This design comes from an exercise in tuning for small area and a short achievable clock period on the open sky130 flow, not from production work.
RTL that was checked went through simulation tests only; none was proved equivalent to the original.
Some runs may be left out. An edit can pass the tests and still lose a function that they never use.
The RTL of runs 14 to 16 was laid out without a check of its function.

==> flow/design.v <==
module mul(clk,reset,opcode,go,
	   src_A,
	   src_B,
	   src_hilo,
	   rob_ptr_in,
	   gpr_prf_ptr_in,
	   hilo_prf_ptr_in,
	   y,complete,
	   rob_ptr_out,
	   gpr_prf_ptr_val_out,
	   gpr_prf_ptr_out,
	   hilo_prf_ptr_val_out,
	   hilo_prf_ptr_out);
   input logic clk;
   input logic reset;
   input logic [7:0] opcode;   
   input logic go;
   input logic [31:0] src_A;
   input logic [31:0] src_B;
   input logic [63:0] src_hilo;
   input logic [5-1:0] rob_ptr_in;
   input logic [6-1:0] gpr_prf_ptr_in;
   input logic [2-1:0] hilo_prf_ptr_in;
   output logic [63:0] 			  y;
   output logic 			  complete;
   output logic [5-1:0] rob_ptr_out;
   output logic 		      gpr_prf_ptr_val_out;
   output logic [6-1:0] gpr_prf_ptr_out;
   output logic 			   hilo_prf_ptr_val_out;
   output logic [2-1:0] hilo_prf_ptr_out;
   logic [63:0] 			   r_mul[2:0];
   logic [2:0] 			   r_complete;
   logic [2:0] 			   r_do_madd;
   logic [2:0] 			   r_do_msub;
   logic [2:0] 			   r_hilo_val;
   logic [2-1:0] 	   r_hilo_ptr[2:0];
   logic [2:0] 			   r_gpr_val;
   logic [6-1:0] 	   r_gpr_ptr[2:0];
   logic [63:0] 		   r_madd[2:0];
   logic [5-1:0] 	   r_rob_ptr[2:0];
   logic [63:0] 			   t_mul;
   assign complete = r_complete[2];
   assign rob_ptr_out = r_rob_ptr[2];
   assign gpr_prf_ptr_val_out = r_gpr_val[2];
   assign gpr_prf_ptr_out = r_gpr_ptr[2];
   assign hilo_prf_ptr_val_out = r_hilo_val[2];
   assign hilo_prf_ptr_out = r_hilo_ptr[2];
   always_comb
     begin
	y = r_mul[2];
	if(r_do_madd[2])
	  begin
	     y = r_mul[2] + r_madd[2];
	  end
	else if(r_do_msub[2])
	  begin
	     y = r_madd[2] - r_mul[2];
	  end
     end
   always_comb
     begin
	if(opcode == 8'd12)
	  begin
	     t_mul = src_A * src_B;
	  end
	else
	  begin
	     t_mul = $signed(src_A) * $signed(src_B);
	  end
     end
   always_ff@(posedge clk)
     begin
	if(reset)
	  begin
	     for(integer i = 0; i <= 2; i=i+1)
	       begin
		  r_mul[i] <= 'd0;
		  r_rob_ptr[i] <= 'd0;
		  r_gpr_ptr[i] <= 'd0;
		  r_hilo_ptr[i] <= 'd0;
		  r_madd[i] <= 'd0;
	       end
	     r_complete <= 'd0;
	     r_do_madd <= 'd0;
	     r_do_msub <= 'd0;
	     r_gpr_val <= 'd0;
	     r_hilo_val <= 'd0;
	  end
	else
	  begin
	     for(integer i = 0; i <= 2; i=i+1)
	       begin
		  if(i == 0)
		    begin
		       r_mul[0] <= t_mul;
		       r_do_madd[0] <= go & (opcode == 8'd66);
		       r_do_msub[0] <= go & (opcode == 8'd69);
		       r_complete[0] <= go;
		       r_rob_ptr[0] <= rob_ptr_in;
		       r_gpr_val[0] <= go && (opcode == 8'd68);
		       r_hilo_val[0] <= go && (opcode != 8'd68);
		       r_gpr_ptr[0] <= gpr_prf_ptr_in;
		       r_hilo_ptr[0] <= hilo_prf_ptr_in;
		       r_madd[0] <= src_hilo;
		    end
		  else
		    begin
		       r_mul[i] <= r_mul[i-1];
		       r_do_madd[i] <= r_do_madd[i-1];
		       r_do_msub[i] <= r_do_msub[i-1];
		       r_complete[i] <= r_complete[i-1];
		       r_rob_ptr[i] <= r_rob_ptr[i-1];
		       r_gpr_val[i] <= r_gpr_val[i-1];
		       r_hilo_val[i] <= r_hilo_val[i-1];
		       r_gpr_ptr[i]  <= r_gpr_ptr[i-1];
		       r_hilo_ptr[i] <= r_hilo_ptr[i-1];
		       r_madd[i] <= r_madd[i-1];
		    end
	       end
	  end
     end  
endmodule
==> flow/run.sh <==
#!/bin/bash
# synth_recipe.tcl (not shown) runs the flow's synth.tcl, then flattens the netlist and writes it again
# the make line also repeats each setting of config.mk as NAME=value (left out here)
make -C /OpenROAD-flow-scripts/flow DESIGN_CONFIG=/design/flow/config.mk WORK_HOME=/design/flow/orfs CLKGATE_MAP_FILE= SYNTH_SCRIPT=/design/flow/synth_recipe.tcl finish
==> flow/config.mk <==
export PLATFORM = sky130hd
export DESIGN_NAME = mul
export DESIGN_NICKNAME = mul
export VERILOG_FILES = /design/flow/design.v
export SDC_FILE = /design/flow/constraint.sdc
export NUM_CORES = 4
export LEC_CHECK = 0
export CAP_MARGIN = 20
export CORE_MARGIN = 2
export CORE_UTILIZATION = 40
export SLEW_MARGIN = 20
==> flow/constraint.sdc <==
create_clock -name core_clock -period 10.5 [get_ports {clk}]
set_input_delay 2.1000 -clock core_clock [delete_from_list [all_inputs] [get_ports {clk}]]
set_output_delay 2.1000 -clock core_clock [all_outputs]
set_load 0.01 [all_outputs]
Fig. 1: run 1, floorplan with the power grid
Pins as bars on the die edge.
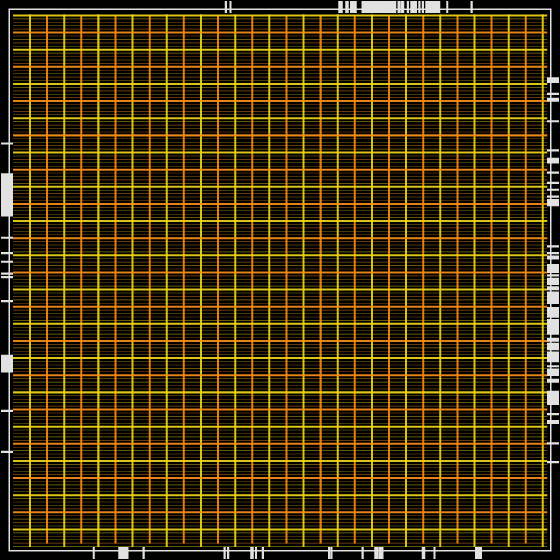
| net | colour |
|---|---|
| VSS | yellow |
| VDD | orange |
rows: 155
met4 straps: 31

Fig. 2: run 1, clock distribution
The bar under the picture is 100 µm long.
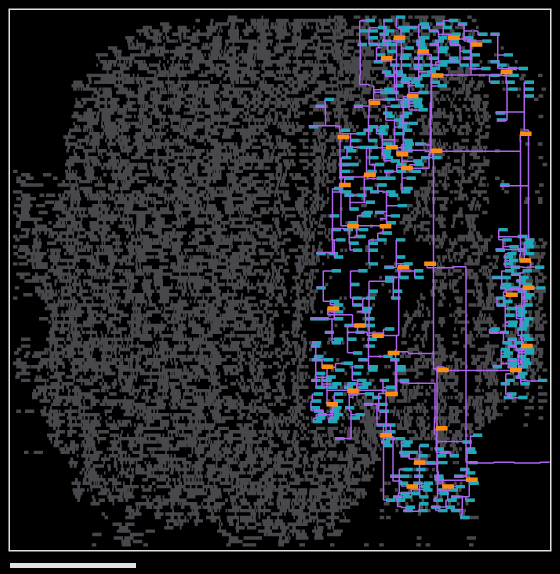
[flip-flops] cyan | count: 438
[clock drivers] orange | count: 41
[clock wires] purple | length: 6030 µm
routed clock nets: 42
Worst Clk Skew: 0.0181 ns
Worst-Skew Late Latency: 0.57 ns

Fig. 3: run 1, cell classes on the final placement
The bar under the picture is 100 µm long.
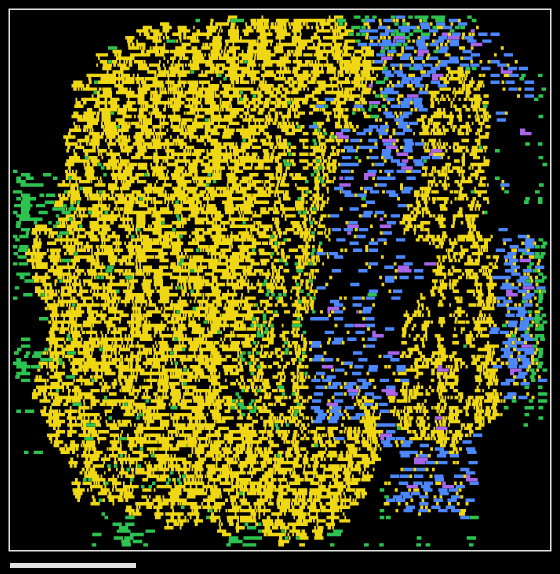
| class | colour | cells | share of their area |
|---|---|---|---|
| combinational and other logic | yellow | 7082 | 80% |
| clock drivers and dummy loads | purple | 73 | 1.8% |
| flops | blue | 438 | 11% |
| other buffers and delay cells | green | 564 | 7.2% |

==> out/qor.csv, run 1 <==
metric;value;unit
r2r_setup_slack;9.88;ns
crit_fanout;10;
wl;211000;µm
synth_nets;10026;
buffers;564;
synthSimpleGateAreaFrac;15.8;%
gp_congestion;0.956;
postSynthCellCount;7887;
hold_buffers;0;
outcome;complete, no violations;
final.min_clock_period;10.08;ns
dieHeight;429;µm
cp.required;10.91;ns
cts_max_level;2;
cts.sinks;438;
synth_compound_area_share;8.34;%
grt.overflow.total;0;
grt_max_degree;139;
r2r_cells;1;
gr-max-usage-layer;met2;
slew-limit-headroom;42.1;%
fin_ws;0.418;ns
cts_tree;done;
synth_area_per_cell;9.15;µm²
cts.clk_slew.worst_paths;0.07;ns
yosys-top-cells-area;fa_1, dfxtp_1, ha_1, inv_1, and2_1;
netlist_top_cells_count;inv_1, fa_1, nand2_1, and2_1, ha_1;
min_to;r_mul[2][47]$_SDFF_PP0_;
gr-usage-met3;3.77;%
timing.final.crit_share;96.0;%
hold_class;flip-flop to flip-flop;
top_regs;r_madd x192, r_mul x192, r_gpr_ptr x18;
ys_warn_count;6;
crit_path_max_incr_delay;0.69;ns
synth_xor_area_share;2.76;%
synth_top_area_share;40.9;%
multi_input_area;55500;µm²
fin_hold_ws;0.426;ns
post-place-ws;-0.133;ns
critical_path_class;input port to flip-flop;
fin_cells;10515;
postCtsSetupRepairBufs;0;
numCtsBuffers;41;
arrival;10.49;ns
cpLargestDelayFamily;adder cells;
antennaDiodeCount;3;
yosysSeqAreaShare;12.2;%
regArea;8770;µm²
drtIter0Drc;3540;
setup_tns;0;ns
ios;232;
grt_pass1_wl;335000;µm
seq_share;10.9;%
n_fill_cell;17333;
core_area;179000;µm²
highest_layer;met4;
netlist_area;72100;µm²
multi_input_area_share;68.8;%
ys_seq_elements;438;
multi_input_gates;5369;
final_cell_mix;inv_1, fa_1, nand2_1;
finalMaxSlewViolations;0;
vias_per_cell;5.08;
r2r_end;r_madd[2][14]$_SDFF_PP0_;
r2r_start;r_madd[1][14]$_SDFF_PP0_;
max-cap-violations;0;
port_buffers;231;
ctsResizeCount;0;
async_flop_share;0;%
yosys_most_used_dff;dfxtp_1;
vias;53464;
dr.pass1.iters;8;
finalSetupViolCount;0;
synth_cell_types;88;
dp_hpwl;181000;µm
mostFrequentLayoutCell;inv_1;
crit_top_cell;fa_1;
dominant_cells;multi-input gates;
grt_pass1_vias;57596;
inv_count;1713;
placedCellCount;10439;
design_area;80700;µm²
seq_cell_count;438;
placed_area;79300;µm²
rsz0062_at_grt;no;
areaGrowthSynthToFinish;11.9;%
synth_most_common_cell;inv_1;
antenna_found_initial;6;
worstSetupStartpoint;src_B[2];
dr_wl_met2;92900;µm
slowest_stage;nor3_1;
buffer_area_share;6.98;%
wl_met1;98700;µm
synth-edff-count;0;
synth_top_area_cell;fa_1;
root_buffer;clkbuf_16;
finalHoldViolCount;0;
fmax;0.0992;GHz
route.met3.wl;15200;µm
synthMuxAreaShare;0.312;%
final_nets;10266;
routedWlPerCell;20.1;µm
start_util;40.3;%
ant_nets;0;
dieArea;184000;µm²
crit_end;r_mul[0][62]$_SDFF_PP0_;
taps;2355;
grtUsageTotal;23.1;%
tightest_slew;0.868;ns
clkbuf_count;49;
cts_max_path_buffers;3;
drc;0;
clock_area_share;1.74;%
die_x;429;µm
synth_top_family_by_area;adder cells;
min_path_cells;1;
endpoint_kind;flip-flop;
drive_gt1_share;5.42;%
startpoint_type;input port;
worstPathBufferInverterCount;8;
utilization;45.2;%
grt_util_met2;36.1;%
synth_fa_ha_area_share;49.8;%
worstHoldStart;r_mul[1][47]$_SDFF_PP0_;
grt_use_met1;33.8;%
row_count;155;
crit_cells;30;
==> run 2: too many edits to list; what changed since run 1 <==
flow/design.v: 122 -> 2228 lines; modules unchanged: 0
  mul: edited, 122 -> 2224 lines
  mul_fa: new, 4 lines
==> module mul_fa as of run 2 <==
module mul_fa(input logic a, input logic b, input logic c, output logic s, output logic co);
   assign s = a ^ b ^ c;
   assign co = (a & b) | (c & (a ^ b));
endmodule
==> flow/flow/run.sh (new file) <==
#!/bin/bash
set -euo pipefail
bash standard.sh SETUP_SLACK_MARGIN=7.0 finish > make_finish.log 2>&1
==> flow/standard.sh (new file) <==
#!/bin/bash
# synth_recipe.tcl (not shown) runs the flow's synth.tcl, then flattens the netlist and writes it again
# the make line also repeats each setting of config.mk as NAME=value (left out here)
make -C /OpenROAD-flow-scripts/flow DESIGN_CONFIG=/design/flow/config.mk WORK_HOME=/design/flow/orfs CLKGATE_MAP_FILE= SYNTH_SCRIPT=/design/flow/synth_recipe.tcl "${@:-finish}"
--- a/flow/config.mk
+++ b/flow/config.mk
@@ -10,2 +10,4 @@
 export CORE_UTILIZATION = 40
 export SLEW_MARGIN = 20
+export SYNTH_HIERARCHICAL = 1
+export SYNTH_MINIMUM_KEEP_SIZE = 0
removed: flow/run.sh
==> out/qor.csv, run 2 <==
metric;value;unit
antennaDiodeCount;4;
postSynthCellCount;3154;
dominant_cells;multi-input gates;
grt_util_met2;42.0;%
vias_per_cell;5.88;
highest_layer;met5;
ctsResizeCount;687;
grt_pass1_wl;184000;µm
yosys-top-cells-area;fa_1, dfxtp_1, xnor2_1, a22oi_1, ha_1;
crit_top_cell;fa_2;
cpLargestDelayFamily;adder cells;
inv_count;83;
timing.final.crit_share;37.6;%
min_to;r1_t[2]$_DFF_P_;
placed_area;38700;µm²
dp_hpwl;73100;µm
design_area;47200;µm²
synthSimpleGateAreaFrac;4.80;%
cts.clk_slew.worst_paths;0.06;ns
slew-limit-headroom;55.8;%
root_buffer;clkbuf_16;
grtUsageTotal;27.6;%
dieArea;89100;µm²
tightest_slew;0.663;ns
synth_most_common_cell;xnor2_1;
cts_max_level;2;
ys_warn_count;7;
critical_path_class;flip-flop to flip-flop;
synth_top_area_cell;fa_1;
multi_input_gates;2331;
grt_max_degree;65;
synth_cell_types;65;
top_regs;r1_t x191, r0_h x64, r2_y x64;
slowest_stage;fa_2;
yosysSeqAreaShare;24.9;%
taps;1155;
grt_pass1_vias;28455;
grt_use_met1;34.8;%
crit_end;r1_t[108]$_DFF_P_;
cts_tree;done;
r2r_setup_slack;6.55;ns
final_nets;4236;
mostFrequentLayoutCell;xnor2_1;
row_count;108;
dieHeight;299;µm
gr-max-usage-layer;met2;
gp_congestion;0.888;
crit_path_max_incr_delay;0.61;ns
synth_top_area_share;31.0;%
multi_input_area_share;59.1;%
setup_tns;0;ns
dr_wl_met2;55900;µm
numCtsBuffers;52;
synth_area_per_cell;11.0;µm²
fin_cells;4633;
fmax;0.253;GHz
r2r_end;r1_t[108]$_DFF_P_;
grt.overflow.total;0;
utilization;54.6;%
finalMaxSlewViolations;0;
die_x;299;µm
placedCellCount;4308;
multi_input_area;27900;µm²
post-place-ws;5.30;ns
start_util;40.2;%
arrival;4.46;ns
synth_nets;3960;
cts_max_path_buffers;3;
outcome;complete, no violations;
crit_fanout;13;
seq_cell_count;432;
finalHoldViolCount;0;
max-cap-violations;0;
regArea;8790;µm²
ys_seq_elements;432;
synth_top_family_by_area;adder cells;
hold_buffers;0;
fin_hold_ws;0.325;ns
rsz0062_at_grt;yes;
postCtsSetupRepairBufs;122;
final.min_clock_period;3.95;ns
route.met3.wl;16600;µm
clkbuf_count;66;
netlist_top_cells_count;xnor2_1, fa_1, a22oi_1, dfxtp_1, clkbuf_1;
ios;232;
gr-usage-met3;9.96;%
synth_compound_area_share;13.7;%
antenna_found_initial;4;
synth-edff-count;0;
buffers;530;
synth_xor_area_share;17.0;%
cp.required;11.00;ns
netlist_area;34700;µm²
drive_gt1_share;29.3;%
n_fill_cell;7121;
fin_ws;6.55;ns
worstPathBufferInverterCount;2;
crit_cells;10;
final_cell_mix;xnor2_1, a22oi_1, dfxtp_1;
finalSetupViolCount;0;
drc;0;
clock_area_share;4.14;%
drtIter0Drc;3292;
wl;128000;µm
dr.pass1.iters;7;
port_buffers;231;
ant_nets;0;
areaGrowthSynthToFinish;35.9;%
hold_class;flip-flop to flip-flop;
r2r_cells;10;
synth_fa_ha_area_share;35.2;%
startpoint_type;flip-flop;
async_flop_share;0;%
routedWlPerCell;27.6;µm
Fig. 4: run 2, clock distribution
The bar under the picture is 100 µm long.
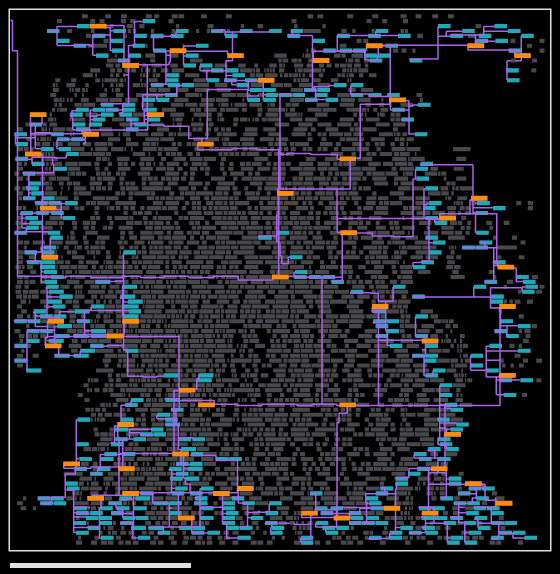
[clock drivers] orange | count: 52
[clock wires] purple | length: 6360 µm
[flip-flops] cyan | count: 432
flops lie: all over the die
routed clock nets: 53
Worst Clk Skew: 0.0226 ns
Worst-Skew Late Latency: 0.63 ns

Fig. 5: run 2, cell classes on the final placement
The bar under the picture is 100 µm long.
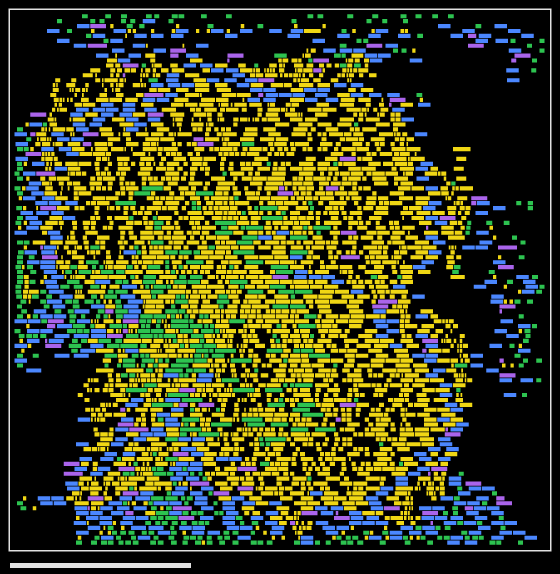
| class | colour | cells | share of their area |
|---|---|---|---|
| other buffers and delay cells | green | 530 | 15% |
| combinational and other logic | yellow | 2414 | 62% |
| flops | blue | 432 | 19% |
| clock drivers and dummy loads | purple | 98 | 4.3% |

==> run 3: changes to the inputs <==
==> flow/run.sh (new file) <==
#!/bin/bash
# synth_recipe.tcl (not shown) runs the flow's synth.tcl, then flattens the netlist and writes it again
# the make line also repeats each setting of config.mk as NAME=value (left out here)
make -C /OpenROAD-flow-scripts/flow DESIGN_CONFIG=/design/flow/config.mk WORK_HOME=/design/flow/orfs CLKGATE_MAP_FILE= SYNTH_SCRIPT=/design/flow/synth_recipe.tcl finish
removed: flow/flow/run.sh
removed: flow/standard.sh
Fig. 6: run 3, finished layout with every layer on
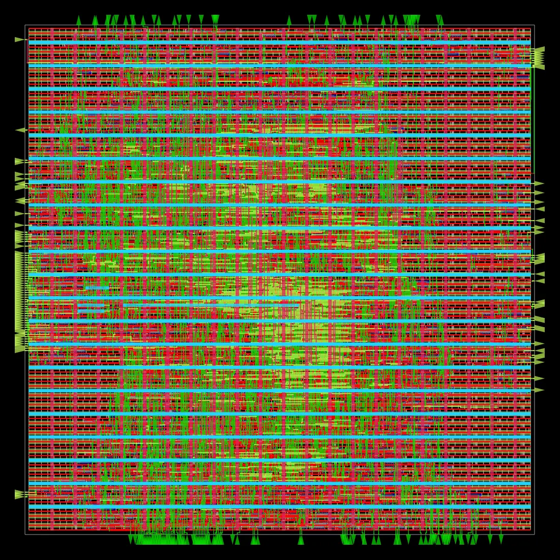
Ports: 232
Layout Cells excl Fill: 4399
std cell rows: 108

==> out/qor.csv, run 3 <==
metric;value;unit
outcome;complete, no violations;
critical_path_class;flip-flop to flip-flop;
max-cap-violations;0;
worstSetupStartpoint;r0_msub$_DFF_P_;
grt.overflow.total;0;
grt_pass1_wl;166000;µm
areaGrowthSynthToFinish;15.2;%
gp_congestion;0.889;
rsz0062_at_grt;no;
slowest_stage;inv_2;
r2r_start;r0_msub$_DFF_P_;
ys_warn_count;7;
n_fill_cell;7944;
wl;108000;µm
final_nets;4007;
min_to;r1_t[2]$_DFF_P_;
synth_top_family_by_area;adder cells;
cts_max_path_buffers;3;
drtIter0Drc;2258;
vias;24805;
hold_buffers;0;
finalMaxSlewViolations;0;
fmax;0.192;GHz
top_regs;r1_t x191, r0_h x64, r2_y x64;
grt_use_met1;33.2;%
endpoint_kind;flip-flop;
fin_ws;5.30;ns
route.met3.wl;10800;µm
root_buffer;clkbuf_16;
postCtsSetupRepairBufs;0;
buffer_area_share;7.24;%
drive_gt1_share;7.59;%
crit_path_max_incr_delay;0.81;ns
cpLargestDelayFamily;adder cells;
seq_cell_count;432;
yosys-top-cells-area;fa_1, dfxtp_1, xnor2_1, a22oi_1, ha_1;
multi_input_area;24900;µm²
start_util;40.2;%
clkbuf_count;63;
timing.final.crit_share;49.6;%
dr_wl_met2;47900;µm
synth_compound_area_share;13.7;%
gr-max-usage-layer;met2;
placedCellCount;4301;
async_flop_share;0;%
worstHoldStart;r0_h[0]$_DFF_P_;
synthMuxAreaShare;0.144;%
cts_max_level;2;
fin_hold_ws;0.321;ns
taps;1155;
die_x;299;µm
final.min_clock_period;5.20;ns
yosys_most_used_dff;dfxtp_1;
clock_area_share;4.48;%
finalSetupViolCount;0;
hold_class;flip-flop to flip-flop;
vias_per_cell;5.64;
crit_fanout;37;
grt_pass1_vias;25967;
dieArea;89100;µm²
synth_area_per_cell;11.0;µm²
synth_nets;3960;
slew-limit-headroom;28.1;%
antennaDiodeCount;1;
ys_seq_elements;432;
crit_top_cell;fa_1;
cts.clk_slew.worst_paths;0.06;ns
regArea;8670;µm²
synth-edff-count;0;
netlist_top_cells_count;xnor2_1, fa_1, a22oi_1, dfxtp_1, clkbuf_1;
post-place-ws;5.29;ns
antenna_found_initial;4;
gr-usage-met3;6.43;%
mostFrequentLayoutCell;xnor2_1;
dieHeight;299;µm
buffers;303;
final_cell_mix;xnor2_1, fa_1, a22oi_1;
synth_top_area_share;31.0;%
synth_most_common_cell;xnor2_1;
grtUsageTotal;24.5;%
synth_cell_types;65;
dp_hpwl;72900;µm
arrival;5.73;ns
postSynthCellCount;3154;
worstPathBufferInverterCount;2;
grt_util_met2;37.4;%
netlist_area;34700;µm²
dominant_cells;multi-input gates;
r2r_end;r1_t[111]$_DFF_P_;
synth_fa_ha_area_share;35.2;%
startpoint_type;flip-flop;
synthSimpleGateAreaFrac;4.80;%
numCtsBuffers;51;
fin_skew;0.0313;ns
r2r_cells;9;
highest_layer;met5;
finalHoldViolCount;0;
synth_xor_area_share;17.0;%
cts_tree;done;
grt_max_degree;50;
ctsResizeCount;0;
Fig. 7: run 3, cell classes on the final placement
The bar under the picture is 100 µm long.
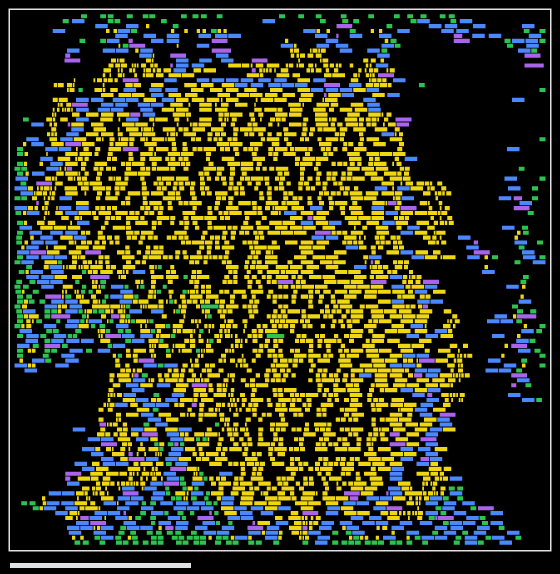
| class | colour | cells | share of their area |
|---|---|---|---|
| flops | blue | 432 | 22% |
| combinational and other logic | yellow | 2413 | 65% |
| clock drivers and dummy loads | purple | 95 | 4.6% |
| other buffers and delay cells | green | 303 | 7.5% |
Post-Layout Inst Area: 40000 µm²
final core occ: 46.3%
CORE AREA: 86300 µm²
Seq/total area: 21.7%

Fig. 8: run 3, metal layers overlaid
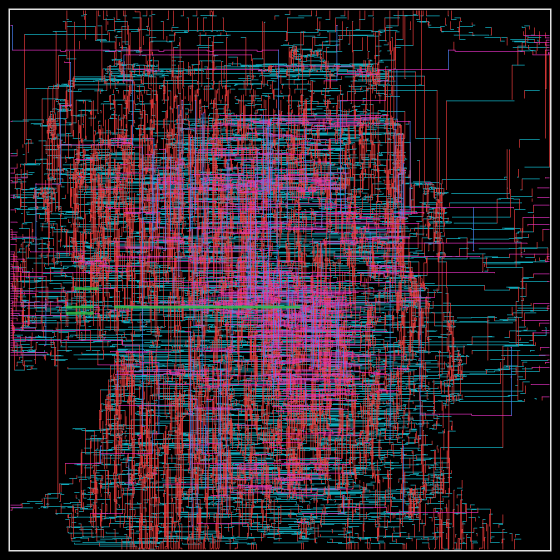

==> run 4: too many edits to list; what changed since run 3 <==
flow/design.v: 2228 -> 2255 lines; modules unchanged: 1
  mul: edited, 2224 -> 2244 lines
  mul_pg: new, 4 lines
  mul_g: new, 3 lines
==> module mul_pg as of run 4 <==
module mul_pg(input logic gh, input logic ph, input logic gl, input logic pl, output logic g, output logic p);
   assign g = gh | (ph & gl);
   assign p = ph & pl;
endmodule
==> module mul_g as of run 4 <==
module mul_g(input logic gh, input logic ph, input logic gl, output logic g);
   assign g = gh | (ph & gl);
endmodule
==> flow/flow/run.sh (new file) <==
#!/bin/bash
set -euo pipefail
bash standard.sh SETUP_SLACK_MARGIN=7.2 "BUFFER_PORTS_ARGS=-buffer_cell sky130_fd_sc_hd__buf_2" finish > make_finish.log 2>&1
==> flow/standard.sh (new file) <==
#!/bin/bash
# synth_recipe.tcl (not shown) runs the flow's synth.tcl, then flattens the netlist and writes it again
# the make line also repeats each setting of config.mk as NAME=value (left out here)
make -C /OpenROAD-flow-scripts/flow DESIGN_CONFIG=/design/flow/config.mk WORK_HOME=/design/flow/orfs CLKGATE_MAP_FILE= SYNTH_SCRIPT=/design/flow/synth_recipe.tcl "${@:-finish}"
--- a/flow/config.mk
+++ b/flow/config.mk
@@ -8,5 +8,6 @@
 export CAP_MARGIN = 20
 export CORE_MARGIN = 2
-export CORE_UTILIZATION = 40
+export CORE_UTILIZATION = 55
+export CTS_CLUSTER_SIZE = 50
 export SLEW_MARGIN = 20
 export SYNTH_HIERARCHICAL = 1
removed: flow/run.sh
Fig. 9: run 4, metal layers overlaid
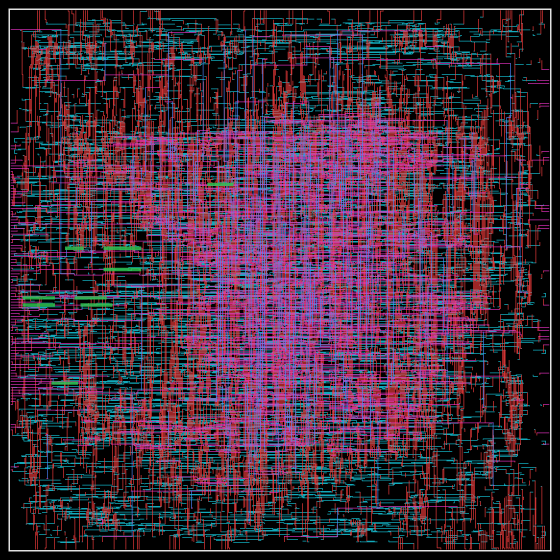
| layer | colour | wire length |
|---|---|---|
| metal 2 | red | 51.3 mm |
| metal 1 | cyan | 45.5 mm |
| metal 3 | magenta | 18100 µm |
| metal 4 | blue | 7410 µm |
| metal 5 | green | 118 µm |

Fig. 10: run 4, cell classes on the final placement
The bar under the picture is 100 µm long.
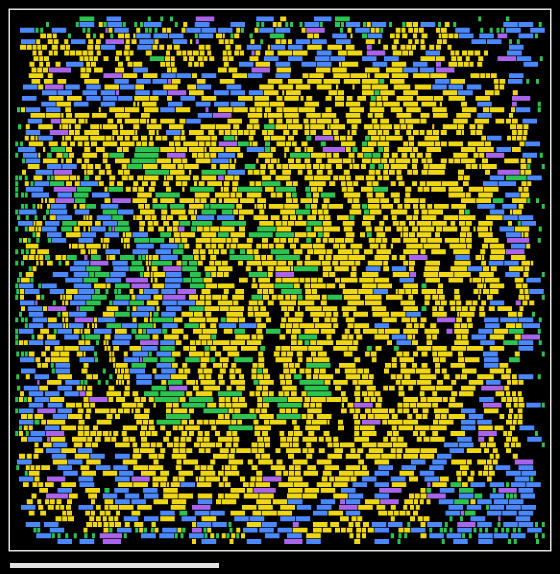
| class | colour | cells | share of their area |
|---|---|---|---|
| flops | blue | 448 | 22% |
| other buffers and delay cells | green | 426 | 11% |
| combinational and other logic | yellow | 2392 | 63% |
| clock drivers and dummy loads | purple | 95 | 4.5% |
Seq/total area: 21.4%
Post-Layout Inst Area: 42900 µm²
final core occ: 66.7%
CORE AREA: 64200 µm²
std cell rows: 93

==> out/qor.csv, run 4 <==
metric;value;unit
outcome;complete, no violations;
netlist_area;35600;µm²
multi_input_area;26000;µm²
r2r_cells;8;
fin_skew;0.0292;ns
worstHoldStart;r1_hptr[1]$_DFF_P_;
dr.pass1.iters;9;
cts_max_level;2;
gr-max-usage-layer;met2;
synth-edff-count;0;
placedCellCount;3998;
min_to;r2_hptr[1]$_DFF_P_;
multi_input_area_share;60.6;%
fin_hold_ws;0.324;ns
min_path_cells;0;
inv_count;40;
ant_nets;0;
gp_congestion;0.947;
synth_top_family_by_area;adder cells;
synth_nets;3980;
critical_path_class;flip-flop to flip-flop;
grt_util_met2;52.0;%
slowest_stage;fa_1;
tightest_slew;0.796;ns
startpoint_type;flip-flop;
netlist_top_cells_count;xnor2_1, fa_1, a22oi_1, dfxtp_1, clkbuf_1;
buffer_area_share;10.7;%
clkbuf_count;62;
synth_cell_types;30;
cpLargestDelayFamily;adder cells;
seq_cell_count;448;
start_util;55.5;%
buffers;426;
gr-usage-met3;15.6;%
cts.sinks;448;
arrival;4.12;ns
wl;122000;µm
vias_per_cell;6.41;
crit_top_cell;fa_1;
synth_fa_ha_area_share;34.0;%
vias;27097;
r2r_setup_slack;6.94;ns
cts.clk_slew.worst_paths;0.06;ns
clk_latency;0.62;ns
drtIter0Drc;3850;
taps;855;
postCtsSetupRepairBufs;43;
n_fill_cell;4903;
dp_hpwl;71100;µm
synth_top_area_cell;fa_1;
wl_met1;45500;µm
postSynthCellCount;3178;
synth_area_per_cell;11.2;µm²
multi_input_gates;2352;
synth_most_common_cell;xnor2_1;
cts_tree;done;
cts_max_path_buffers;3;
grt_use_met1;46.6;%
fmax;0.281;GHz
antenna_found_initial;18;
drive_gt1_share;23.4;%
dieHeight;259;µm
antennaDiodeCount;9;
areaGrowthSynthToFinish;20.3;%
port_buffers;231;
endpoint_kind;flip-flop;
worstSetupStartpoint;r0_a[24]$_DFF_P_;
final.min_clock_period;3.56;ns
regArea;9150;µm²
numCtsBuffers;51;
routedWlPerCell;29.0;µm
synthSimpleGateAreaFrac;4.63;%
yosysSeqAreaShare;25.2;%
yosys-top-cells-area;fa_1, dfxtp_1, xnor2_1, a22oi_1, ha_1;
cp.required;11.07;ns
fin_ws;6.94;ns
yosys_most_used_dff;dfxtp_1;
grt_pass1_vias;28483;
top_regs;r1_t x191, r0_h x64, r2_y x64;
route.met3.wl;18100;µm
root_buffer;clkbuf_16;
slew-limit-headroom;46.9;%
die_x;259;µm
worstPathBufferInverterCount;1;
Fig. 11: run 4, floorplan with the power grid
Pins as bars on the die edge.
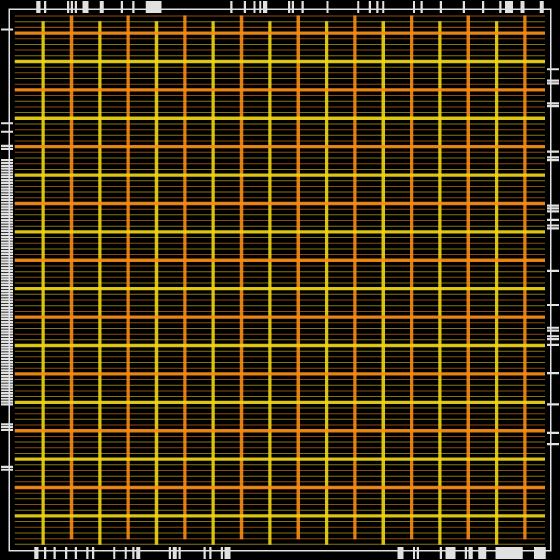

==> run 5: changes to the inputs <==
==> flow/flow/run.sh (replaced) <==
#!/bin/bash
set -euo pipefail
bash standard.sh SETUP_SLACK_MARGIN=6.7 "BUFFER_PORTS_ARGS=-buffer_cell sky130_fd_sc_hd__buf_2" finish > make_finish.log 2>&1
--- a/flow/config.mk
+++ b/flow/config.mk
@@ -7,8 +7,7 @@
 export LEC_CHECK = 0
 export CAP_MARGIN = 20
 export CORE_MARGIN = 2
-export CORE_UTILIZATION = 55
-export CTS_CLUSTER_SIZE = 50
+export CORE_UTILIZATION = 40
 export SLEW_MARGIN = 20
 export SYNTH_HIERARCHICAL = 1
 export SYNTH_MINIMUM_KEEP_SIZE = 0
Fig. 12: run 5, floorplan with the power grid
Pins as bars on the die edge.
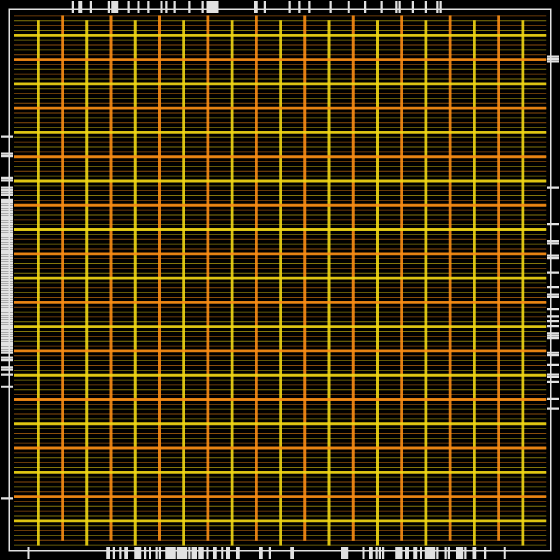
| net | colour |
|---|---|
| VSS | yellow |
| VDD | orange |
met4 straps: 21
signal pins: 232
met1 rails: 110
met5 straps: 21
CORE AREA: 88400 µm²
Die Y: 303 µm
die span in x: 303 µm

Fig. 13: run 5, metal layers overlaid
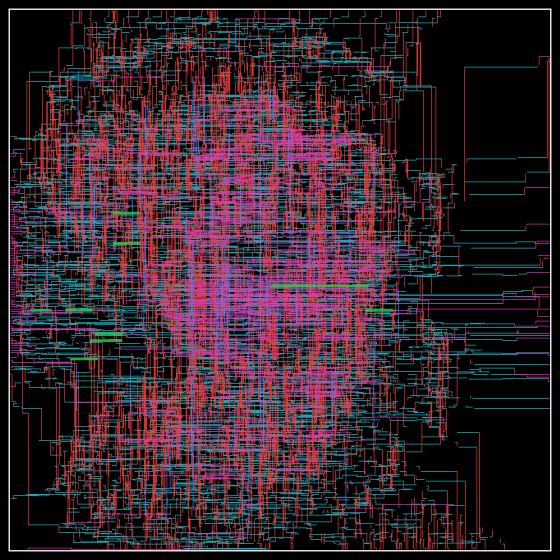
| layer | colour | wire length |
|---|---|---|
| metal 4 | blue | 2860 µm |
| metal 1 | cyan | 46.4 mm |
| metal 5 | green | 162 µm |
| metal 2 | red | 47.7 mm |
| metal 3 | magenta | 11900 µm |
wire per inst: 24.8 µm
WL final: 109000 µm
routed vias: 24780

==> out/qor.csv, run 5 <==
metric;value;unit
grt.overflow.total;0;
utilization;44.5;%
clkbuf_count;75;
cts.clk_slew.worst_paths;0.06;ns
crit_path_max_incr_delay;1.03;ns
numCtsBuffers;51;
rsz0062_at_grt;no;
gr-max-usage-layer;met2;
row_count;109;
cts_tree;done;
grt_max_degree;65;
endpoint_kind;flip-flop;
multi_input_gates;2352;
finalHoldViolCount;0;
finalMaxSlewViolations;0;
cp.required;10.98;ns
startpoint_type;flip-flop;
tightest_slew;1.10;ns
antenna_found_initial;11;
regArea;9090;µm²
highest_layer;met5;
crit_fanout;33;
gp_congestion;0.892;
worstSetupStartpoint;r0_a[1]$_DFF_P_;
r2r_cells;6;
vias_per_cell;5.64;
final_nets;3988;
placed_area;37400;µm²
crit_top_cell;fa_1;
gr-usage-met3;6.91;%
buffer_area_share;4.39;%
fin_cells;4390;
ant_nets;0;
dominant_cells;multi-input gates;
synth_top_area_cell;fa_1;
port_buffers;231;
final_cell_mix;xnor2_1, fa_1, a22oi_1;
dieArea;91500;µm²
min_to;r2_gpr[1]$_DFF_P_;
outcome;complete, no violations;
setup_tns;0;ns
synth_xor_area_share;16.7;%
slowest_stage;dfxtp_2;
seq_cell_count;448;
crit_cells;6;
postCtsSetupRepairBufs;0;
design_area;39300;µm²
wl_met1;46400;µm
placedCellCount;4298;
hold_buffers;0;
yosys_most_used_dff;dfxtp_1;
postSynthCellCount;3178;
ys_seq_elements;448;
fin_hold_ws;0.324;ns
top_regs;r1_t x191, r0_h x64, r2_y x64;
synthSimpleGateAreaFrac;4.63;%
cts_max_path_buffers;3;
ctsResizeCount;22;
buffers;293;
r2r_setup_slack;6.74;ns
synth_area_per_cell;11.2;µm²
grt_util_met2;36.8;%
synthMuxAreaShare;0;%
clk_latency;0.63;ns
dp_hpwl;71500;µm
cts_max_level;2;
r2r_start;r0_a[1]$_DFF_P_;
yosysSeqAreaShare;25.2;%
clock_area_share;4.36;%
finalSetupViolCount;0;
grt_pass1_vias;26175;
route.met3.wl;11900;µm
timing.final.crit_share;35.8;%
==> run 6: changes to the inputs <==
==> flow/flow/run.sh (replaced) <==
#!/bin/bash
set -euo pipefail
bash standard.sh SETUP_SLACK_MARGIN=6.5 "BUFFER_PORTS_ARGS=-buffer_cell sky130_fd_sc_hd__buf_2" finish > make_finish.log 2>&1
Fig. 14: run 6, cell classes on the final placement
The bar under the picture is 100 µm long.
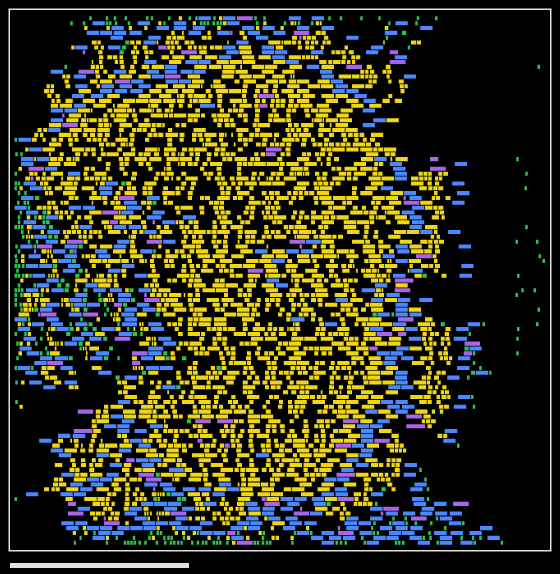
| class | colour | cells | share of their area |
|---|---|---|---|
| clock drivers and dummy loads | purple | 90 | 4.5% |
| other buffers and delay cells | green | 293 | 4.3% |
| flops | blue | 448 | 24% |
| combinational and other logic | yellow | 2392 | 67% |

==> out/qor.csv, run 6 <==
metric;value;unit
final_nets;3988;
gr-usage-met3;7.07;%
buffers;293;
critical_path_class;flip-flop to flip-flop;
netlist_area;35600;µm²
dominant_cells;multi-input gates;
fmax;0.252;GHz
ios;232;
r2r_start;r0_a[12]$_DFF_P_;
antennaDiodeCount;4;
synth_xor_area_share;16.7;%
dr_wl_met2;47900;µm
buffer_area_share;4.14;%
final_cell_mix;xnor2_1, fa_1, a22oi_1;
r2r_setup_slack;6.54;ns
mostFrequentLayoutCell;xnor2_1;
min_path_cells;0;
synth_nets;3980;
synth_top_area_share;29.8;%
multi_input_area_share;64.2;%
taps;1165;
routedWlPerCell;24.9;µm
seq_cell_count;448;
fin_ws;6.54;ns
vias_per_cell;5.64;
postSynthCellCount;3178;
min_to;r2_gpr[1]$_DFF_P_;
start_util;40.3;%
post-place-ws;6.60;ns
synthMuxAreaShare;0;%
vias;24764;
dieHeight;303;µm
drc;0;
wl;109000;µm
numCtsBuffers;51;
cpLargestDelayFamily;adder cells;
r2r_end;r1_t[102]$_DFF_P_;
synth_area_per_cell;11.2;µm²
synth_most_common_cell;xnor2_1;
seq_share;23.1;%
die_x;303;µm
route.met3.wl;12200;µm
synth_compound_area_share;15.2;%
yosys_most_used_dff;dfxtp_1;
drtIter0Drc;2780;
cts.clk_slew.worst_paths;0.06;ns
grt_util_met2;36.8;%
finalHoldViolCount;0;
cp.required;11.00;ns
grt.overflow.total;0;
hold_buffers;0;
worstPathBufferInverterCount;0;
highest_layer;met5;
dieArea;91500;µm²
multi_input_area;25200;µm²
grt_use_met1;33.2;%
outcome;complete, no violations;
worstSetupStartpoint;r0_a[12]$_DFF_P_;
grt_pass1_vias;26199;
clock_area_share;4.38;%
hold_class;flip-flop to flip-flop;
setup_tns;0;ns
slew-limit-headroom;27.7;%
inv_count;40;
fin_cells;4392;
timing.final.crit_share;37.7;%
Fig. 15: run 6, finished layout with every layer on
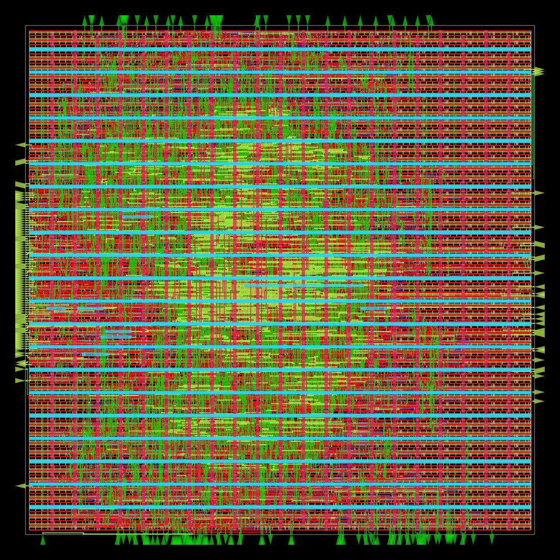
final core occ: 44.3%
std cell rows: 109
Post-Layout Inst Area: 39200 µm²

==> run 7: changes to the inputs <==
==> flow/flow/run.sh (replaced) <==
#!/bin/bash
set -euo pipefail
bash standard.sh SETUP_SLACK_MARGIN=6.85 "BUFFER_PORTS_ARGS=-buffer_cell sky130_fd_sc_hd__buf_2" finish > make_finish.log 2>&1
Fig. 16: run 7, cell classes on the final placement
The bar under the picture is 100 µm long.
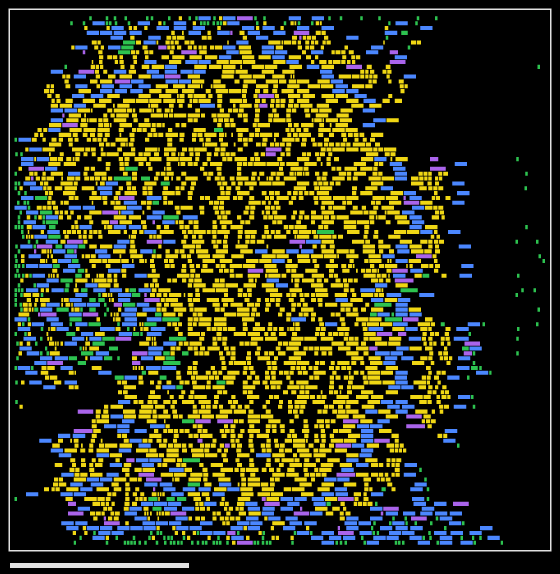
| class | colour | cells | share of their area |
|---|---|---|---|
| flops | blue | 448 | 24% |
| other buffers and delay cells | green | 308 | 6.2% |
| clock drivers and dummy loads | purple | 90 | 4.5% |
| combinational and other logic | yellow | 2392 | 66% |

==> out/qor.csv, run 7 <==
metric;value;unit
outcome;complete, no violations;
finalMaxSlewViolations;0;
netlist_area;35600;µm²
clk_latency;0.63;ns
worstPathBufferInverterCount;1;
die_x;303;µm
postCtsSetupRepairBufs;0;
grt_max_degree;65;
fmax;0.276;GHz
yosys-top-cells-area;fa_1, dfxtp_1, xnor2_1, a22oi_1, ha_1;
synth_xor_area_share;16.7;%
r2r_setup_slack;6.87;ns
ys_seq_elements;448;
post-place-ws;6.60;ns
placedCellCount;4298;
finalSetupViolCount;0;
cts_max_path_buffers;3;
rsz0062_at_grt;no;
hold_buffers;0;
min_to;r2_gpr[1]$_DFF_P_;
start_util;40.3;%
arrival;4.10;ns
multi_input_area_share;63.0;%
synthSimpleGateAreaFrac;4.63;%
hold_class;flip-flop to flip-flop;
seq_cell_count;448;
vias;24954;
grt_pass1_vias;26152;
placed_area;37400;µm²
synth_most_common_cell;xnor2_1;
synth_nets;3980;
ys_warn_count;7;
regArea;9100;µm²
r2r_end;r1_t[90]$_DFF_P_;
cts_max_level;2;
buffers;308;
r2r_start;r0_one[2]$_DFF_P_;
slowest_stage;fa_1;
worstSetupStartpoint;r0_one[2]$_DFF_P_;
antennaDiodeCount;1;
cp.required;10.97;ns
clkbuf_count;75;
taps;1165;
grt.overflow.total;0;
netlist_top_cells_count;xnor2_1, fa_1, a22oi_1, dfxtp_1, clkbuf_1;
drtIter0Drc;2755;
clock_area_share;4.29;%
synth_compound_area_share;15.2;%
dieArea;91500;µm²
gr-usage-met3;7.01;%
max-cap-violations;0;
root_buffer;clkbuf_16;
seq_share;22.8;%
synth_top_family_by_area;adder cells;
synth_top_area_cell;fa_1;
crit_end;r1_t[90]$_DFF_P_;
grtUsageTotal;24.1;%
dominant_cells;multi-input gates;
synth_cell_types;30;
worstHoldStart;r1_gpr[1]$_DFF_P_;
postSynthCellCount;3178;
utilization;45.2;%
inv_count;40;
dp_hpwl;71500;µm
mostFrequentLayoutCell;xnor2_1;
crit_path_max_incr_delay;0.61;ns
crit_fanout;34;
finalHoldViolCount;0;
highest_layer;met5;
areaGrowthSynthToFinish;12.1;%
async_flop_share;0;%
startpoint_type;flip-flop;
ios;232;
synth_fa_ha_area_share;34.0;%
cts.sinks;448;
final_cell_mix;xnor2_1, fa_1, a22oi_1;
design_area;40000;µm²
min_path_cells;0;
multi_input_area;25200;µm²
grt_util_met2;36.7;%
endpoint_kind;flip-flop;
gp_congestion;0.892;
crit_cells;8;
final_nets;4003;
vias_per_cell;5.67;
cts_tree;done;
dieHeight;303;µm
timing.final.crit_share;34.6;%
synth_top_area_share;29.8;%
core_area;88400;µm²
n_fill_cell;8178;
drc;0;
ant_nets;0;
numCtsBuffers;51;
yosys_most_used_dff;dfxtp_1;
dr_wl_met2;48100;µm
cpLargestDelayFamily;adder cells;
row_count;109;
fin_ws;6.87;ns
final.min_clock_period;3.63;ns
synth-edff-count;0;
fin_cells;4404;
cts.clk_slew.worst_paths;0.06;ns
wl_met1;46500;µm
grt_pass1_wl;167000;µm
top_regs;r1_t x191, r0_h x64, r2_y x64;
yosysSeqAreaShare;25.2;%
synth_area_per_cell;11.2;µm²
r2r_cells;8;
antenna_found_initial;10;
ctsResizeCount;55;
crit_top_cell;fa_1;
synthMuxAreaShare;0;%
critical_path_class;flip-flop to flip-flop;
dr.pass1.iters;6;
Fig. 17: run 7, clock distribution
The bar under the picture is 100 µm long.
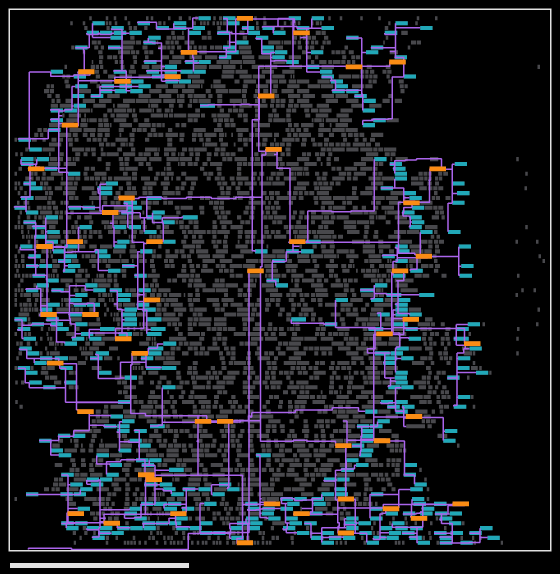
[clock drivers] orange | count: 51
[clock wires] purple | length: 6710 µm
[flip-flops] cyan | count: 448
flops lie: all over the die
routed clock nets: 52
Worst Clk Skew: 0.0341 ns

Fig. 18: run 7, finished layout with every layer on
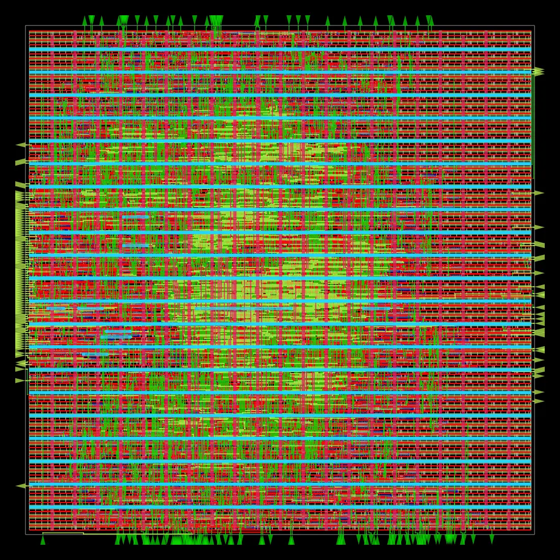

==> run 8: changes to the inputs <==
==> flow/flow/run.sh (replaced) <==
#!/bin/bash
set -euo pipefail
bash standard.sh SETUP_SLACK_MARGIN=7.0 "BUFFER_PORTS_ARGS=-buffer_cell sky130_fd_sc_hd__buf_2" finish > make_finish.log 2>&1
Fig. 19: run 8, finished layout with every layer on
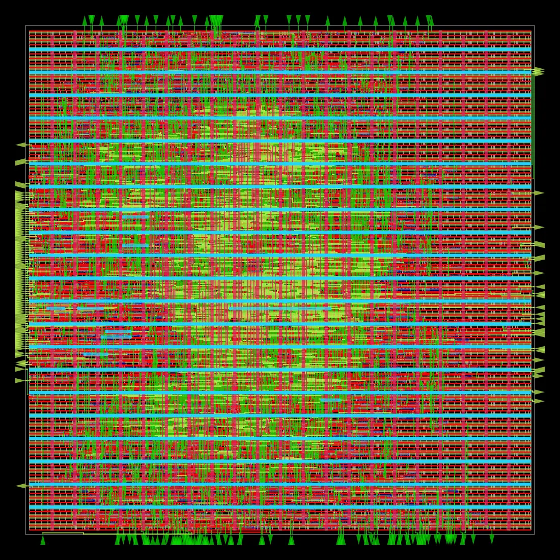
WL final: 121000 µm
final core occ: 47.2%
Post-Layout Inst Area: 41700 µm²
Layout Cells excl Fill: 4487

==> out/qor.csv, run 8 <==
metric;value;unit
synthSimpleGateAreaFrac;4.63;%
netlist_area;35600;µm²
n_fill_cell;8020;
placed_area;37400;µm²
crit_end;r1_t[93]$_DFF_P_;
arrival;4.01;ns
min_to;r2_gpr[1]$_DFF_P_;
synth_fa_ha_area_share;34.0;%
ctsResizeCount;149;
fmax;0.284;GHz
post-place-ws;6.60;ns
yosysSeqAreaShare;25.2;%
crit_path_max_incr_delay;0.59;ns
cts_tree;done;
routedWlPerCell;26.9;µm
fin_ws;6.98;ns
core_area;88400;µm²
grt.overflow.total;0;
finalSetupViolCount;0;
placedCellCount;4298;
antennaDiodeCount;2;
final_cell_mix;xnor2_1, fa_1, a22oi_1;
dr.pass1.iters;7;
worstHoldStart;r1_gpr[1]$_DFF_P_;
gr-usage-met3;8.64;%
root_buffer;clkbuf_16;
dieHeight;303;µm
cts.sinks;448;
drive_gt1_share;18.2;%
cp.required;10.99;ns
dieArea;91500;µm²
max-cap-violations;0;
crit_cells;9;
rsz0062_at_grt;yes;
die_x;303;µm
grt_pass1_wl;171000;µm
ant_nets;0;
synth_cell_types;30;
synth_xor_area_share;16.7;%
startpoint_type;flip-flop;
hold_class;flip-flop to flip-flop;
grt_max_degree;65;
port_buffers;231;
dr_wl_met2;50900;µm
setup_tns;0;ns
slowest_stage;fa_1;
seq_cell_count;448;
async_flop_share;0;%
clk_latency;0.63;ns
ys_seq_elements;448;
synth_compound_area_share;15.2;%
numCtsBuffers;51;
netlist_top_cells_count;xnor2_1, fa_1, a22oi_1, dfxtp_1, clkbuf_1;
drc;0;
areaGrowthSynthToFinish;17.0;%
tightest_slew;0.788;ns
synth_most_common_cell;xnor2_1;
gr-max-usage-layer;met2;
top_regs;r1_t x191, r0_h x64, r2_y x64;
clock_area_share;4.11;%
worstPathBufferInverterCount;2;
min_path_cells;0;
route.met3.wl;15700;µm
mostFrequentLayoutCell;xnor2_1;
vias_per_cell;5.80;
finalMaxSlewViolations;0;
cp_cell_sequence;buf_12, buf_4, a22oi_2, xnor2_2, fa_1, fa_1, fa_1, fa_2, fa_1;
postSynthCellCount;3178;
buffer_area_share;9.26;%
r2r_cells;9;
highest_layer;met5;
synth_nets;3980;
row_count;109;
yosys_most_used_dff;dfxtp_1;
grt_util_met2;37.2;%
synthMuxAreaShare;0;%
grtUsageTotal;25.0;%
r2r_start;r0_a[23]$_DFF_P_;
wl_met1;48000;µm
antenna_found_initial;11;
buffers;390;
dp_hpwl;71500;µm
synth_top_family_by_area;adder cells;
endpoint_kind;flip-flop;
taps;1165;
slew-limit-headroom;47.5;%
postCtsSetupRepairBufs;21;
hold_buffers;0;
timing.final.crit_share;33.5;%
cts_max_path_buffers;3;
cts.clk_slew.worst_paths;0.07;ns
multi_input_area;25300;µm²
crit_top_cell;fa_1;
grt_pass1_vias;26847;
r2r_end;r1_t[93]$_DFF_P_;
fin_hold_ws;0.324;ns
start_util;40.3;%
final.min_clock_period;3.52;ns
multi_input_area_share;60.7;%
multi_input_gates;2352;
inv_count;40;
regArea;9180;µm²
critical_path_class;flip-flop to flip-flop;
finalHoldViolCount;0;
dominant_cells;multi-input gates;
r2r_setup_slack;6.98;ns
fin_skew;0.0365;ns
vias;26005;
gp_congestion;0.892;
drtIter0Drc;3407;
crit_fanout;13;
synth_top_area_share;29.8;%
ios;232;
synth_top_area_cell;fa_1;
cts_max_level;2;
synth-edff-count;0;
largest_reg_flops;191;
clkbuf_count;75;
ys_warn_count;7;
worstSetupStartpoint;r0_a[23]$_DFF_P_;
cpLargestDelayFamily;adder cells;
grt_use_met1;33.4;%
final_nets;4085;
synth_area_per_cell;11.2;µm²
outcome;complete, no violations;
yosys-top-cells-area;fa_1, dfxtp_1, xnor2_1, a22oi_1, ha_1;
Fig. 20: run 8, cell classes on the final placement
The bar under the picture is 100 µm long.
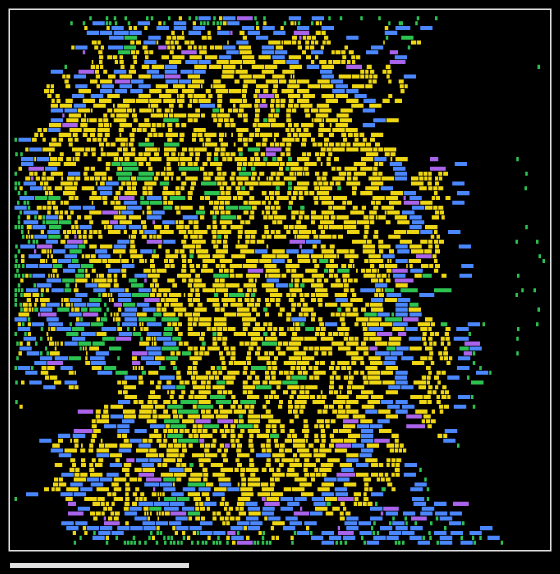
| class | colour | cells | share of their area |
|---|---|---|---|
| combinational and other logic | yellow | 2392 | 63% |
| clock drivers and dummy loads | purple | 90 | 4.3% |
| other buffers and delay cells | green | 390 | 9.6% |
| flops | blue | 448 | 23% |

==> run 9: changes to the inputs <==
==> flow/flow/run.sh (replaced) <==
#!/bin/bash
set -euo pipefail
bash standard.sh SETUP_SLACK_MARGIN=6.7 "BUFFER_PORTS_ARGS=-buffer_cell sky130_fd_sc_hd__buf_1" finish > make_finish.log 2>&1
--- a/flow/config.mk
+++ b/flow/config.mk
@@ -8,6 +8,7 @@
 export CAP_MARGIN = 20
 export CORE_MARGIN = 2
 export CORE_UTILIZATION = 40
+export CTS_BUF_LIST = sky130_fd_sc_hd__clkbuf_8
 export SLEW_MARGIN = 20
 export SYNTH_HIERARCHICAL = 1
 export SYNTH_MINIMUM_KEEP_SIZE = 0
==> out/qor.csv, run 9 <==
metric;value;unit
outcome;complete, no violations;
n_fill_cell;8428;
placedCellCount;4303;
clk_latency;0.73;ns
top_regs;r1_t x191, r0_h x64, r2_y x64;
core_area;88400;µm²
gp_congestion;0.883;
clkbuf_count;99;
taps;1165;
ys_warn_count;7;
synth_most_common_cell;xnor2_1;
crit_top_cell;fa_1;
max-cap-violations;0;
finalMaxSlewViolations;0;
cts_max_level;3;
grt_pass1_wl;169000;µm
cts.clk_slew.worst_paths;0.06;ns
vias_per_cell;5.68;
route.met3.wl;13200;µm
ios;232;
finalSetupViolCount;0;
final.min_clock_period;3.75;ns
grt_max_degree;65;
cp_cell_sequence;a22oi_1, xnor2_1, fa_1, fa_1, fa_1, fa_1, fa_1;
drive_gt1_share;7.53;%
multi_input_gates;2352;
synth_top_area_share;29.8;%
synth_fa_ha_area_share;34.0;%
crit_path_max_incr_delay;0.72;ns
multi_input_area_share;64.6;%
grtUsageTotal;24.7;%
rsz0062_at_grt;yes;
vias;25243;
postCtsSetupRepairBufs;0;
dominant_cells;multi-input gates;
antennaDiodeCount;1;
startpoint_type;flip-flop;
dieHeight;303;µm
dr.pass1.iters;9;
netlist_top_cells_count;xnor2_1, fa_1, a22oi_1, dfxtp_1, clkbuf_1;
yosysSeqAreaShare;25.2;%
synth_compound_area_share;15.2;%
finalHoldViolCount;0;
fmax;0.267;GHz
routedWlPerCell;25.2;µm
synth_nets;3980;
buffer_area_share;3.80;%
placed_area;37200;µm²
areaGrowthSynthToFinish;9.30;%
netlist_area;35600;µm²
grt.overflow.total;0;
grt_pass1_vias;26855;
numCtsBuffers;79;
dp_hpwl;70600;µm
postSynthCellCount;3178;
post-place-ws;6.58;ns
drc;0;
clock_area_share;4.19;%
die_x;303;µm
highest_layer;met5;
worstHoldStart;r0_h[1]$_DFF_P_;
fin_skew;0.0553;ns
cts.sinks;448;
crit_cells;7;
start_util;40.3;%
synth_xor_area_share;16.7;%
dr_wl_met2;48100;µm
ant_nets;0;
arrival;4.32;ns
synth_area_per_cell;11.2;µm²
ys_seq_elements;448;
endpoint_kind;flip-flop;
wl;112000;µm
wl_met1;46500;µm
slowest_stage;dfxtp_4;
final_nets;4021;
cts_max_path_buffers;3;
yosys_most_used_dff;dfxtp_1;
min_path_cells;0;
crit_fanout;33;
synth_top_family_by_area;adder cells;
r2r_start;r0_a[16]$_DFF_P_;
synthSimpleGateAreaFrac;4.63;%
hold_class;flip-flop to flip-flop;
buffers;298;
gr-usage-met3;7.88;%
gr-max-usage-layer;met2;
crit_end;r1_t[90]$_DFF_P_;
worstPathBufferInverterCount;0;
cts_tree;done;
yosys-top-cells-area;fa_1, dfxtp_1, xnor2_1, a22oi_1, ha_1;
slew-limit-headroom;42.0;%
seq_cell_count;448;
fin_hold_ws;0.318;ns
multi_input_area;25200;µm²
async_flop_share;0;%
port_buffers;231;
Fig. 21: run 9, cell classes on the final placement
The bar under the picture is 100 µm long.
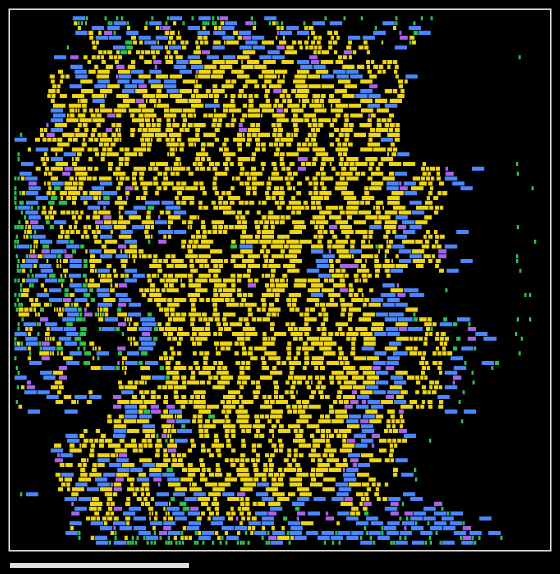
| class | colour | cells | share of their area |
|---|---|---|---|
| clock drivers and dummy loads | purple | 142 | 4.4% |
| other buffers and delay cells | green | 298 | 4.0% |
| flops | blue | 448 | 24% |
| combinational and other logic | yellow | 2392 | 68% |
final core occ: 44.1%
Seq/total area: 23.3%

Fig. 22: run 9, finished layout with every layer on
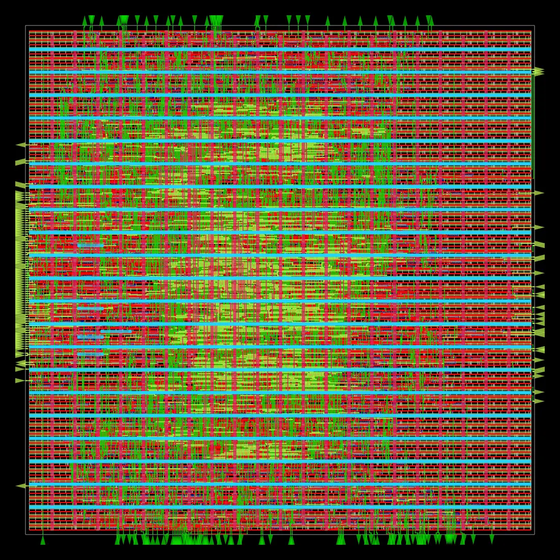
Die ar.: 91500 µm²
Layout Cells excl Fill: 4446
Post-Layout Inst Area: 39000 µm²

==> run 10: changes to the inputs <==
==> flow/flow/run.sh (replaced) <==
#!/bin/bash
set -euo pipefail
bash standard.sh SETUP_SLACK_MARGIN=6.85 "BUFFER_PORTS_ARGS=-buffer_cell sky130_fd_sc_hd__buf_1" finish > make_finish.log 2>&1
--- a/flow/config.mk
+++ b/flow/config.mk
@@ -9,6 +9,7 @@
 export CORE_MARGIN = 2
 export CORE_UTILIZATION = 40
 export CTS_BUF_LIST = sky130_fd_sc_hd__clkbuf_8
+export PLACE_DENSITY = 0.75
 export SLEW_MARGIN = 20
 export SYNTH_HIERARCHICAL = 1
 export SYNTH_MINIMUM_KEEP_SIZE = 0
==> out/qor.csv, run 10 <==
metric;value;unit
outcome;complete, no violations;
antenna_found_initial;4;
finalSetupViolCount;0;
fin_skew;0.0653;ns
hold_class;flip-flop to flip-flop;
taps;1165;
setup_tns;0;ns
antennaDiodeCount;5;
placed_area;37100;µm²
synth_xor_area_share;16.7;%
dp_hpwl;70000;µm
tightest_slew;1.07;ns
final_cell_mix;xnor2_1, fa_1, a22oi_1;
regArea;9110;µm²
arrival;4.22;ns
row_count;109;
r2r_cells;7;
ys_seq_elements;448;
ys_warn_count;7;
drc;0;
clock_area_share;4.26;%
fin_ws;6.86;ns
routedWlPerCell;24.5;µm
slowest_stage;dfxtp_4;
inv_count;40;
synth_area_per_cell;11.2;µm²
ctsResizeCount;41;
grt.overflow.total;0;
netlist_top_cells_count;xnor2_1, fa_1, a22oi_1, dfxtp_1, clkbuf_1;
cpLargestDelayFamily;adder cells;
placedCellCount;4297;
n_fill_cell;8110;
dominant_cells;multi-input gates;
highest_layer;met5;
finalHoldViolCount;0;
synth_fa_ha_area_share;34.0;%
synth-edff-count;0;
gp_congestion;0.953;
grt_pass1_wl;164000;µm
buffer_area_share;4.37;%
yosys_most_used_dff;dfxtp_1;
drtIter0Drc;3296;
final.min_clock_period;3.64;ns
crit_path_max_incr_delay;0.69;ns
root_buffer;clkbuf_8;
buffers;299;
ant_nets;0;
route.met3.wl;14300;µm
synthSimpleGateAreaFrac;4.63;%
worstSetupStartpoint;r0_two[6]$_DFF_P_;
hold_buffers;0;
mostFrequentLayoutCell;xnor2_1;
synth_nets;3980;
top_regs;r1_t x191, r0_h x64, r2_y x64;
port_buffers;231;
drive_gt1_share;8.22;%
dieArea;91500;µm²
netlist_area;35600;µm²
fin_hold_ws;0.322;ns
grt_max_degree;65;
yosysSeqAreaShare;25.2;%
grt_util_met2;36.1;%
synth_top_family_by_area;adder cells;
multi_input_gates;2352;
crit_cells;7;
die_x;303;µm
start_util;40.3;%
grt_use_met1;29.4;%
Fig. 23: run 10, clock distribution
The bar under the picture is 100 µm long.
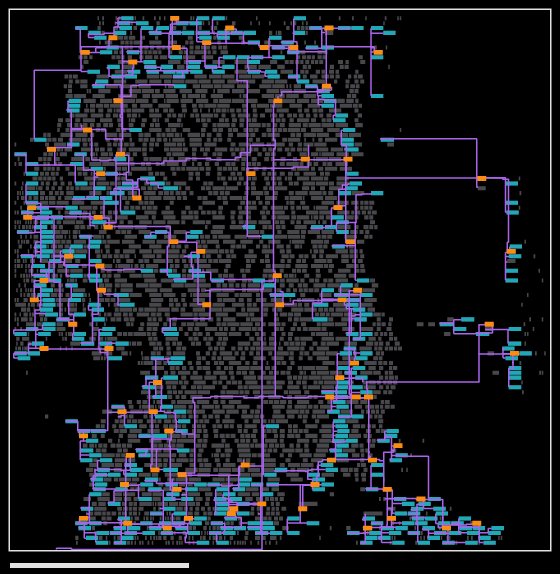
[clock wires] purple | length: 6940 µm
[flip-flops] cyan | count: 448
[clock drivers] orange | count: 81
flops lie: all over the die
Worst-Skew Late Latency: 0.74 ns

Fig. 24: run 10, finished layout with every layer on
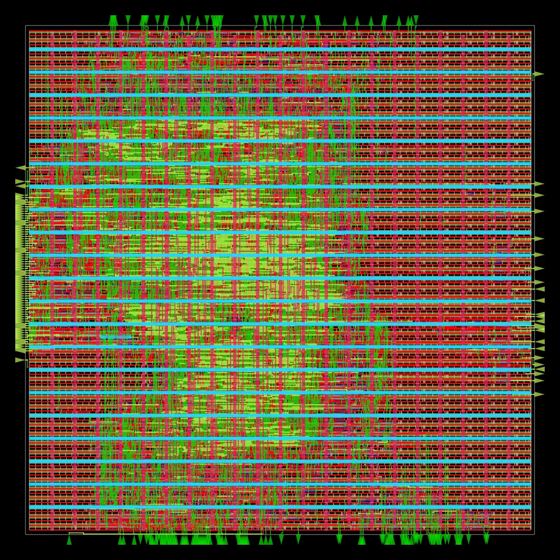
Layout Cells excl Fill: 4453
Post-Layout Inst Area: 39300 µm²
final core occ: 44.4%
WL final: 109000 µm

==> run 11: changes to the inputs <==
--- a/flow/config.mk
+++ b/flow/config.mk
@@ -9,7 +9,6 @@
 export CORE_MARGIN = 2
 export CORE_UTILIZATION = 40
 export CTS_BUF_LIST = sky130_fd_sc_hd__clkbuf_8
-export PLACE_DENSITY = 0.75
 export SLEW_MARGIN = 20
 export SYNTH_HIERARCHICAL = 1
 export SYNTH_MINIMUM_KEEP_SIZE = 0
Fig. 25: run 11, clock distribution
The bar under the picture is 100 µm long.
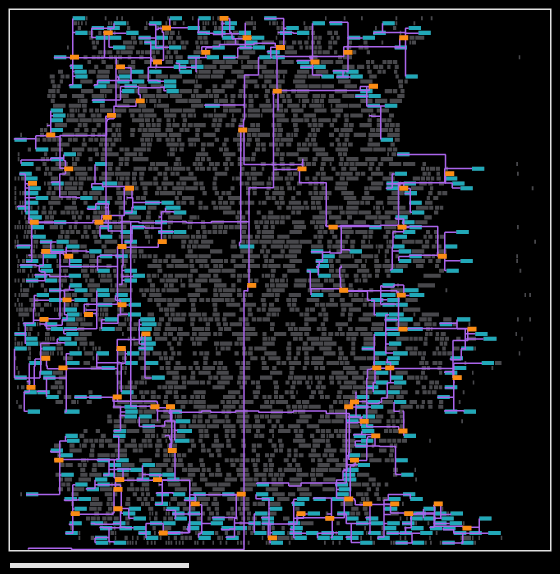

==> out/qor.csv, run 11 <==
metric;value;unit
outcome;complete, no violations;
synth_area_per_cell;11.2;µm²
hold_class;flip-flop to flip-flop;
final_nets;4037;
cts.clk_slew.worst_paths;0.06;ns
top_regs;r1_t x191, r0_h x64, r2_y x64;
buffers;314;
startpoint_type;flip-flop;
taps;1165;
crit_path_max_incr_delay;0.69;ns
design_area;39700;µm²
ys_seq_elements;448;
ctsResizeCount;43;
setup_tns;0;ns
largest_reg_flops;191;
core_area;88400;µm²
yosys-top-cells-area;fa_1, dfxtp_1, xnor2_1, a22oi_1, ha_1;
die_x;303;µm
crit_fanout;33;
highest_layer;met5;
synth_top_area_share;29.8;%
synth_most_common_cell;xnor2_1;
netlist_area;35600;µm²
synth-edff-count;0;
buffer_area_share;5.44;%
ys_warn_count;7;
synthSimpleGateAreaFrac;4.63;%
root_buffer;clkbuf_8;
slowest_stage;dfxtp_4;
seq_cell_count;448;
clkbuf_count;99;
grt_use_met1;33.9;%
netlist_top_cells_count;xnor2_1, fa_1, a22oi_1, dfxtp_1, clkbuf_1;
synth_nets;3980;
fin_skew;0.0541;ns
inv_count;40;
ios;232;
synth_compound_area_share;15.2;%
cpLargestDelayFamily;adder cells;
finalSetupViolCount;0;
gr-usage-met3;7.56;%
postCtsSetupRepairBufs;0;
route.met3.wl;14100;µm
cts_max_path_buffers;3;
port_buffers;231;
yosysSeqAreaShare;25.2;%
antennaDiodeCount;3;
r2r_start;r0_two[7]$_DFF_P_;
placedCellCount;4303;
dp_hpwl;70600;µm
critical_path_class;flip-flop to flip-flop;
post-place-ws;6.58;ns
cp.required;11.08;ns
gp_congestion;0.883;
timing.final.crit_share;34.3;%
grt.overflow.total;0;
fmax;0.277;GHz
gr-max-usage-layer;met2;
yosys_most_used_dff;dfxtp_1;
seq_share;22.9;%
grt_util_met2;36.3;%
synth_xor_area_share;16.7;%
synth_fa_ha_area_share;34.0;%
fin_hold_ws;0.318;ns
regArea;9080;µm²
slew-limit-headroom;47.8;%
synth_cell_types;30;
tightest_slew;0.783;ns
finalHoldViolCount;0;
rsz0062_at_grt;yes;
drtIter0Drc;3062;
clk_latency;0.74;ns
row_count;109;
clock_area_share;4.11;%
grtUsageTotal;24.6;%
fin_ws;6.89;ns
grt_pass1_vias;26783;
grt_pass1_wl;169000;µm
wl_met1;47000;µm
cts_max_level;3;
areaGrowthSynthToFinish;11.3;%
min_to;r1_t[3]$_DFF_P_;
n_fill_cell;8361;
drive_gt1_share;8.25;%
r2r_setup_slack;6.89;ns
dr.pass1.iters;6;
multi_input_gates;2352;
async_flop_share;0;%
synthMuxAreaShare;0;%
max-cap-violations;0;
routedWlPerCell;25.6;µm
arrival;4.19;ns
multi_input_area_share;63.5;%
ant_nets;0;
cts_tree;done;
worstHoldStart;r0_h[1]$_DFF_P_;
start_util;40.3;%
dieArea;91500;µm²
vias;25587;
cp_cell_sequence;a22oi_1, xnor2_1, fa_1, fa_1, fa_1, fa_1, fa_1;
vias_per_cell;5.73;
finalMaxSlewViolations;0;
crit_top_cell;fa_1;
multi_input_area;25200;µm²
hold_buffers;0;
placed_area;37200;µm²
crit_cells;7;
min_path_cells;0;
final.min_clock_period;3.61;ns
r2r_end;r1_t[107]$_DFF_P_;
antenna_found_initial;8;
grt_max_degree;65;
cts.sinks;448;
drc;0;
dieHeight;303;µm
final_cell_mix;xnor2_1, fa_1, a22oi_1;
dominant_cells;multi-input gates;
dr_wl_met2;48600;µm
worstSetupStartpoint;r0_two[7]$_DFF_P_;
postSynthCellCount;3178;
synth_top_family_by_area;adder cells;
synth_top_area_cell;fa_1;
endpoint_kind;flip-flop;
worstPathBufferInverterCount;0;
mostFrequentLayoutCell;xnor2_1;
numCtsBuffers;79;
Fig. 26: run 11, finished layout with every layer on
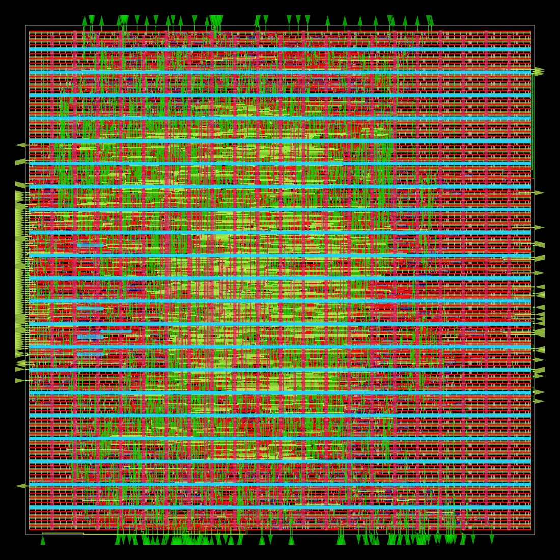
Layout Cells excl Fill: 4464
WL final: 114000 µm
final core occ: 44.9%

Fig. 27: run 11, metal layers overlaid
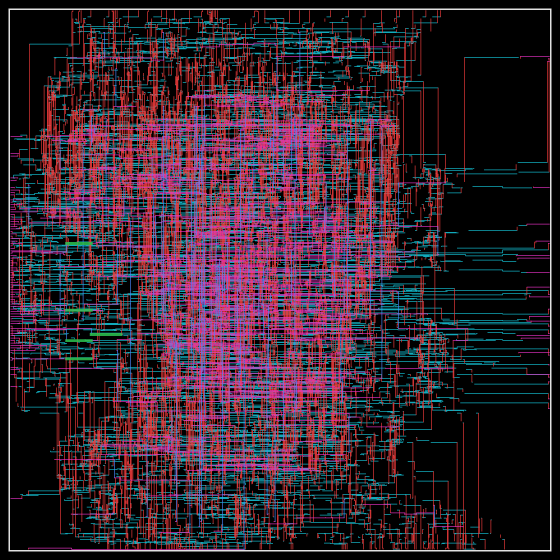

==> run 12: changes to the inputs <==
--- a/flow/config.mk
+++ b/flow/config.mk
@@ -7,7 +7,7 @@
 export LEC_CHECK = 0
 export CAP_MARGIN = 20
 export CORE_MARGIN = 2
-export CORE_UTILIZATION = 40
+export CORE_UTILIZATION = 55
 export CTS_BUF_LIST = sky130_fd_sc_hd__clkbuf_8
 export SLEW_MARGIN = 20
 export SYNTH_HIERARCHICAL = 1
Fig. 28: run 12, metal layers overlaid
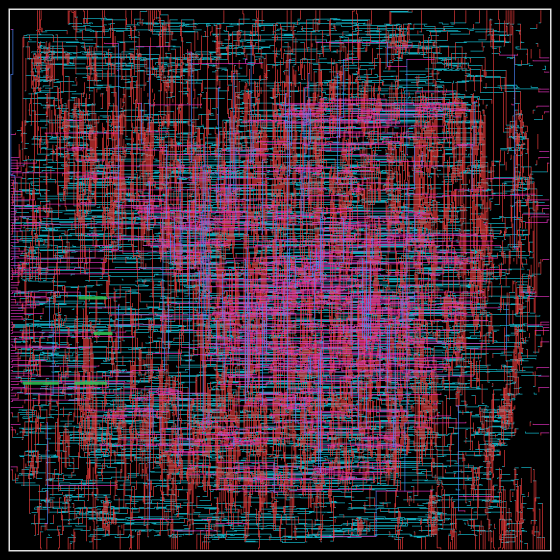
| layer | colour | wire length |
|---|---|---|
| metal 3 | magenta | 13600 µm |
| metal 1 | cyan | 43.5 mm |
| metal 2 | red | 49.1 mm |
| metal 4 | blue | 3940 µm |
| metal 5 | green | 48.8 µm |

Fig. 29: run 12, cell classes on the final placement
The bar under the picture is 100 µm long.
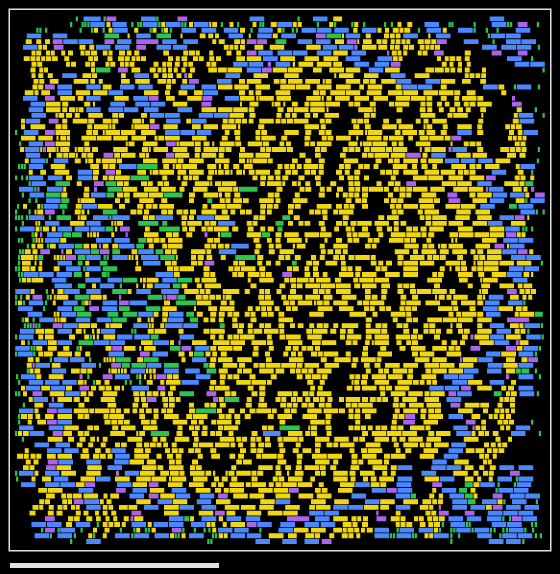
| class | colour | cells | share of their area |
|---|---|---|---|
| flops | blue | 448 | 24% |
| combinational and other logic | yellow | 2392 | 66% |
| clock drivers and dummy loads | purple | 144 | 4.5% |
| other buffers and delay cells | green | 324 | 6.0% |

==> out/qor.csv, run 12 <==
metric;value;unit
multi_input_area;25200;µm²
dieHeight;259;µm
ys_warn_count;7;
worstSetupStartpoint;r0_one[2]$_DFF_P_;
min_path_cells;0;
crit_fanout;34;
yosysSeqAreaShare;25.2;%
hold_buffers;0;
clk_latency;0.71;ns
crit_end;r1_t[114]$_DFF_P_;
drtIter0Drc;3007;
fin_ws;6.88;ns
routedWlPerCell;26.4;µm
areaGrowthSynthToFinish;11.0;%
crit_path_max_incr_delay;0.59;ns
buffers;324;
multi_input_area_share;63.8;%
route.met3.wl;13600;µm
clock_area_share;4.34;%
timing.final.crit_share;34.5;%
wl_met1;43500;µm
taps;855;
worstHoldStart;r1_gpr[3]$_DFF_P_;
antenna_found_initial;9;
worstPathBufferInverterCount;1;
root_buffer;clkbuf_8;
buffer_area_share;5.84;%
largest_reg_flops;191;
rsz0062_at_grt;yes;
synth_fa_ha_area_share;34.0;%
async_flop_share;0;%
seq_cell_count;448;
post-place-ws;6.51;ns
slew-limit-headroom;34.9;%
n_fill_cell;5339;
grt_pass1_wl;165000;µm
ctsResizeCount;64;
synthSimpleGateAreaFrac;4.63;%
synth_most_common_cell;xnor2_1;
cts_max_path_buffers;3;
finalHoldViolCount;0;
setup_tns;0;ns
inv_count;40;
gr-usage-met3;10.0;%
ant_nets;0;
fin_hold_ws;0.324;ns
dr_wl_met2;49100;µm
synthMuxAreaShare;0;%
wl;110000;µm
vias_per_cell;6.18;
dr.pass1.iters;6;
top_regs;r1_t x191, r0_h x64, r2_y x64;
mostFrequentLayoutCell;xnor2_1;
grt_use_met1;43.6;%
numCtsBuffers;80;
grtUsageTotal;32.5;%
fmax;0.276;GHz
cts.clk_slew.worst_paths;0.06;ns
cp.required;11.04;ns
cpLargestDelayFamily;adder cells;
placed_area;36800;µm²
final.min_clock_period;3.62;ns
hold_class;flip-flop to flip-flop;
core_area;64200;µm²
antennaDiodeCount;7;
highest_layer;met5;
cts.sinks;448;
max-cap-violations;0;
outcome;complete, no violations;
critical_path_class;flip-flop to flip-flop;
synth_nets;3980;
grt_util_met2;49.9;%
r2r_cells;8;
synth_top_area_share;29.8;%
synth_top_area_cell;fa_1;
yosys-top-cells-area;fa_1, dfxtp_1, xnor2_1, a22oi_1, ha_1;
netlist_top_cells_count;xnor2_1, fa_1, a22oi_1, dfxtp_1, clkbuf_1;
finalSetupViolCount;0;
synth-edff-count;0;
postCtsSetupRepairBufs;0;
synth_cell_types;30;
synth_top_family_by_area;adder cells;
dieArea;66900;µm²
synth_area_per_cell;11.2;µm²
final_nets;4048;
crit_cells;8;
final_cell_mix;xnor2_1, fa_1, a22oi_1;
fin_cells;4170;
arrival;4.16;ns
gp_congestion;0.884;
crit_top_cell;fa_1;
design_area;39600;µm²
postSynthCellCount;3178;
regArea;9070;µm²
synth_compound_area_share;15.2;%
netlist_area;35600;µm²
row_count;93;
dp_hpwl;71100;µm
seq_share;22.9;%
dominant_cells;multi-input gates;
ios;232;
die_x;259;µm
r2r_setup_slack;6.88;ns
cts_max_level;3;
grt_max_degree;65;
tightest_slew;0.977;ns
grt_pass1_vias;27615;
slowest_stage;fa_1;
grt.overflow.total;0;
r2r_end;r1_t[114]$_DFF_P_;
finalMaxSlewViolations;0;
drive_gt1_share;8.74;%
==> run 13: changes to the inputs <==
==> flow/flow/run.sh (replaced) <==
#!/bin/bash
set -euo pipefail
bash standard.sh SETUP_SLACK_MARGIN=7.2 "BUFFER_PORTS_ARGS=-buffer_cell sky130_fd_sc_hd__buf_2" finish > make_finish.log 2>&1
--- a/flow/config.mk
+++ b/flow/config.mk
@@ -7,8 +7,7 @@
 export LEC_CHECK = 0
 export CAP_MARGIN = 20
 export CORE_MARGIN = 2
-export CORE_UTILIZATION = 55
-export CTS_BUF_LIST = sky130_fd_sc_hd__clkbuf_8
+export CORE_UTILIZATION = 40
 export SLEW_MARGIN = 20
 export SYNTH_HIERARCHICAL = 1
 export SYNTH_MINIMUM_KEEP_SIZE = 0
Fig. 30: run 13, metal layers overlaid
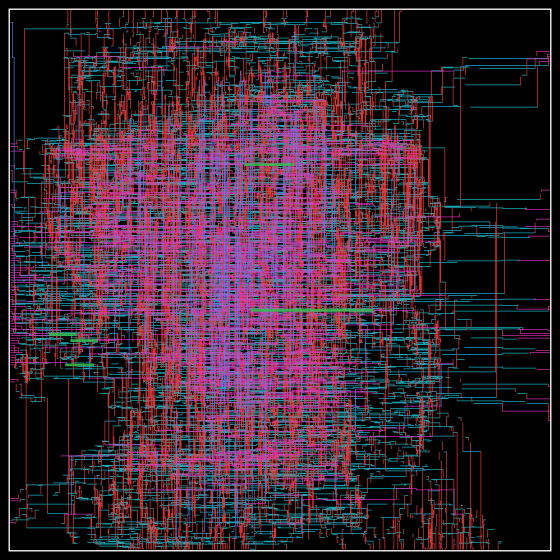
wire per inst: 28.2 µm
gr usage total: 27.1%
WL final: 128000 µm

==> out/qor.csv, run 13 <==
metric;value;unit
outcome;complete, no violations;
min_to;r1_gpr[3]$_DFF_P_;
top_regs;r1_t x191, r0_h x64, r2_y x64;
multi_input_area;25900;µm²
cpLargestDelayFamily;adder cells;
core_area;88400;µm²
grt_util_met2;39.6;%
gr-max-usage-layer;met2;
drive_gt1_share;23.8;%
dieArea;91500;µm²
cts_max_level;2;
post-place-ws;6.55;ns
dp_hpwl;71300;µm
synth_nets;3980;
utilization;49.3;%
finalHoldViolCount;0;
fmax;0.286;GHz
crit_top_cell;fa_2;
gr-usage-met3;9.77;%
seq_cell_count;448;
mostFrequentLayoutCell;xnor2_1;
clock_area_share;4.37;%
synth_compound_area_share;15.2;%
ios;232;
vias;26985;
placedCellCount;4298;
postSynthCellCount;3178;
antennaDiodeCount;4;
synth_top_area_share;29.8;%
areaGrowthSynthToFinish;22.4;%
design_area;43600;µm²
start_util;40.3;%
highest_layer;met5;
seq_share;21.1;%
yosys_most_used_dff;dfxtp_1;
clkbuf_count;64;
cts_tree;done;
synthSimpleGateAreaFrac;4.63;%
fin_ws;7.00;ns
rsz0062_at_grt;yes;
synth_cell_types;30;
vias_per_cell;5.93;
route.met3.wl;16900;µm
die_x;303;µm
worstHoldStart;r0_gpr[3]$_DFF_P_;
r2r_setup_slack;7.00;ns
setup_tns;0;ns
grt_max_degree;65;
hold_buffers;0;
final_cell_mix;xnor2_1, fa_1, a22oi_1;
startpoint_type;flip-flop;
cts.clk_slew.worst_paths;0.06;ns
gp_congestion;0.877;
max-cap-violations;0;
grt_pass1_wl;183000;µm
r2r_cells;8;
r2r_start;r0_two[4]$_DFF_P_;
netlist_top_cells_count;xnor2_1, fa_1, a22oi_1, dfxtp_1, clkbuf_1;
synth_most_common_cell;xnor2_1;
tightest_slew;0.677;ns
fin_cells;4553;
synth-edff-count;0;
synth_xor_area_share;16.7;%
synth_area_per_cell;11.2;µm²
crit_end;r1_t[102]$_DFF_P_;
yosys-top-cells-area;fa_1, dfxtp_1, xnor2_1, a22oi_1, ha_1;
hold_class;flip-flop to flip-flop;
fin_hold_ws;0.320;ns
root_buffer;clkbuf_16;
n_fill_cell;7819;
worstPathBufferInverterCount;1;
min_path_cells;0;
ys_seq_elements;448;
cp.required;11.06;ns
crit_cells;8;
drtIter0Drc;3493;
finalSetupViolCount;0;
largest-register;r1_t;
inv_count;40;
synth_top_area_cell;fa_1;
critical_path_class;flip-flop to flip-flop;
drc;0;
endpoint_kind;flip-flop;
netlist_area;35600;µm²
grt_pass1_vias;27417;
crit_path_max_incr_delay;0.60;ns
cts.sinks;448;
dieHeight;303;µm
async_flop_share;0;%
wl_met1;48700;µm
multi_input_gates;2352;
ant_nets;0;
final_nets;4145;
finalMaxSlewViolations;0;
postCtsSetupRepairBufs;60;
arrival;4.05;ns
ys_warn_count;7;
synthMuxAreaShare;0;%
multi_input_area_share;59.4;%
largest_reg_flops;191;
slew-limit-headroom;54.8;%
cts_max_path_buffers;3;
regArea;9190;µm²
dr.pass1.iters;8;
r2r_end;r1_t[102]$_DFF_P_;
slowest_stage;fa_2;
synth_top_family_by_area;adder cells;
dr_wl_met2;54700;µm
yosysSeqAreaShare;25.2;%
worstSetupStartpoint;r0_two[4]$_DFF_P_;
taps;1165;
buffer_area_share;11.5;%
timing.final.crit_share;33.3;%
dominant_cells;multi-input gates;
cp_cell_sequence;clkbuf_16, a22oi_2, xnor2_1, fa_1, fa_2, fa_1, fa_2, fa_2;
antenna_found_initial;8;
crit_fanout;4;
placed_area;37400;µm²
grt.overflow.total;0;
numCtsBuffers;50;
ctsResizeCount;293;
grt_use_met1;34.9;%
final.min_clock_period;3.50;ns
synth_fa_ha_area_share;34.0;%
port_buffers;231;
buffers;451;
row_count;109;
Fig. 31: run 13, clock distribution
The bar under the picture is 100 µm long.
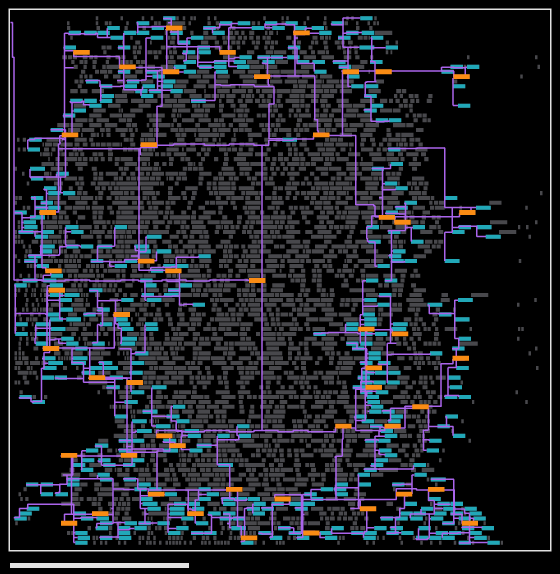
Worst-Skew Late Latency: 0.65 ns
Worst Clk Skew: 0.0371 ns

--- run 14: outline of the changes from run 13 ---
flow/design.v: 2255 -> 2282 lines; modules unchanged: 3
  mul: edited, 2244 -> 2271 lines
==> flow/flow/run.sh (replaced) <==
#!/bin/bash
set -euo pipefail
bash standard.sh SETUP_SLACK_MARGIN=6.85 "BUFFER_PORTS_ARGS=-buffer_cell sky130_fd_sc_hd__buf_1" finish > make_finish.log 2>&1
--- a/flow/config.mk
+++ b/flow/config.mk
@@ -9,4 +9,6 @@
 export CORE_MARGIN = 2
 export CORE_UTILIZATION = 40
+export CTS_BUF_LIST = sky130_fd_sc_hd__clkbuf_8
+export PLACE_DENSITY = 0.75
 export SLEW_MARGIN = 20
 export SYNTH_HIERARCHICAL = 1
==> out/qor.csv, run 14 <==
metric;value;unit
outcome;complete, no violations;
max-cap-violations;0;
row_count;109;
post-place-ws;6.58;ns
cts_tree;done;
r2r_end;r1_t[111]$_DFF_P_;
r2r_cells;7;
synth_xor_area_share;16.6;%
ios;232;
crit_path_max_incr_delay;0.72;ns
startpoint_type;flip-flop;
wl_met1;37300;µm
cts_max_level;3;
antenna_found_initial;5;
drive_gt1_share;9.57;%
taps;1165;
dominant_cells;multi-input gates;
fin_skew;0.0538;ns
largest_reg_flops;179;
yosysSeqAreaShare;24.6;%
fmax;0.277;GHz
final_nets;4042;
grt.overflow.total;0;
slew-limit-headroom;31.9;%
min_to;r1_hptr[1]$_DFF_P_;
placedCellCount;4302;
final_cell_mix;xnor2_1, fa_1, a22oi_1;
crit_end;r1_t[111]$_DFF_P_;
gr-max-usage-layer;met2;
cp.required;11.07;ns
crit_fanout;33;
slowest_stage;dfxtp_4;
drtIter0Drc;2967;
worstSetupStartpoint;r0_a[10]$_DFF_P_;
crit_top_cell;fa_1;
postSynthCellCount;3180;
dr.pass1.iters;8;
postCtsSetupRepairBufs;0;
rsz0062_at_grt;yes;
grt_pass1_vias;27121;
finalSetupViolCount;0;
dr_wl_met2;50300;µm
clkbuf_count;100;
vias_per_cell;5.77;
synth-edff-count;0;
antennaDiodeCount;4;
cts.sinks;436;
numCtsBuffers;77;
root_buffer;clkbuf_8;
synth_most_common_cell;xnor2_1;
mostFrequentLayoutCell;xnor2_1;
core_area;88200;µm²
netlist_area;35500;µm²
fin_hold_ws;0.323;ns
synthMuxAreaShare;0;%
drc;0;
regArea;8850;µm²
multi_input_gates;2366;
route.met3.wl;12500;µm
synth_area_per_cell;11.2;µm²
synthSimpleGateAreaFrac;4.85;%
timing.final.crit_share;34.4;%
r2r_start;r0_a[10]$_DFF_P_;
synth_fa_ha_area_share;34.5;%
cts.clk_slew.worst_paths;0.06;ns
crit_cells;7;
vias;25739;
clk_latency;0.73;ns
areaGrowthSynthToFinish;10.9;%
clock_area_share;4.28;%
synth_top_area_cell;fa_1;
n_fill_cell;8094;
seq_share;22.5;%
cts_max_path_buffers;3;
async_flop_share;0;%
Fig. 32: run 14, finished layout with every layer on
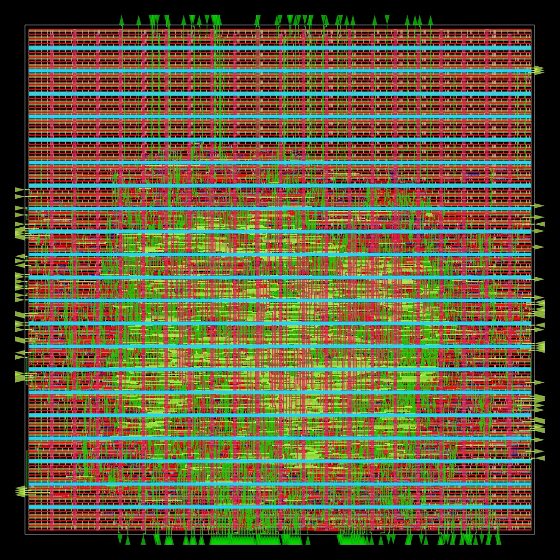
final core occ: 44.6%
die span in x: 302 µm
Die Y: 302 µm

Fig. 33: run 14, floorplan with the power grid
Pins as bars on the die edge.
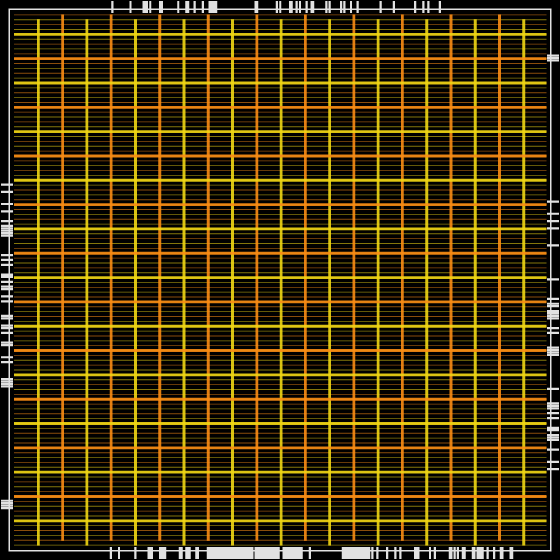
| net | colour |
|---|---|
| VSS | yellow |
| VDD | orange |
signal pins: 232
met5 straps: 21

==> run 15: changes to the inputs <==
--- a/flow/config.mk
+++ b/flow/config.mk
@@ -7,7 +7,7 @@
 export LEC_CHECK = 0
 export CAP_MARGIN = 20
 export CORE_MARGIN = 2
-export CORE_UTILIZATION = 40
+export CORE_UTILIZATION = 50
 export CTS_BUF_LIST = sky130_fd_sc_hd__clkbuf_8
 export PLACE_DENSITY = 0.75
 export SLEW_MARGIN = 20
==> out/qor.csv, run 15 <==
metric;value;unit
die_x;270;µm
port_buffers;231;
synth_top_area_share;29.9;%
clk_latency;0.71;ns
design_area;38900;µm²
cp.required;11.07;ns
ys_warn_count;7;
hold_buffers;0;
buffer_area_share;4.19;%
grt_pass1_wl;160000;µm
root_buffer;clkbuf_8;
cpLargestDelayFamily;adder cells;
inv_count;41;
worstHoldStart;r0_h[1]$_DFF_P_;
startpoint_type;flip-flop;
dieHeight;270;µm
cts.clk_slew.worst_paths;0.06;ns
worstPathBufferInverterCount;0;
drtIter0Drc;2679;
max-cap-violations;0;
placed_area;36800;µm²
synth_xor_area_share;16.6;%
grt_pass1_vias;27879;
crit_end;r1_t[99]$_DFF_P_;
min_to;r1_t[3]$_DFF_P_;
crit_fanout;34;
top_regs;r1_t x179, r0_h x64, r2_y x64;
hold_class;flip-flop to flip-flop;
start_util;50.6;%
numCtsBuffers;79;
largest-register;r1_t;
multi_input_area;25300;µm²
vias_per_cell;6.07;
gr-max-usage-layer;met2;
slowest_stage;dfxtp_4;
cts_max_path_buffers;3;
postSynthCellCount;3180;
grt_use_met1;33.8;%
fin_cells;4225;
r2r_start;r0_one[7]$_DFF_P_;
r2r_cells;7;
regArea;8850;µm²
synth_cell_types;31;
cp_cell_sequence;a22oi_1, xnor2_1, fa_2, fa_1, fa_1, fa_1, fa_1;
arrival;4.20;ns
postCtsSetupRepairBufs;0;
finalSetupViolCount;0;
rsz0062_at_grt;yes;
multi_input_area_share;65.0;%
ant_nets;0;
yosys_most_used_dff;dfxtp_1;
timing.final.crit_share;34.6;%
core_area;70100;µm²
grt_util_met2;46.9;%
fin_skew;0.0326;ns
ios;232;
tightest_slew;0.996;ns
final_nets;4034;
dominant_cells;multi-input gates;
synth_top_area_cell;fa_1;
buffers;297;
cts.sinks;436;
synth_nets;3993;
grtUsageTotal;28.5;%
final.min_clock_period;3.63;ns
vias;25653;
drive_gt1_share;9.08;%
drc;0;
grt.overflow.total;0;
crit_path_max_incr_delay;0.69;ns
fin_ws;6.87;ns
critical_path_class;flip-flop to flip-flop;
netlist_top_cells_count;xnor2_1, fa_1, a22oi_1, dfxtp_1, clkbuf_1;
placedCellCount;4077;
dp_hpwl;66100;µm
antennaDiodeCount;2;
mostFrequentLayoutCell;xnor2_1;
min_path_cells;0;
r2r_setup_slack;6.87;ns
worstSetupStartpoint;r0_one[7]$_DFF_P_;
ys_seq_elements;436;
largest_reg_flops;179;
routedWlPerCell;24.7;µm
multi_input_gates;2366;
yosysSeqAreaShare;24.6;%
wl_met1;37300;µm
cts_tree;done;
wl;105000;µm
setup_tns;0;ns
fmax;0.275;GHz
synth-edff-count;0;
r2r_end;r1_t[99]$_DFF_P_;
taps;940;
antenna_found_initial;1;
crit_cells;7;
clock_area_share;4.62;%
n_fill_cell;6054;
post-place-ws;6.59;ns
gr-usage-met3;7.15;%
areaGrowthSynthToFinish;9.63;%
endpoint_kind;flip-flop;
fin_hold_ws;0.311;ns
grt_max_degree;65;
dr.pass1.iters;7;
async_flop_share;0;%
synth_fa_ha_area_share;34.5;%
finalMaxSlewViolations;0;
synth_top_family_by_area;adder cells;
synth_area_per_cell;11.2;µm²
synth_compound_area_share;15.3;%
route.met3.wl;11200;µm
cts_max_level;3;
crit_top_cell;fa_1;
ctsResizeCount;40;
yosys-top-cells-area;fa_1, dfxtp_1, xnor2_1, a22oi_1, ha_1;
row_count;97;
slew-limit-headroom;33.6;%
synthSimpleGateAreaFrac;4.85;%
highest_layer;met4;
outcome;complete, no violations;
final_cell_mix;xnor2_1, fa_1, a22oi_1;
netlist_area;35500;µm²
finalHoldViolCount;0;
dieArea;73200;µm²
synth_most_common_cell;xnor2_1;
clkbuf_count;98;
gp_congestion;0.915;
synthMuxAreaShare;0;%
seq_cell_count;436;
dr_wl_met2;49300;µm
Fig. 34: run 15, metal layers overlaid
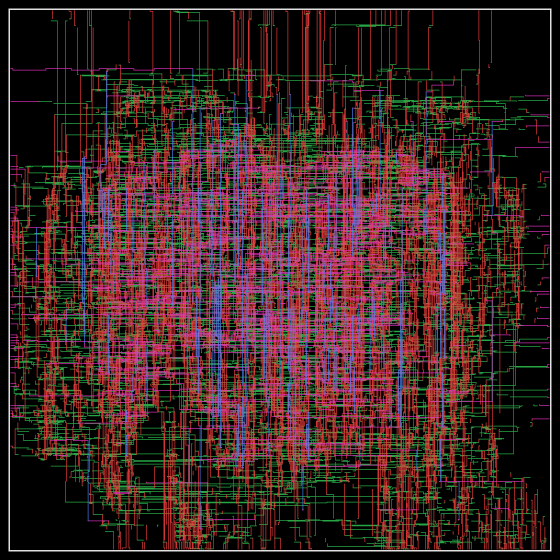
| layer | colour | wire length |
|---|---|---|
| metal 3 | magenta | 11200 µm |
| metal 1 | green | 37.3 mm |
| metal 2 | red | 49.3 mm |
| metal 4 | blue | 6740 µm |

Fig. 35: run 15, cell classes on the final placement
The bar under the picture is 100 µm long.
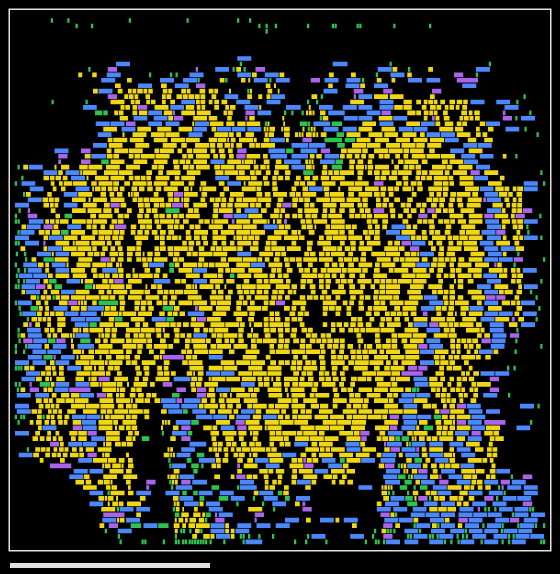
| class | colour | cells | share of their area |
|---|---|---|---|
| combinational and other logic | yellow | 2407 | 67% |
| clock drivers and dummy loads | purple | 143 | 4.8% |
| flops | blue | 436 | 23% |
| other buffers and delay cells | green | 297 | 4.3% |
Seq/total area: 22.7%
final core occ: 55.5%

==> run 16: changes to the inputs <==
==> flow/flow/run.sh (replaced) <==
#!/bin/bash
set -euo pipefail
bash standard.sh SETUP_SLACK_MARGIN=7.0 "BUFFER_PORTS_ARGS=-buffer_cell sky130_fd_sc_hd__buf_1" finish > make_finish.log 2>&1
--- a/flow/config.mk
+++ b/flow/config.mk
@@ -7,7 +7,7 @@
 export LEC_CHECK = 0
 export CAP_MARGIN = 20
 export CORE_MARGIN = 2
-export CORE_UTILIZATION = 50
+export CORE_UTILIZATION = 40
 export CTS_BUF_LIST = sky130_fd_sc_hd__clkbuf_8
 export PLACE_DENSITY = 0.75
 export SLEW_MARGIN = 20
Fig. 36: run 16, cell classes on the final placement
The bar under the picture is 100 µm long.
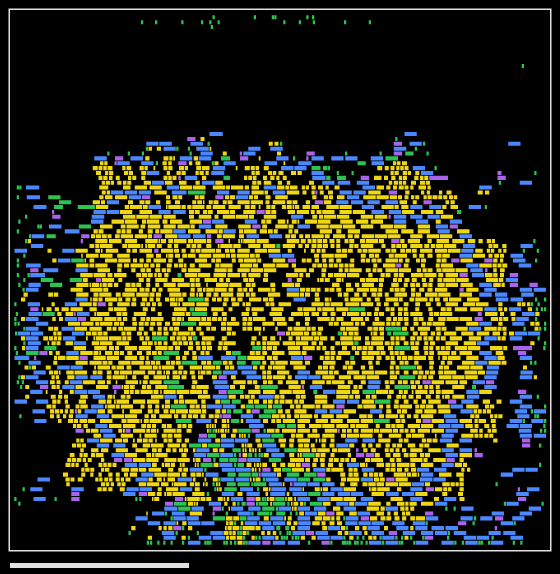
Seq/total area: 22.0%
CORE AREA: 88200 µm²
Post-Layout Inst Area: 40300 µm²
final core occ: 45.7%

Fig. 37: run 16, clock distribution
The bar under the picture is 100 µm long.
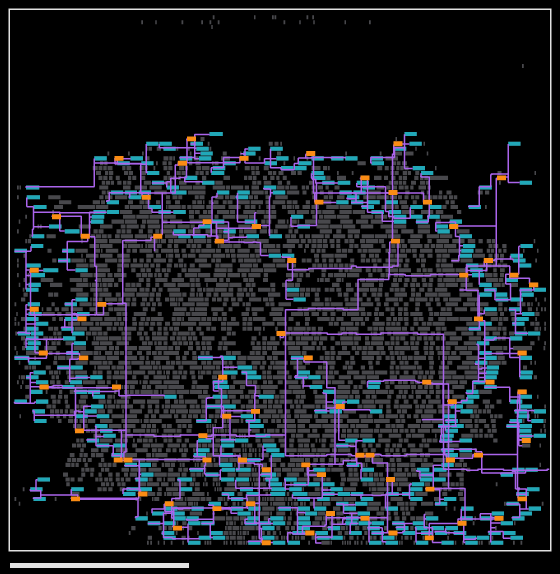
[clock drivers] orange | count: 76
[clock wires] purple | length: 6620 µm
[flip-flops] cyan | count: 436
routed clock nets: 77
flops lie: all over the die
Worst Clk Skew: 0.0339 ns
Worst-Skew Late Latency: 0.72 ns

==> out/qor.csv, run 16 <==
metric;value;unit
cts_tree;done;
dieHeight;302;µm
synth_top_area_cell;fa_1;
synth_top_family_by_area;adder cells;
hold_buffers;0;
slew-limit-headroom;39.5;%
wl;114000;µm
cts_max_level;3;
crit_path_max_incr_delay;0.57;ns
inv_count;41;
synthMuxAreaShare;0;%
fmax;0.282;GHz
wl_met1;39500;µm
setup_tns;0;ns
cp_cell_sequence;buf_12, a22oi_1, xnor2_1, fa_1, fa_2, fa_1, fa_1, fa_1;
fin_hold_ws;0.322;ns
areaGrowthSynthToFinish;13.6;%
worstHoldStart;r1_rob[0]$_DFF_P_;
final.min_clock_period;3.54;ns
ctsResizeCount;114;
synth_xor_area_share;16.6;%
vias;26608;
crit_cells;8;
drc;0;
cts.sinks;436;
mostFrequentLayoutCell;xnor2_1;
multi_input_gates;2366;
finalMaxSlewViolations;0;
route.met3.wl;14900;µm
finalHoldViolCount;0;
synth_fa_ha_area_share;34.5;%
numCtsBuffers;76;
grt_pass1_wl;165000;µm
endpoint_kind;flip-flop;
synth-edff-count;0;
netlist_top_cells_count;xnor2_1, fa_1, a22oi_1, dfxtp_1, clkbuf_1;
arrival;4.12;ns
grt_use_met1;28.6;%
max-cap-violations;0;
post-place-ws;6.56;ns
postSynthCellCount;3180;
crit_fanout;34;
final_nets;4084;
yosys_most_used_dff;dfxtp_1;
root_buffer;clkbuf_8;
fin_ws;6.96;ns
dominant_cells;multi-input gates;
vias_per_cell;5.94;
yosysSeqAreaShare;24.6;%
start_util;40.2;%
synth_most_common_cell;xnor2_1;
synth_area_per_cell;11.2;µm²
hold_class;flip-flop to flip-flop;
synth_compound_area_share;15.3;%
worstPathBufferInverterCount;1;
ys_warn_count;7;
slowest_stage;fa_2;
clock_area_share;3.64;%
synth_top_area_share;29.9;%
r2r_setup_slack;6.96;ns
crit_end;r1_t[99]$_DFF_P_;
ant_nets;0;
gp_congestion;0.935;
ios;232;
rsz0062_at_grt;yes;
taps;1165;
dieArea;91200;µm²
timing.final.crit_share;33.7;%
startpoint_type;flip-flop;
grtUsageTotal;23.9;%
cts.clk_slew.worst_paths;0.06;ns
placedCellCount;4313;
min_path_cells;0;
cpLargestDelayFamily;adder cells;
placed_area;37100;µm²
crit_top_cell;fa_1;
yosys-top-cells-area;fa_1, dfxtp_1, xnor2_1, a22oi_1, ha_1;
netlist_area;35500;µm²
cts_max_path_buffers;3;
routedWlPerCell;25.4;µm
grt.overflow.total;0;
critical_path_class;flip-flop to flip-flop;
synthSimpleGateAreaFrac;4.85;%
cp.required;11.08;ns
largest-register;r1_t;
multi_input_area;25400;µm²
dp_hpwl;70100;µm
buffers;350;
n_fill_cell;7882;
synth_nets;3993;
drive_gt1_share;11.2;%
grt_pass1_vias;27602;
regArea;8870;µm²
r2r_end;r1_t[99]$_DFF_P_;
largest_reg_flops;179;
antenna_found_initial;2;
postCtsSetupRepairBufs;4;
min_to;r2_rob[0]$_DFF_P_;
final_cell_mix;xnor2_1, fa_1, a22oi_1;
antennaDiodeCount;0;
async_flop_share;0;%
top_regs;r1_t x179, r0_h x64, r2_y x64;
row_count;109;
gr-max-usage-layer;met2;
buffer_area_share;7.30;%
die_x;302;µm
gr-usage-met3;6.46;%
synth_cell_types;31;
multi_input_area_share;63.1;%
tightest_slew;0.906;ns
fin_cells;4483;
dr.pass1.iters;12;
outcome;complete, no violations;
highest_layer;met4;
worstSetupStartpoint;r0_one[0]$_DFF_P_;
seq_cell_count;436;
ys_seq_elements;436;
drtIter0Drc;3589;
grt_max_degree;36;
finalSetupViolCount;0;
r2r_start;r0_one[0]$_DFF_P_;
grt_util_met2;38.3;%
dr_wl_met2;51900;µm
port_buffers;231;
r2r_cells;8;
clkbuf_count;90;
--- run 17: outline of the changes from run 16 ---
flow/design.v: 2282 -> 2286 lines; modules unchanged: 3
  mul: edited, 2271 -> 2275 lines
==> flow/flow/run.sh (replaced) <==
#!/bin/bash
set -euo pipefail
bash standard.sh SETUP_SLACK_MARGIN=6.85 "BUFFER_PORTS_ARGS=-buffer_cell sky130_fd_sc_hd__buf_1" finish > make_finish.log 2>&1
--- a/flow/config.mk
+++ b/flow/config.mk
@@ -8,5 +8,5 @@
 export CAP_MARGIN = 20
 export CORE_MARGIN = 2
-export CORE_UTILIZATION = 40
+export CORE_UTILIZATION = 50
 export CTS_BUF_LIST = sky130_fd_sc_hd__clkbuf_8
 export PLACE_DENSITY = 0.75
Fig. 38: run 17, clock distribution
The bar under the picture is 100 µm long.
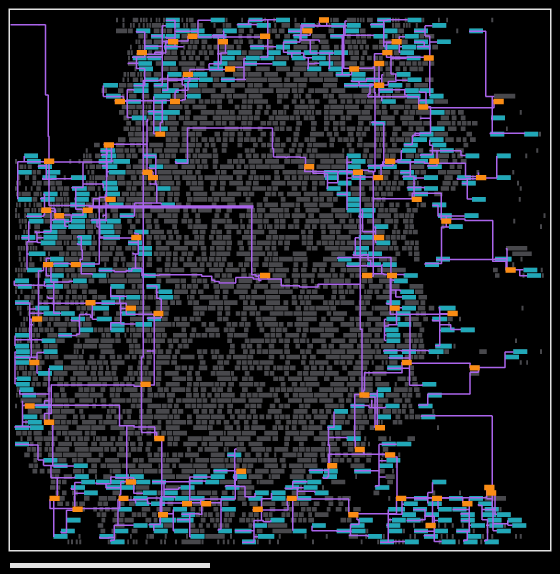
[clock drivers] orange | count: 79
[flip-flops] cyan | count: 433
[clock wires] purple | length: 6580 µm
flops lie: all over the die
routed clock nets: 80

==> out/qor.csv, run 17 <==
metric;value;unit
drtIter0Drc;3767;
netlist_area;35400;µm²
placedCellCount;4038;
fin_cells;4196;
async_flop_share;0;%
postCtsSetupRepairBufs;0;
final_nets;4011;
synth_top_family_by_area;adder cells;
vias_per_cell;6.26;
synth_area_per_cell;11.2;µm²
crit_fanout;33;
grt.overflow.total;0;
crit_top_cell;fa_1;
cp_cell_sequence;buf_6, a22oi_1, xnor2_1, fa_1, fa_1, fa_1, fa_1, fa_1;
gr-max-usage-layer;met2;
clkbuf_count;98;
multi_input_gates;2328;
fin_skew;0.0544;ns
worstHoldStart;r0_hptr[0]$_DFF_P_;
drive_gt1_share;8.02;%
design_area;39000;µm²
buffer_area_share;5.16;%
row_count;97;
cts_tree;done;
placed_area;36500;µm²
vias;26279;
synth-edff-count;0;
n_fill_cell;5997;
cpLargestDelayFamily;adder cells;
dp_hpwl;65600;µm
ctsResizeCount;32;
synth_compound_area_share;15.3;%
synthMuxAreaShare;0;%
outcome;complete, no violations;
startpoint_type;flip-flop;
arrival;4.21;ns
final_cell_mix;xnor2_1, fa_1, a22oi_1;
max-cap-violations;0;
gp_congestion;0.875;
tightest_slew;0.833;ns
min_to;r1_hptr[0]$_DFF_P_;
fin_ws;6.85;ns
inv_count;41;
start_util;50.5;%
grt_util_met2;43.5;%
finalSetupViolCount;0;
largest_reg_flops;177;
utilization;55.6;%
taps;940;
crit_path_max_incr_delay;0.54;ns
yosys_most_used_dff;dfxtp_1;
root_buffer;clkbuf_8;
areaGrowthSynthToFinish;10.0;%
routedWlPerCell;25.6;µm
cts.sinks;433;
rsz0062_at_grt;yes;
postSynthCellCount;3150;
crit_cells;8;
seq_share;22.6;%
regArea;8790;µm²
timing.final.crit_share;34.7;%
r2r_cells;8;
dr.pass1.iters;9;
slowest_stage;fa_1;
dieHeight;270;µm
multi_input_area_share;64.5;%
buffers;314;
cts_max_level;3;
final.min_clock_period;3.65;ns
min_path_cells;0;
port_buffers;231;
die_x;270;µm
highest_layer;met5;
synthSimpleGateAreaFrac;5.22;%
cp.required;11.06;ns
grt_max_degree;68;
critical_path_class;flip-flop to flip-flop;
seq_cell_count;433;
synth_xor_area_share;15.8;%
yosys-top-cells-area;fa_1, dfxtp_1, xnor2_1, a22oi_1, ha_1;
gr-usage-met3;11.0;%
grtUsageTotal;28.6;%
grt_use_met1;35.7;%
multi_input_area;25100;µm²
finalMaxSlewViolations;0;
cts_max_path_buffers;3;
setup_tns;0;ns
synth_top_area_share;29.9;%
antenna_found_initial;1;
post-place-ws;6.30;ns
ys_seq_elements;433;
r2r_end;r1_t[99]$_DFF_P_;
clock_area_share;4.37;%
r2r_start;r0_a[24]$_DFF_P_;
top_regs;r1_t x177, r0_h x64, r2_y x64;
route.met3.wl;15400;µm
hold_buffers;0;
grt_pass1_vias;27932;
largest-register;r1_t;
dominant_cells;multi-input gates;
antennaDiodeCount;2;
synth_fa_ha_area_share;34.6;%
fmax;0.274;GHz
r2r_setup_slack;6.85;ns
hold_class;flip-flop to flip-flop;
synth_top_area_cell;fa_1;
netlist_top_cells_count;xnor2_1, fa_1, a22oi_1, dfxtp_1, clkbuf_1;
ys_warn_count;7;
ios;232;
core_area;70100;µm²
grt_pass1_wl;162000;µm
synth_nets;3964;
dieArea;73000;µm²
clk_latency;0.73;ns
drc;0;
fin_hold_ws;0.319;ns
worstPathBufferInverterCount;1;
mostFrequentLayoutCell;xnor2_1;
numCtsBuffers;79;
Fig. 39: run 17, floorplan with the power grid
Pins as bars on the die edge.
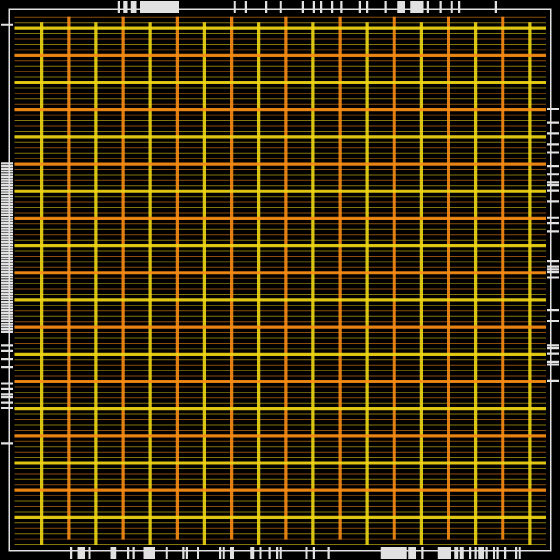
| net | colour |
|---|---|
| VSS | yellow |
| VDD | orange |
met4 straps: 19
met1 rails: 98

==> run 18: changes to the inputs <==
--- a/flow/config.mk
+++ b/flow/config.mk
@@ -8,7 +8,8 @@
 export CAP_MARGIN = 20
 export CORE_MARGIN = 2
 export CORE_UTILIZATION = 50
-export CTS_BUF_LIST = sky130_fd_sc_hd__clkbuf_8
+export CTS_CLUSTER_DIAMETER = 120
+export CTS_CLUSTER_SIZE = 28
 export PLACE_DENSITY = 0.75
 export SLEW_MARGIN = 20
 export SYNTH_HIERARCHICAL = 1
==> out/qor.csv, run 18 <==
metric;value;unit
synth_top_area_share;29.9;%
routedWlPerCell;25.9;µm
cts_tree;done;
placedCellCount;4038;
crit_path_max_incr_delay;0.60;ns
inv_count;41;
root_buffer;clkbuf_16;
ios;232;
r2r_cells;6;
clkbuf_count;22;
areaGrowthSynthToFinish;6.88;%
critical_path_class;flip-flop to flip-flop;
synth_cell_types;29;
regArea;8790;µm²
n_fill_cell;6142;
finalMaxSlewViolations;0;
cp_cell_sequence;buf_4, fa_1, fa_1, fa_1, fa_1, fa_1;
timing.final.crit_share;34.9;%
final.min_clock_period;3.66;ns
yosys_most_used_dff;dfxtp_1;
grt_util_met2;43.1;%
synthMuxAreaShare;0;%
drc;0;
crit_end;r1_t[96]$_DFF_P_;
hold_buffers;0;
min_to;r1_gpr[1]$_DFF_P_;
cts.sinks;433;
wl;106000;µm
dr_wl_met2;46500;µm
dominant_cells;multi-input gates;
fin_hold_ws;0.334;ns
multi_input_area_share;66.4;%
ys_seq_elements;433;
synth_fa_ha_area_share;34.6;%
r2r_end;r1_t[96]$_DFF_P_;
multi_input_gates;2328;
worstPathBufferInverterCount;1;
fmax;0.273;GHz
fin_ws;6.84;ns
worstSetupStartpoint;r0_neg[15]$_DFF_P_;
async_flop_share;0;%
slowest_stage;buf_4;
largest_reg_flops;177;
hold_class;flip-flop to flip-flop;
vias;25736;
rsz0062_at_grt;yes;
buffers;313;
crit_cells;6;
r2r_start;r0_neg[15]$_DFF_P_;
cpLargestDelayFamily;adder cells;
final_nets;3952;
setup_tns;0;ns
outcome;complete, no violations;
synth_top_area_cell;fa_1;
highest_layer;met5;
gr-usage-met3;9.85;%
dieHeight;270;µm
buffer_area_share;5.17;%
route.met3.wl;15100;µm
wl_met1;38400;µm
post-place-ws;6.30;ns
synth_most_common_cell;xnor2_1;
finalSetupViolCount;0;
placed_area;36500;µm²
slew-limit-headroom;44.8;%
start_util;50.5;%
vias_per_cell;6.30;
multi_input_area;25100;µm²
port_buffers;231;
row_count;97;
gr-max-usage-layer;met2;
synth_compound_area_share;15.3;%
synth_area_per_cell;11.2;µm²
cts.clk_slew.worst_paths;0.11;ns
ctsResizeCount;33;
largest-register;r1_t;
ys_warn_count;7;
grt_max_degree;68;
numCtsBuffers;21;
seq_cell_count;433;
min_path_cells;0;
crit_fanout;35;
cp.required;10.97;ns
ant_nets;0;
drive_gt1_share;5.41;%
antennaDiodeCount;1;
drtIter0Drc;3509;
clock_area_share;1.73;%
tightest_slew;0.828;ns
synth_xor_area_share;15.8;%
synth_nets;3964;
r2r_setup_slack;6.84;ns
grt_pass1_vias;27266;
mostFrequentLayoutCell;xnor2_1;
top_regs;r1_t x177, r0_h x64, r2_y x64;
gp_congestion;0.875;
fin_skew;0.0238;ns
worstHoldStart;r0_gpr[1]$_DFF_P_;
max-cap-violations;0;
fin_cells;4085;
arrival;4.13;ns
startpoint_type;flip-flop;
antenna_found_initial;1;
grtUsageTotal;28.0;%
netlist_top_cells_count;xnor2_1, fa_1, a22oi_1, dfxtp_1, clkbuf_1;
grt_pass1_wl;159000;µm
synth_top_family_by_area;adder cells;
die_x;270;µm
postSynthCellCount;3150;
grt.overflow.total;0;
endpoint_kind;flip-flop;
cts_max_level;1;
yosys-top-cells-area;fa_1, dfxtp_1, xnor2_1, a22oi_1, ha_1;
Fig. 40: run 18, cell classes on the final placement
The bar under the picture is 100 µm long.
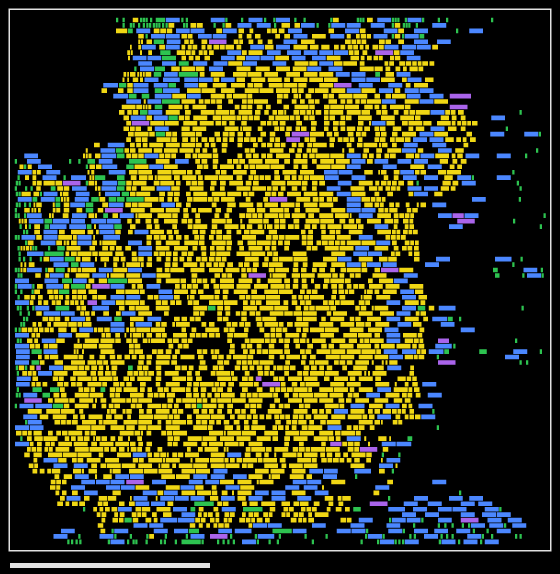
| class | colour | cells | share of their area |
|---|---|---|---|
| clock drivers and dummy loads | purple | 29 | 1.8% |
| other buffers and delay cells | green | 313 | 5.3% |
| combinational and other logic | yellow | 2369 | 69% |
| flops | blue | 433 | 24% |
Seq/total area: 23.2%
CORE AREA: 70100 µm²
final core occ: 54.0%
Post-Layout Inst Area: 37900 µm²

Fig. 41: run 18, metal layers overlaid
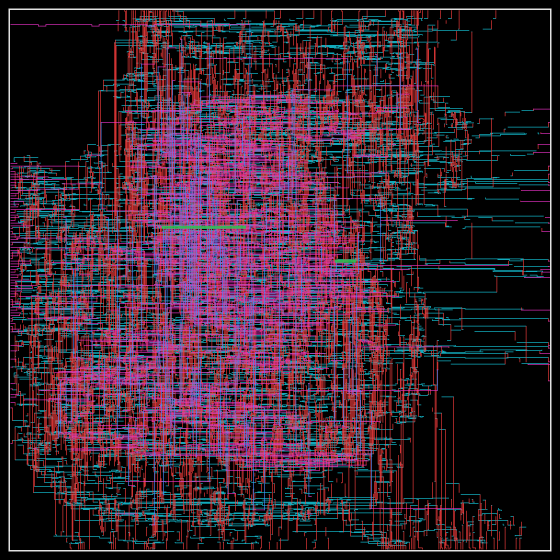
| layer | colour | wire length |
|---|---|---|
| metal 2 | red | 46.5 mm |
| metal 1 | cyan | 38.4 mm |
| metal 3 | magenta | 15100 µm |
| metal 5 | green | 49.7 µm |
| metal 4 | blue | 5700 µm |


==> gallery <==
Floorplan with the power grid.
Pins as bars on the die edge.
picture 1
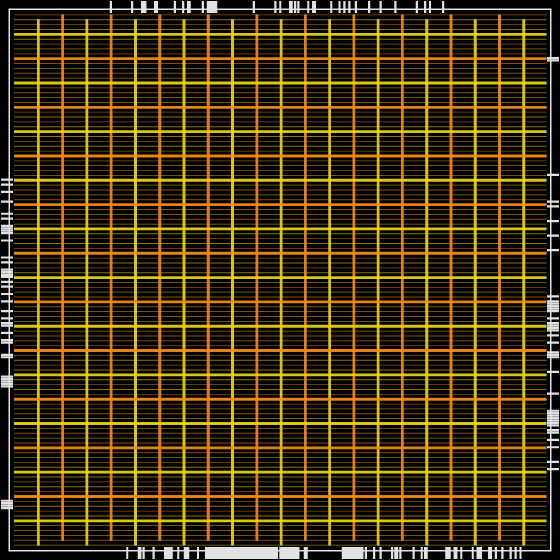
picture 2
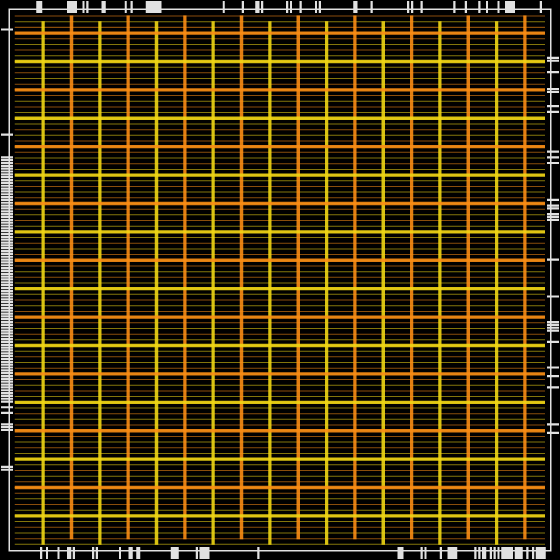
picture 3
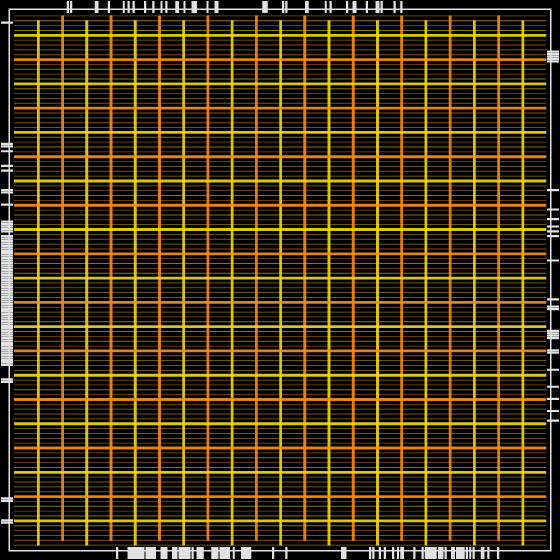
| picture | from |
|---|---|
| picture 2 | run 12 |
| picture 1 | run 16 |
| picture 3 | run 13 |
The one with the smallest die is picture 2.

Key to picture 3:
| net | colour |
|---|---|
| VSS | yellow |
| VDD | orange |
met5 straps: 21
rows: 109
met4 straps: 21
signal pins: 232
met1 rails: 110


==> screenshots <==
Finished layout with every layer on.
Plate I
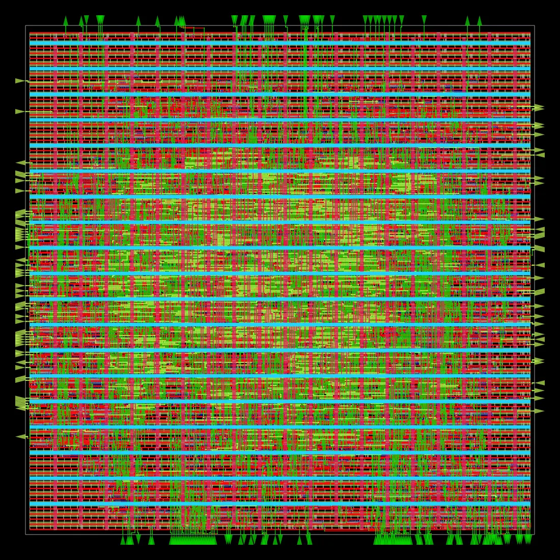
Plate II
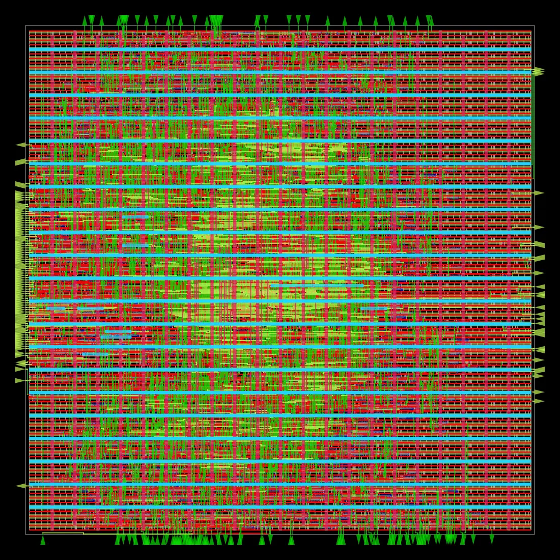
Plate III
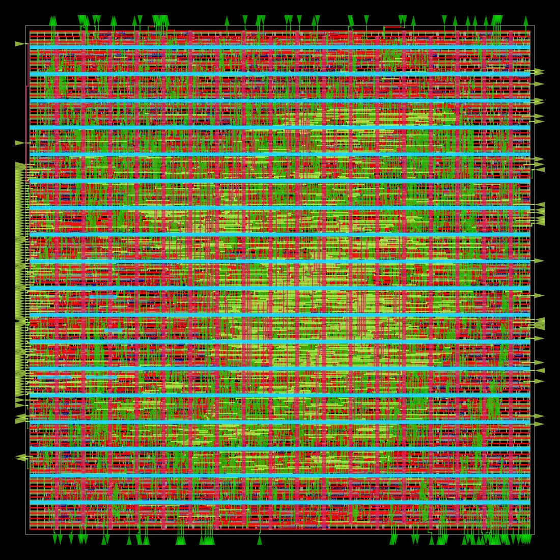
Plate IV
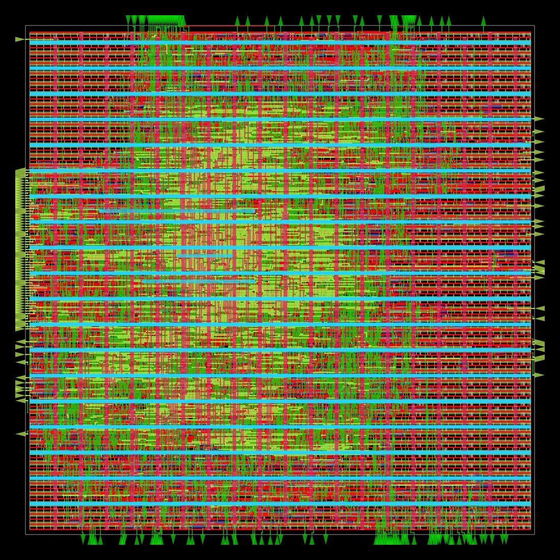
Plate V
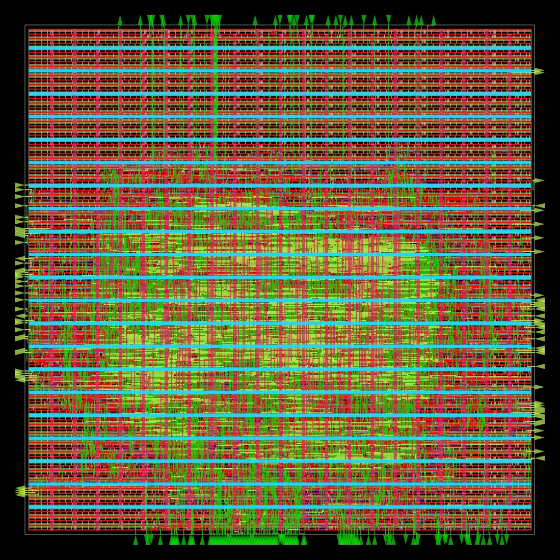
Plate VI
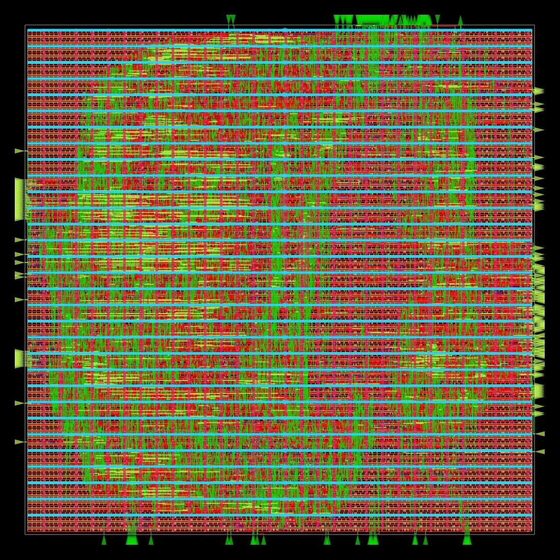
Plate III comes from run 12.
Plate II comes from run 5.
Plate V comes from run 16.
Plate IV comes from run 17.
Plate I comes from run 15.
Plate VI comes from run 1.

afterwards: timing with drivers on the ports:
The results above use ideal ports. As a check the final layouts listed here were re-extracted and re-timed, cells and wires unchanged. Step 1 assumes that a clkbuf_16 drives the clock port and a buf_2 every other input. Step 2, shift: input delay + t, output delay - t, t = (earliest + latest rising clock arrival at the registers) / 2. This alone moves slack from input paths to output paths. Three values: ideal, step 1, step 2; two values: the first two.
| run | t (ns) | setup WS [ns] | slew at the worst register clock pin (ns) |
|---|---|---|---|
| run 1 | 0.625 | 0.418 / 0.457 / -0.168 | 0.08 / 0.08 |
| run 2 | 0.689 | 6.547 / 6.547 / 6.537 | 0.07 / 0.07 |
| run 3 | 0.708 | 5.296 / 5.296 / 5.296 | 0.08 / 0.08 |
| run 4 | 0.672 | 6.945 / 6.945 / 6.783 | 0.07 / 0.07 |
| run 5 | 0.675 | 6.742 / 6.742 / 6.742 | 0.08 / 0.08 |
| run 6 | 0.674 | 6.539 / 6.539 / 6.539 | 0.08 / 0.08 |
| run 7 | 0.677 | 6.872 / 6.872 / 6.745 | 0.08 / 0.08 |
| run 8 | 0.681 | 6.980 / 6.980 / 6.750 | 0.08 / 0.08 |
| run 9 | 0.764 | 6.754 / 6.754 / 6.745 | 0.08 / 0.08 |
| run 10 | 0.772 | 6.861 / 6.861 / 6.861 | 0.07 / 0.07 |
| run 11 | 0.770 | 6.893 / 6.893 / 6.760 | 0.08 / 0.08 |
| run 12 | 0.742 | 6.883 / 6.883 / 6.861 | 0.07 / 0.07 |
| run 13 | 0.697 | 7.005 / 7.005 / 6.841 | 0.07 / 0.07 |
| run 14 | 0.760 | 6.886 / 6.886 / 6.573 | 0.08 / 0.08 |
| run 15 | 0.754 | 6.869 / 6.869 / 6.595 | 0.07 / 0.07 |
| run 16 | 0.762 | 6.960 / 6.960 / 6.505 | 0.07 / 0.07 |
| run 17 | 0.756 | 6.852 / 6.852 / 6.549 | 0.08 / 0.08 |
| run 18 | 0.643 | 6.839 / 6.839 / 6.595 | 0.11 / 0.11 |
With both steps, setup timing fails in run 1, where it was met with ideal ports. The setup slack of run 1, which loses most, moves by +0.039 ns with the drivers and by -0.586 ns with both steps.
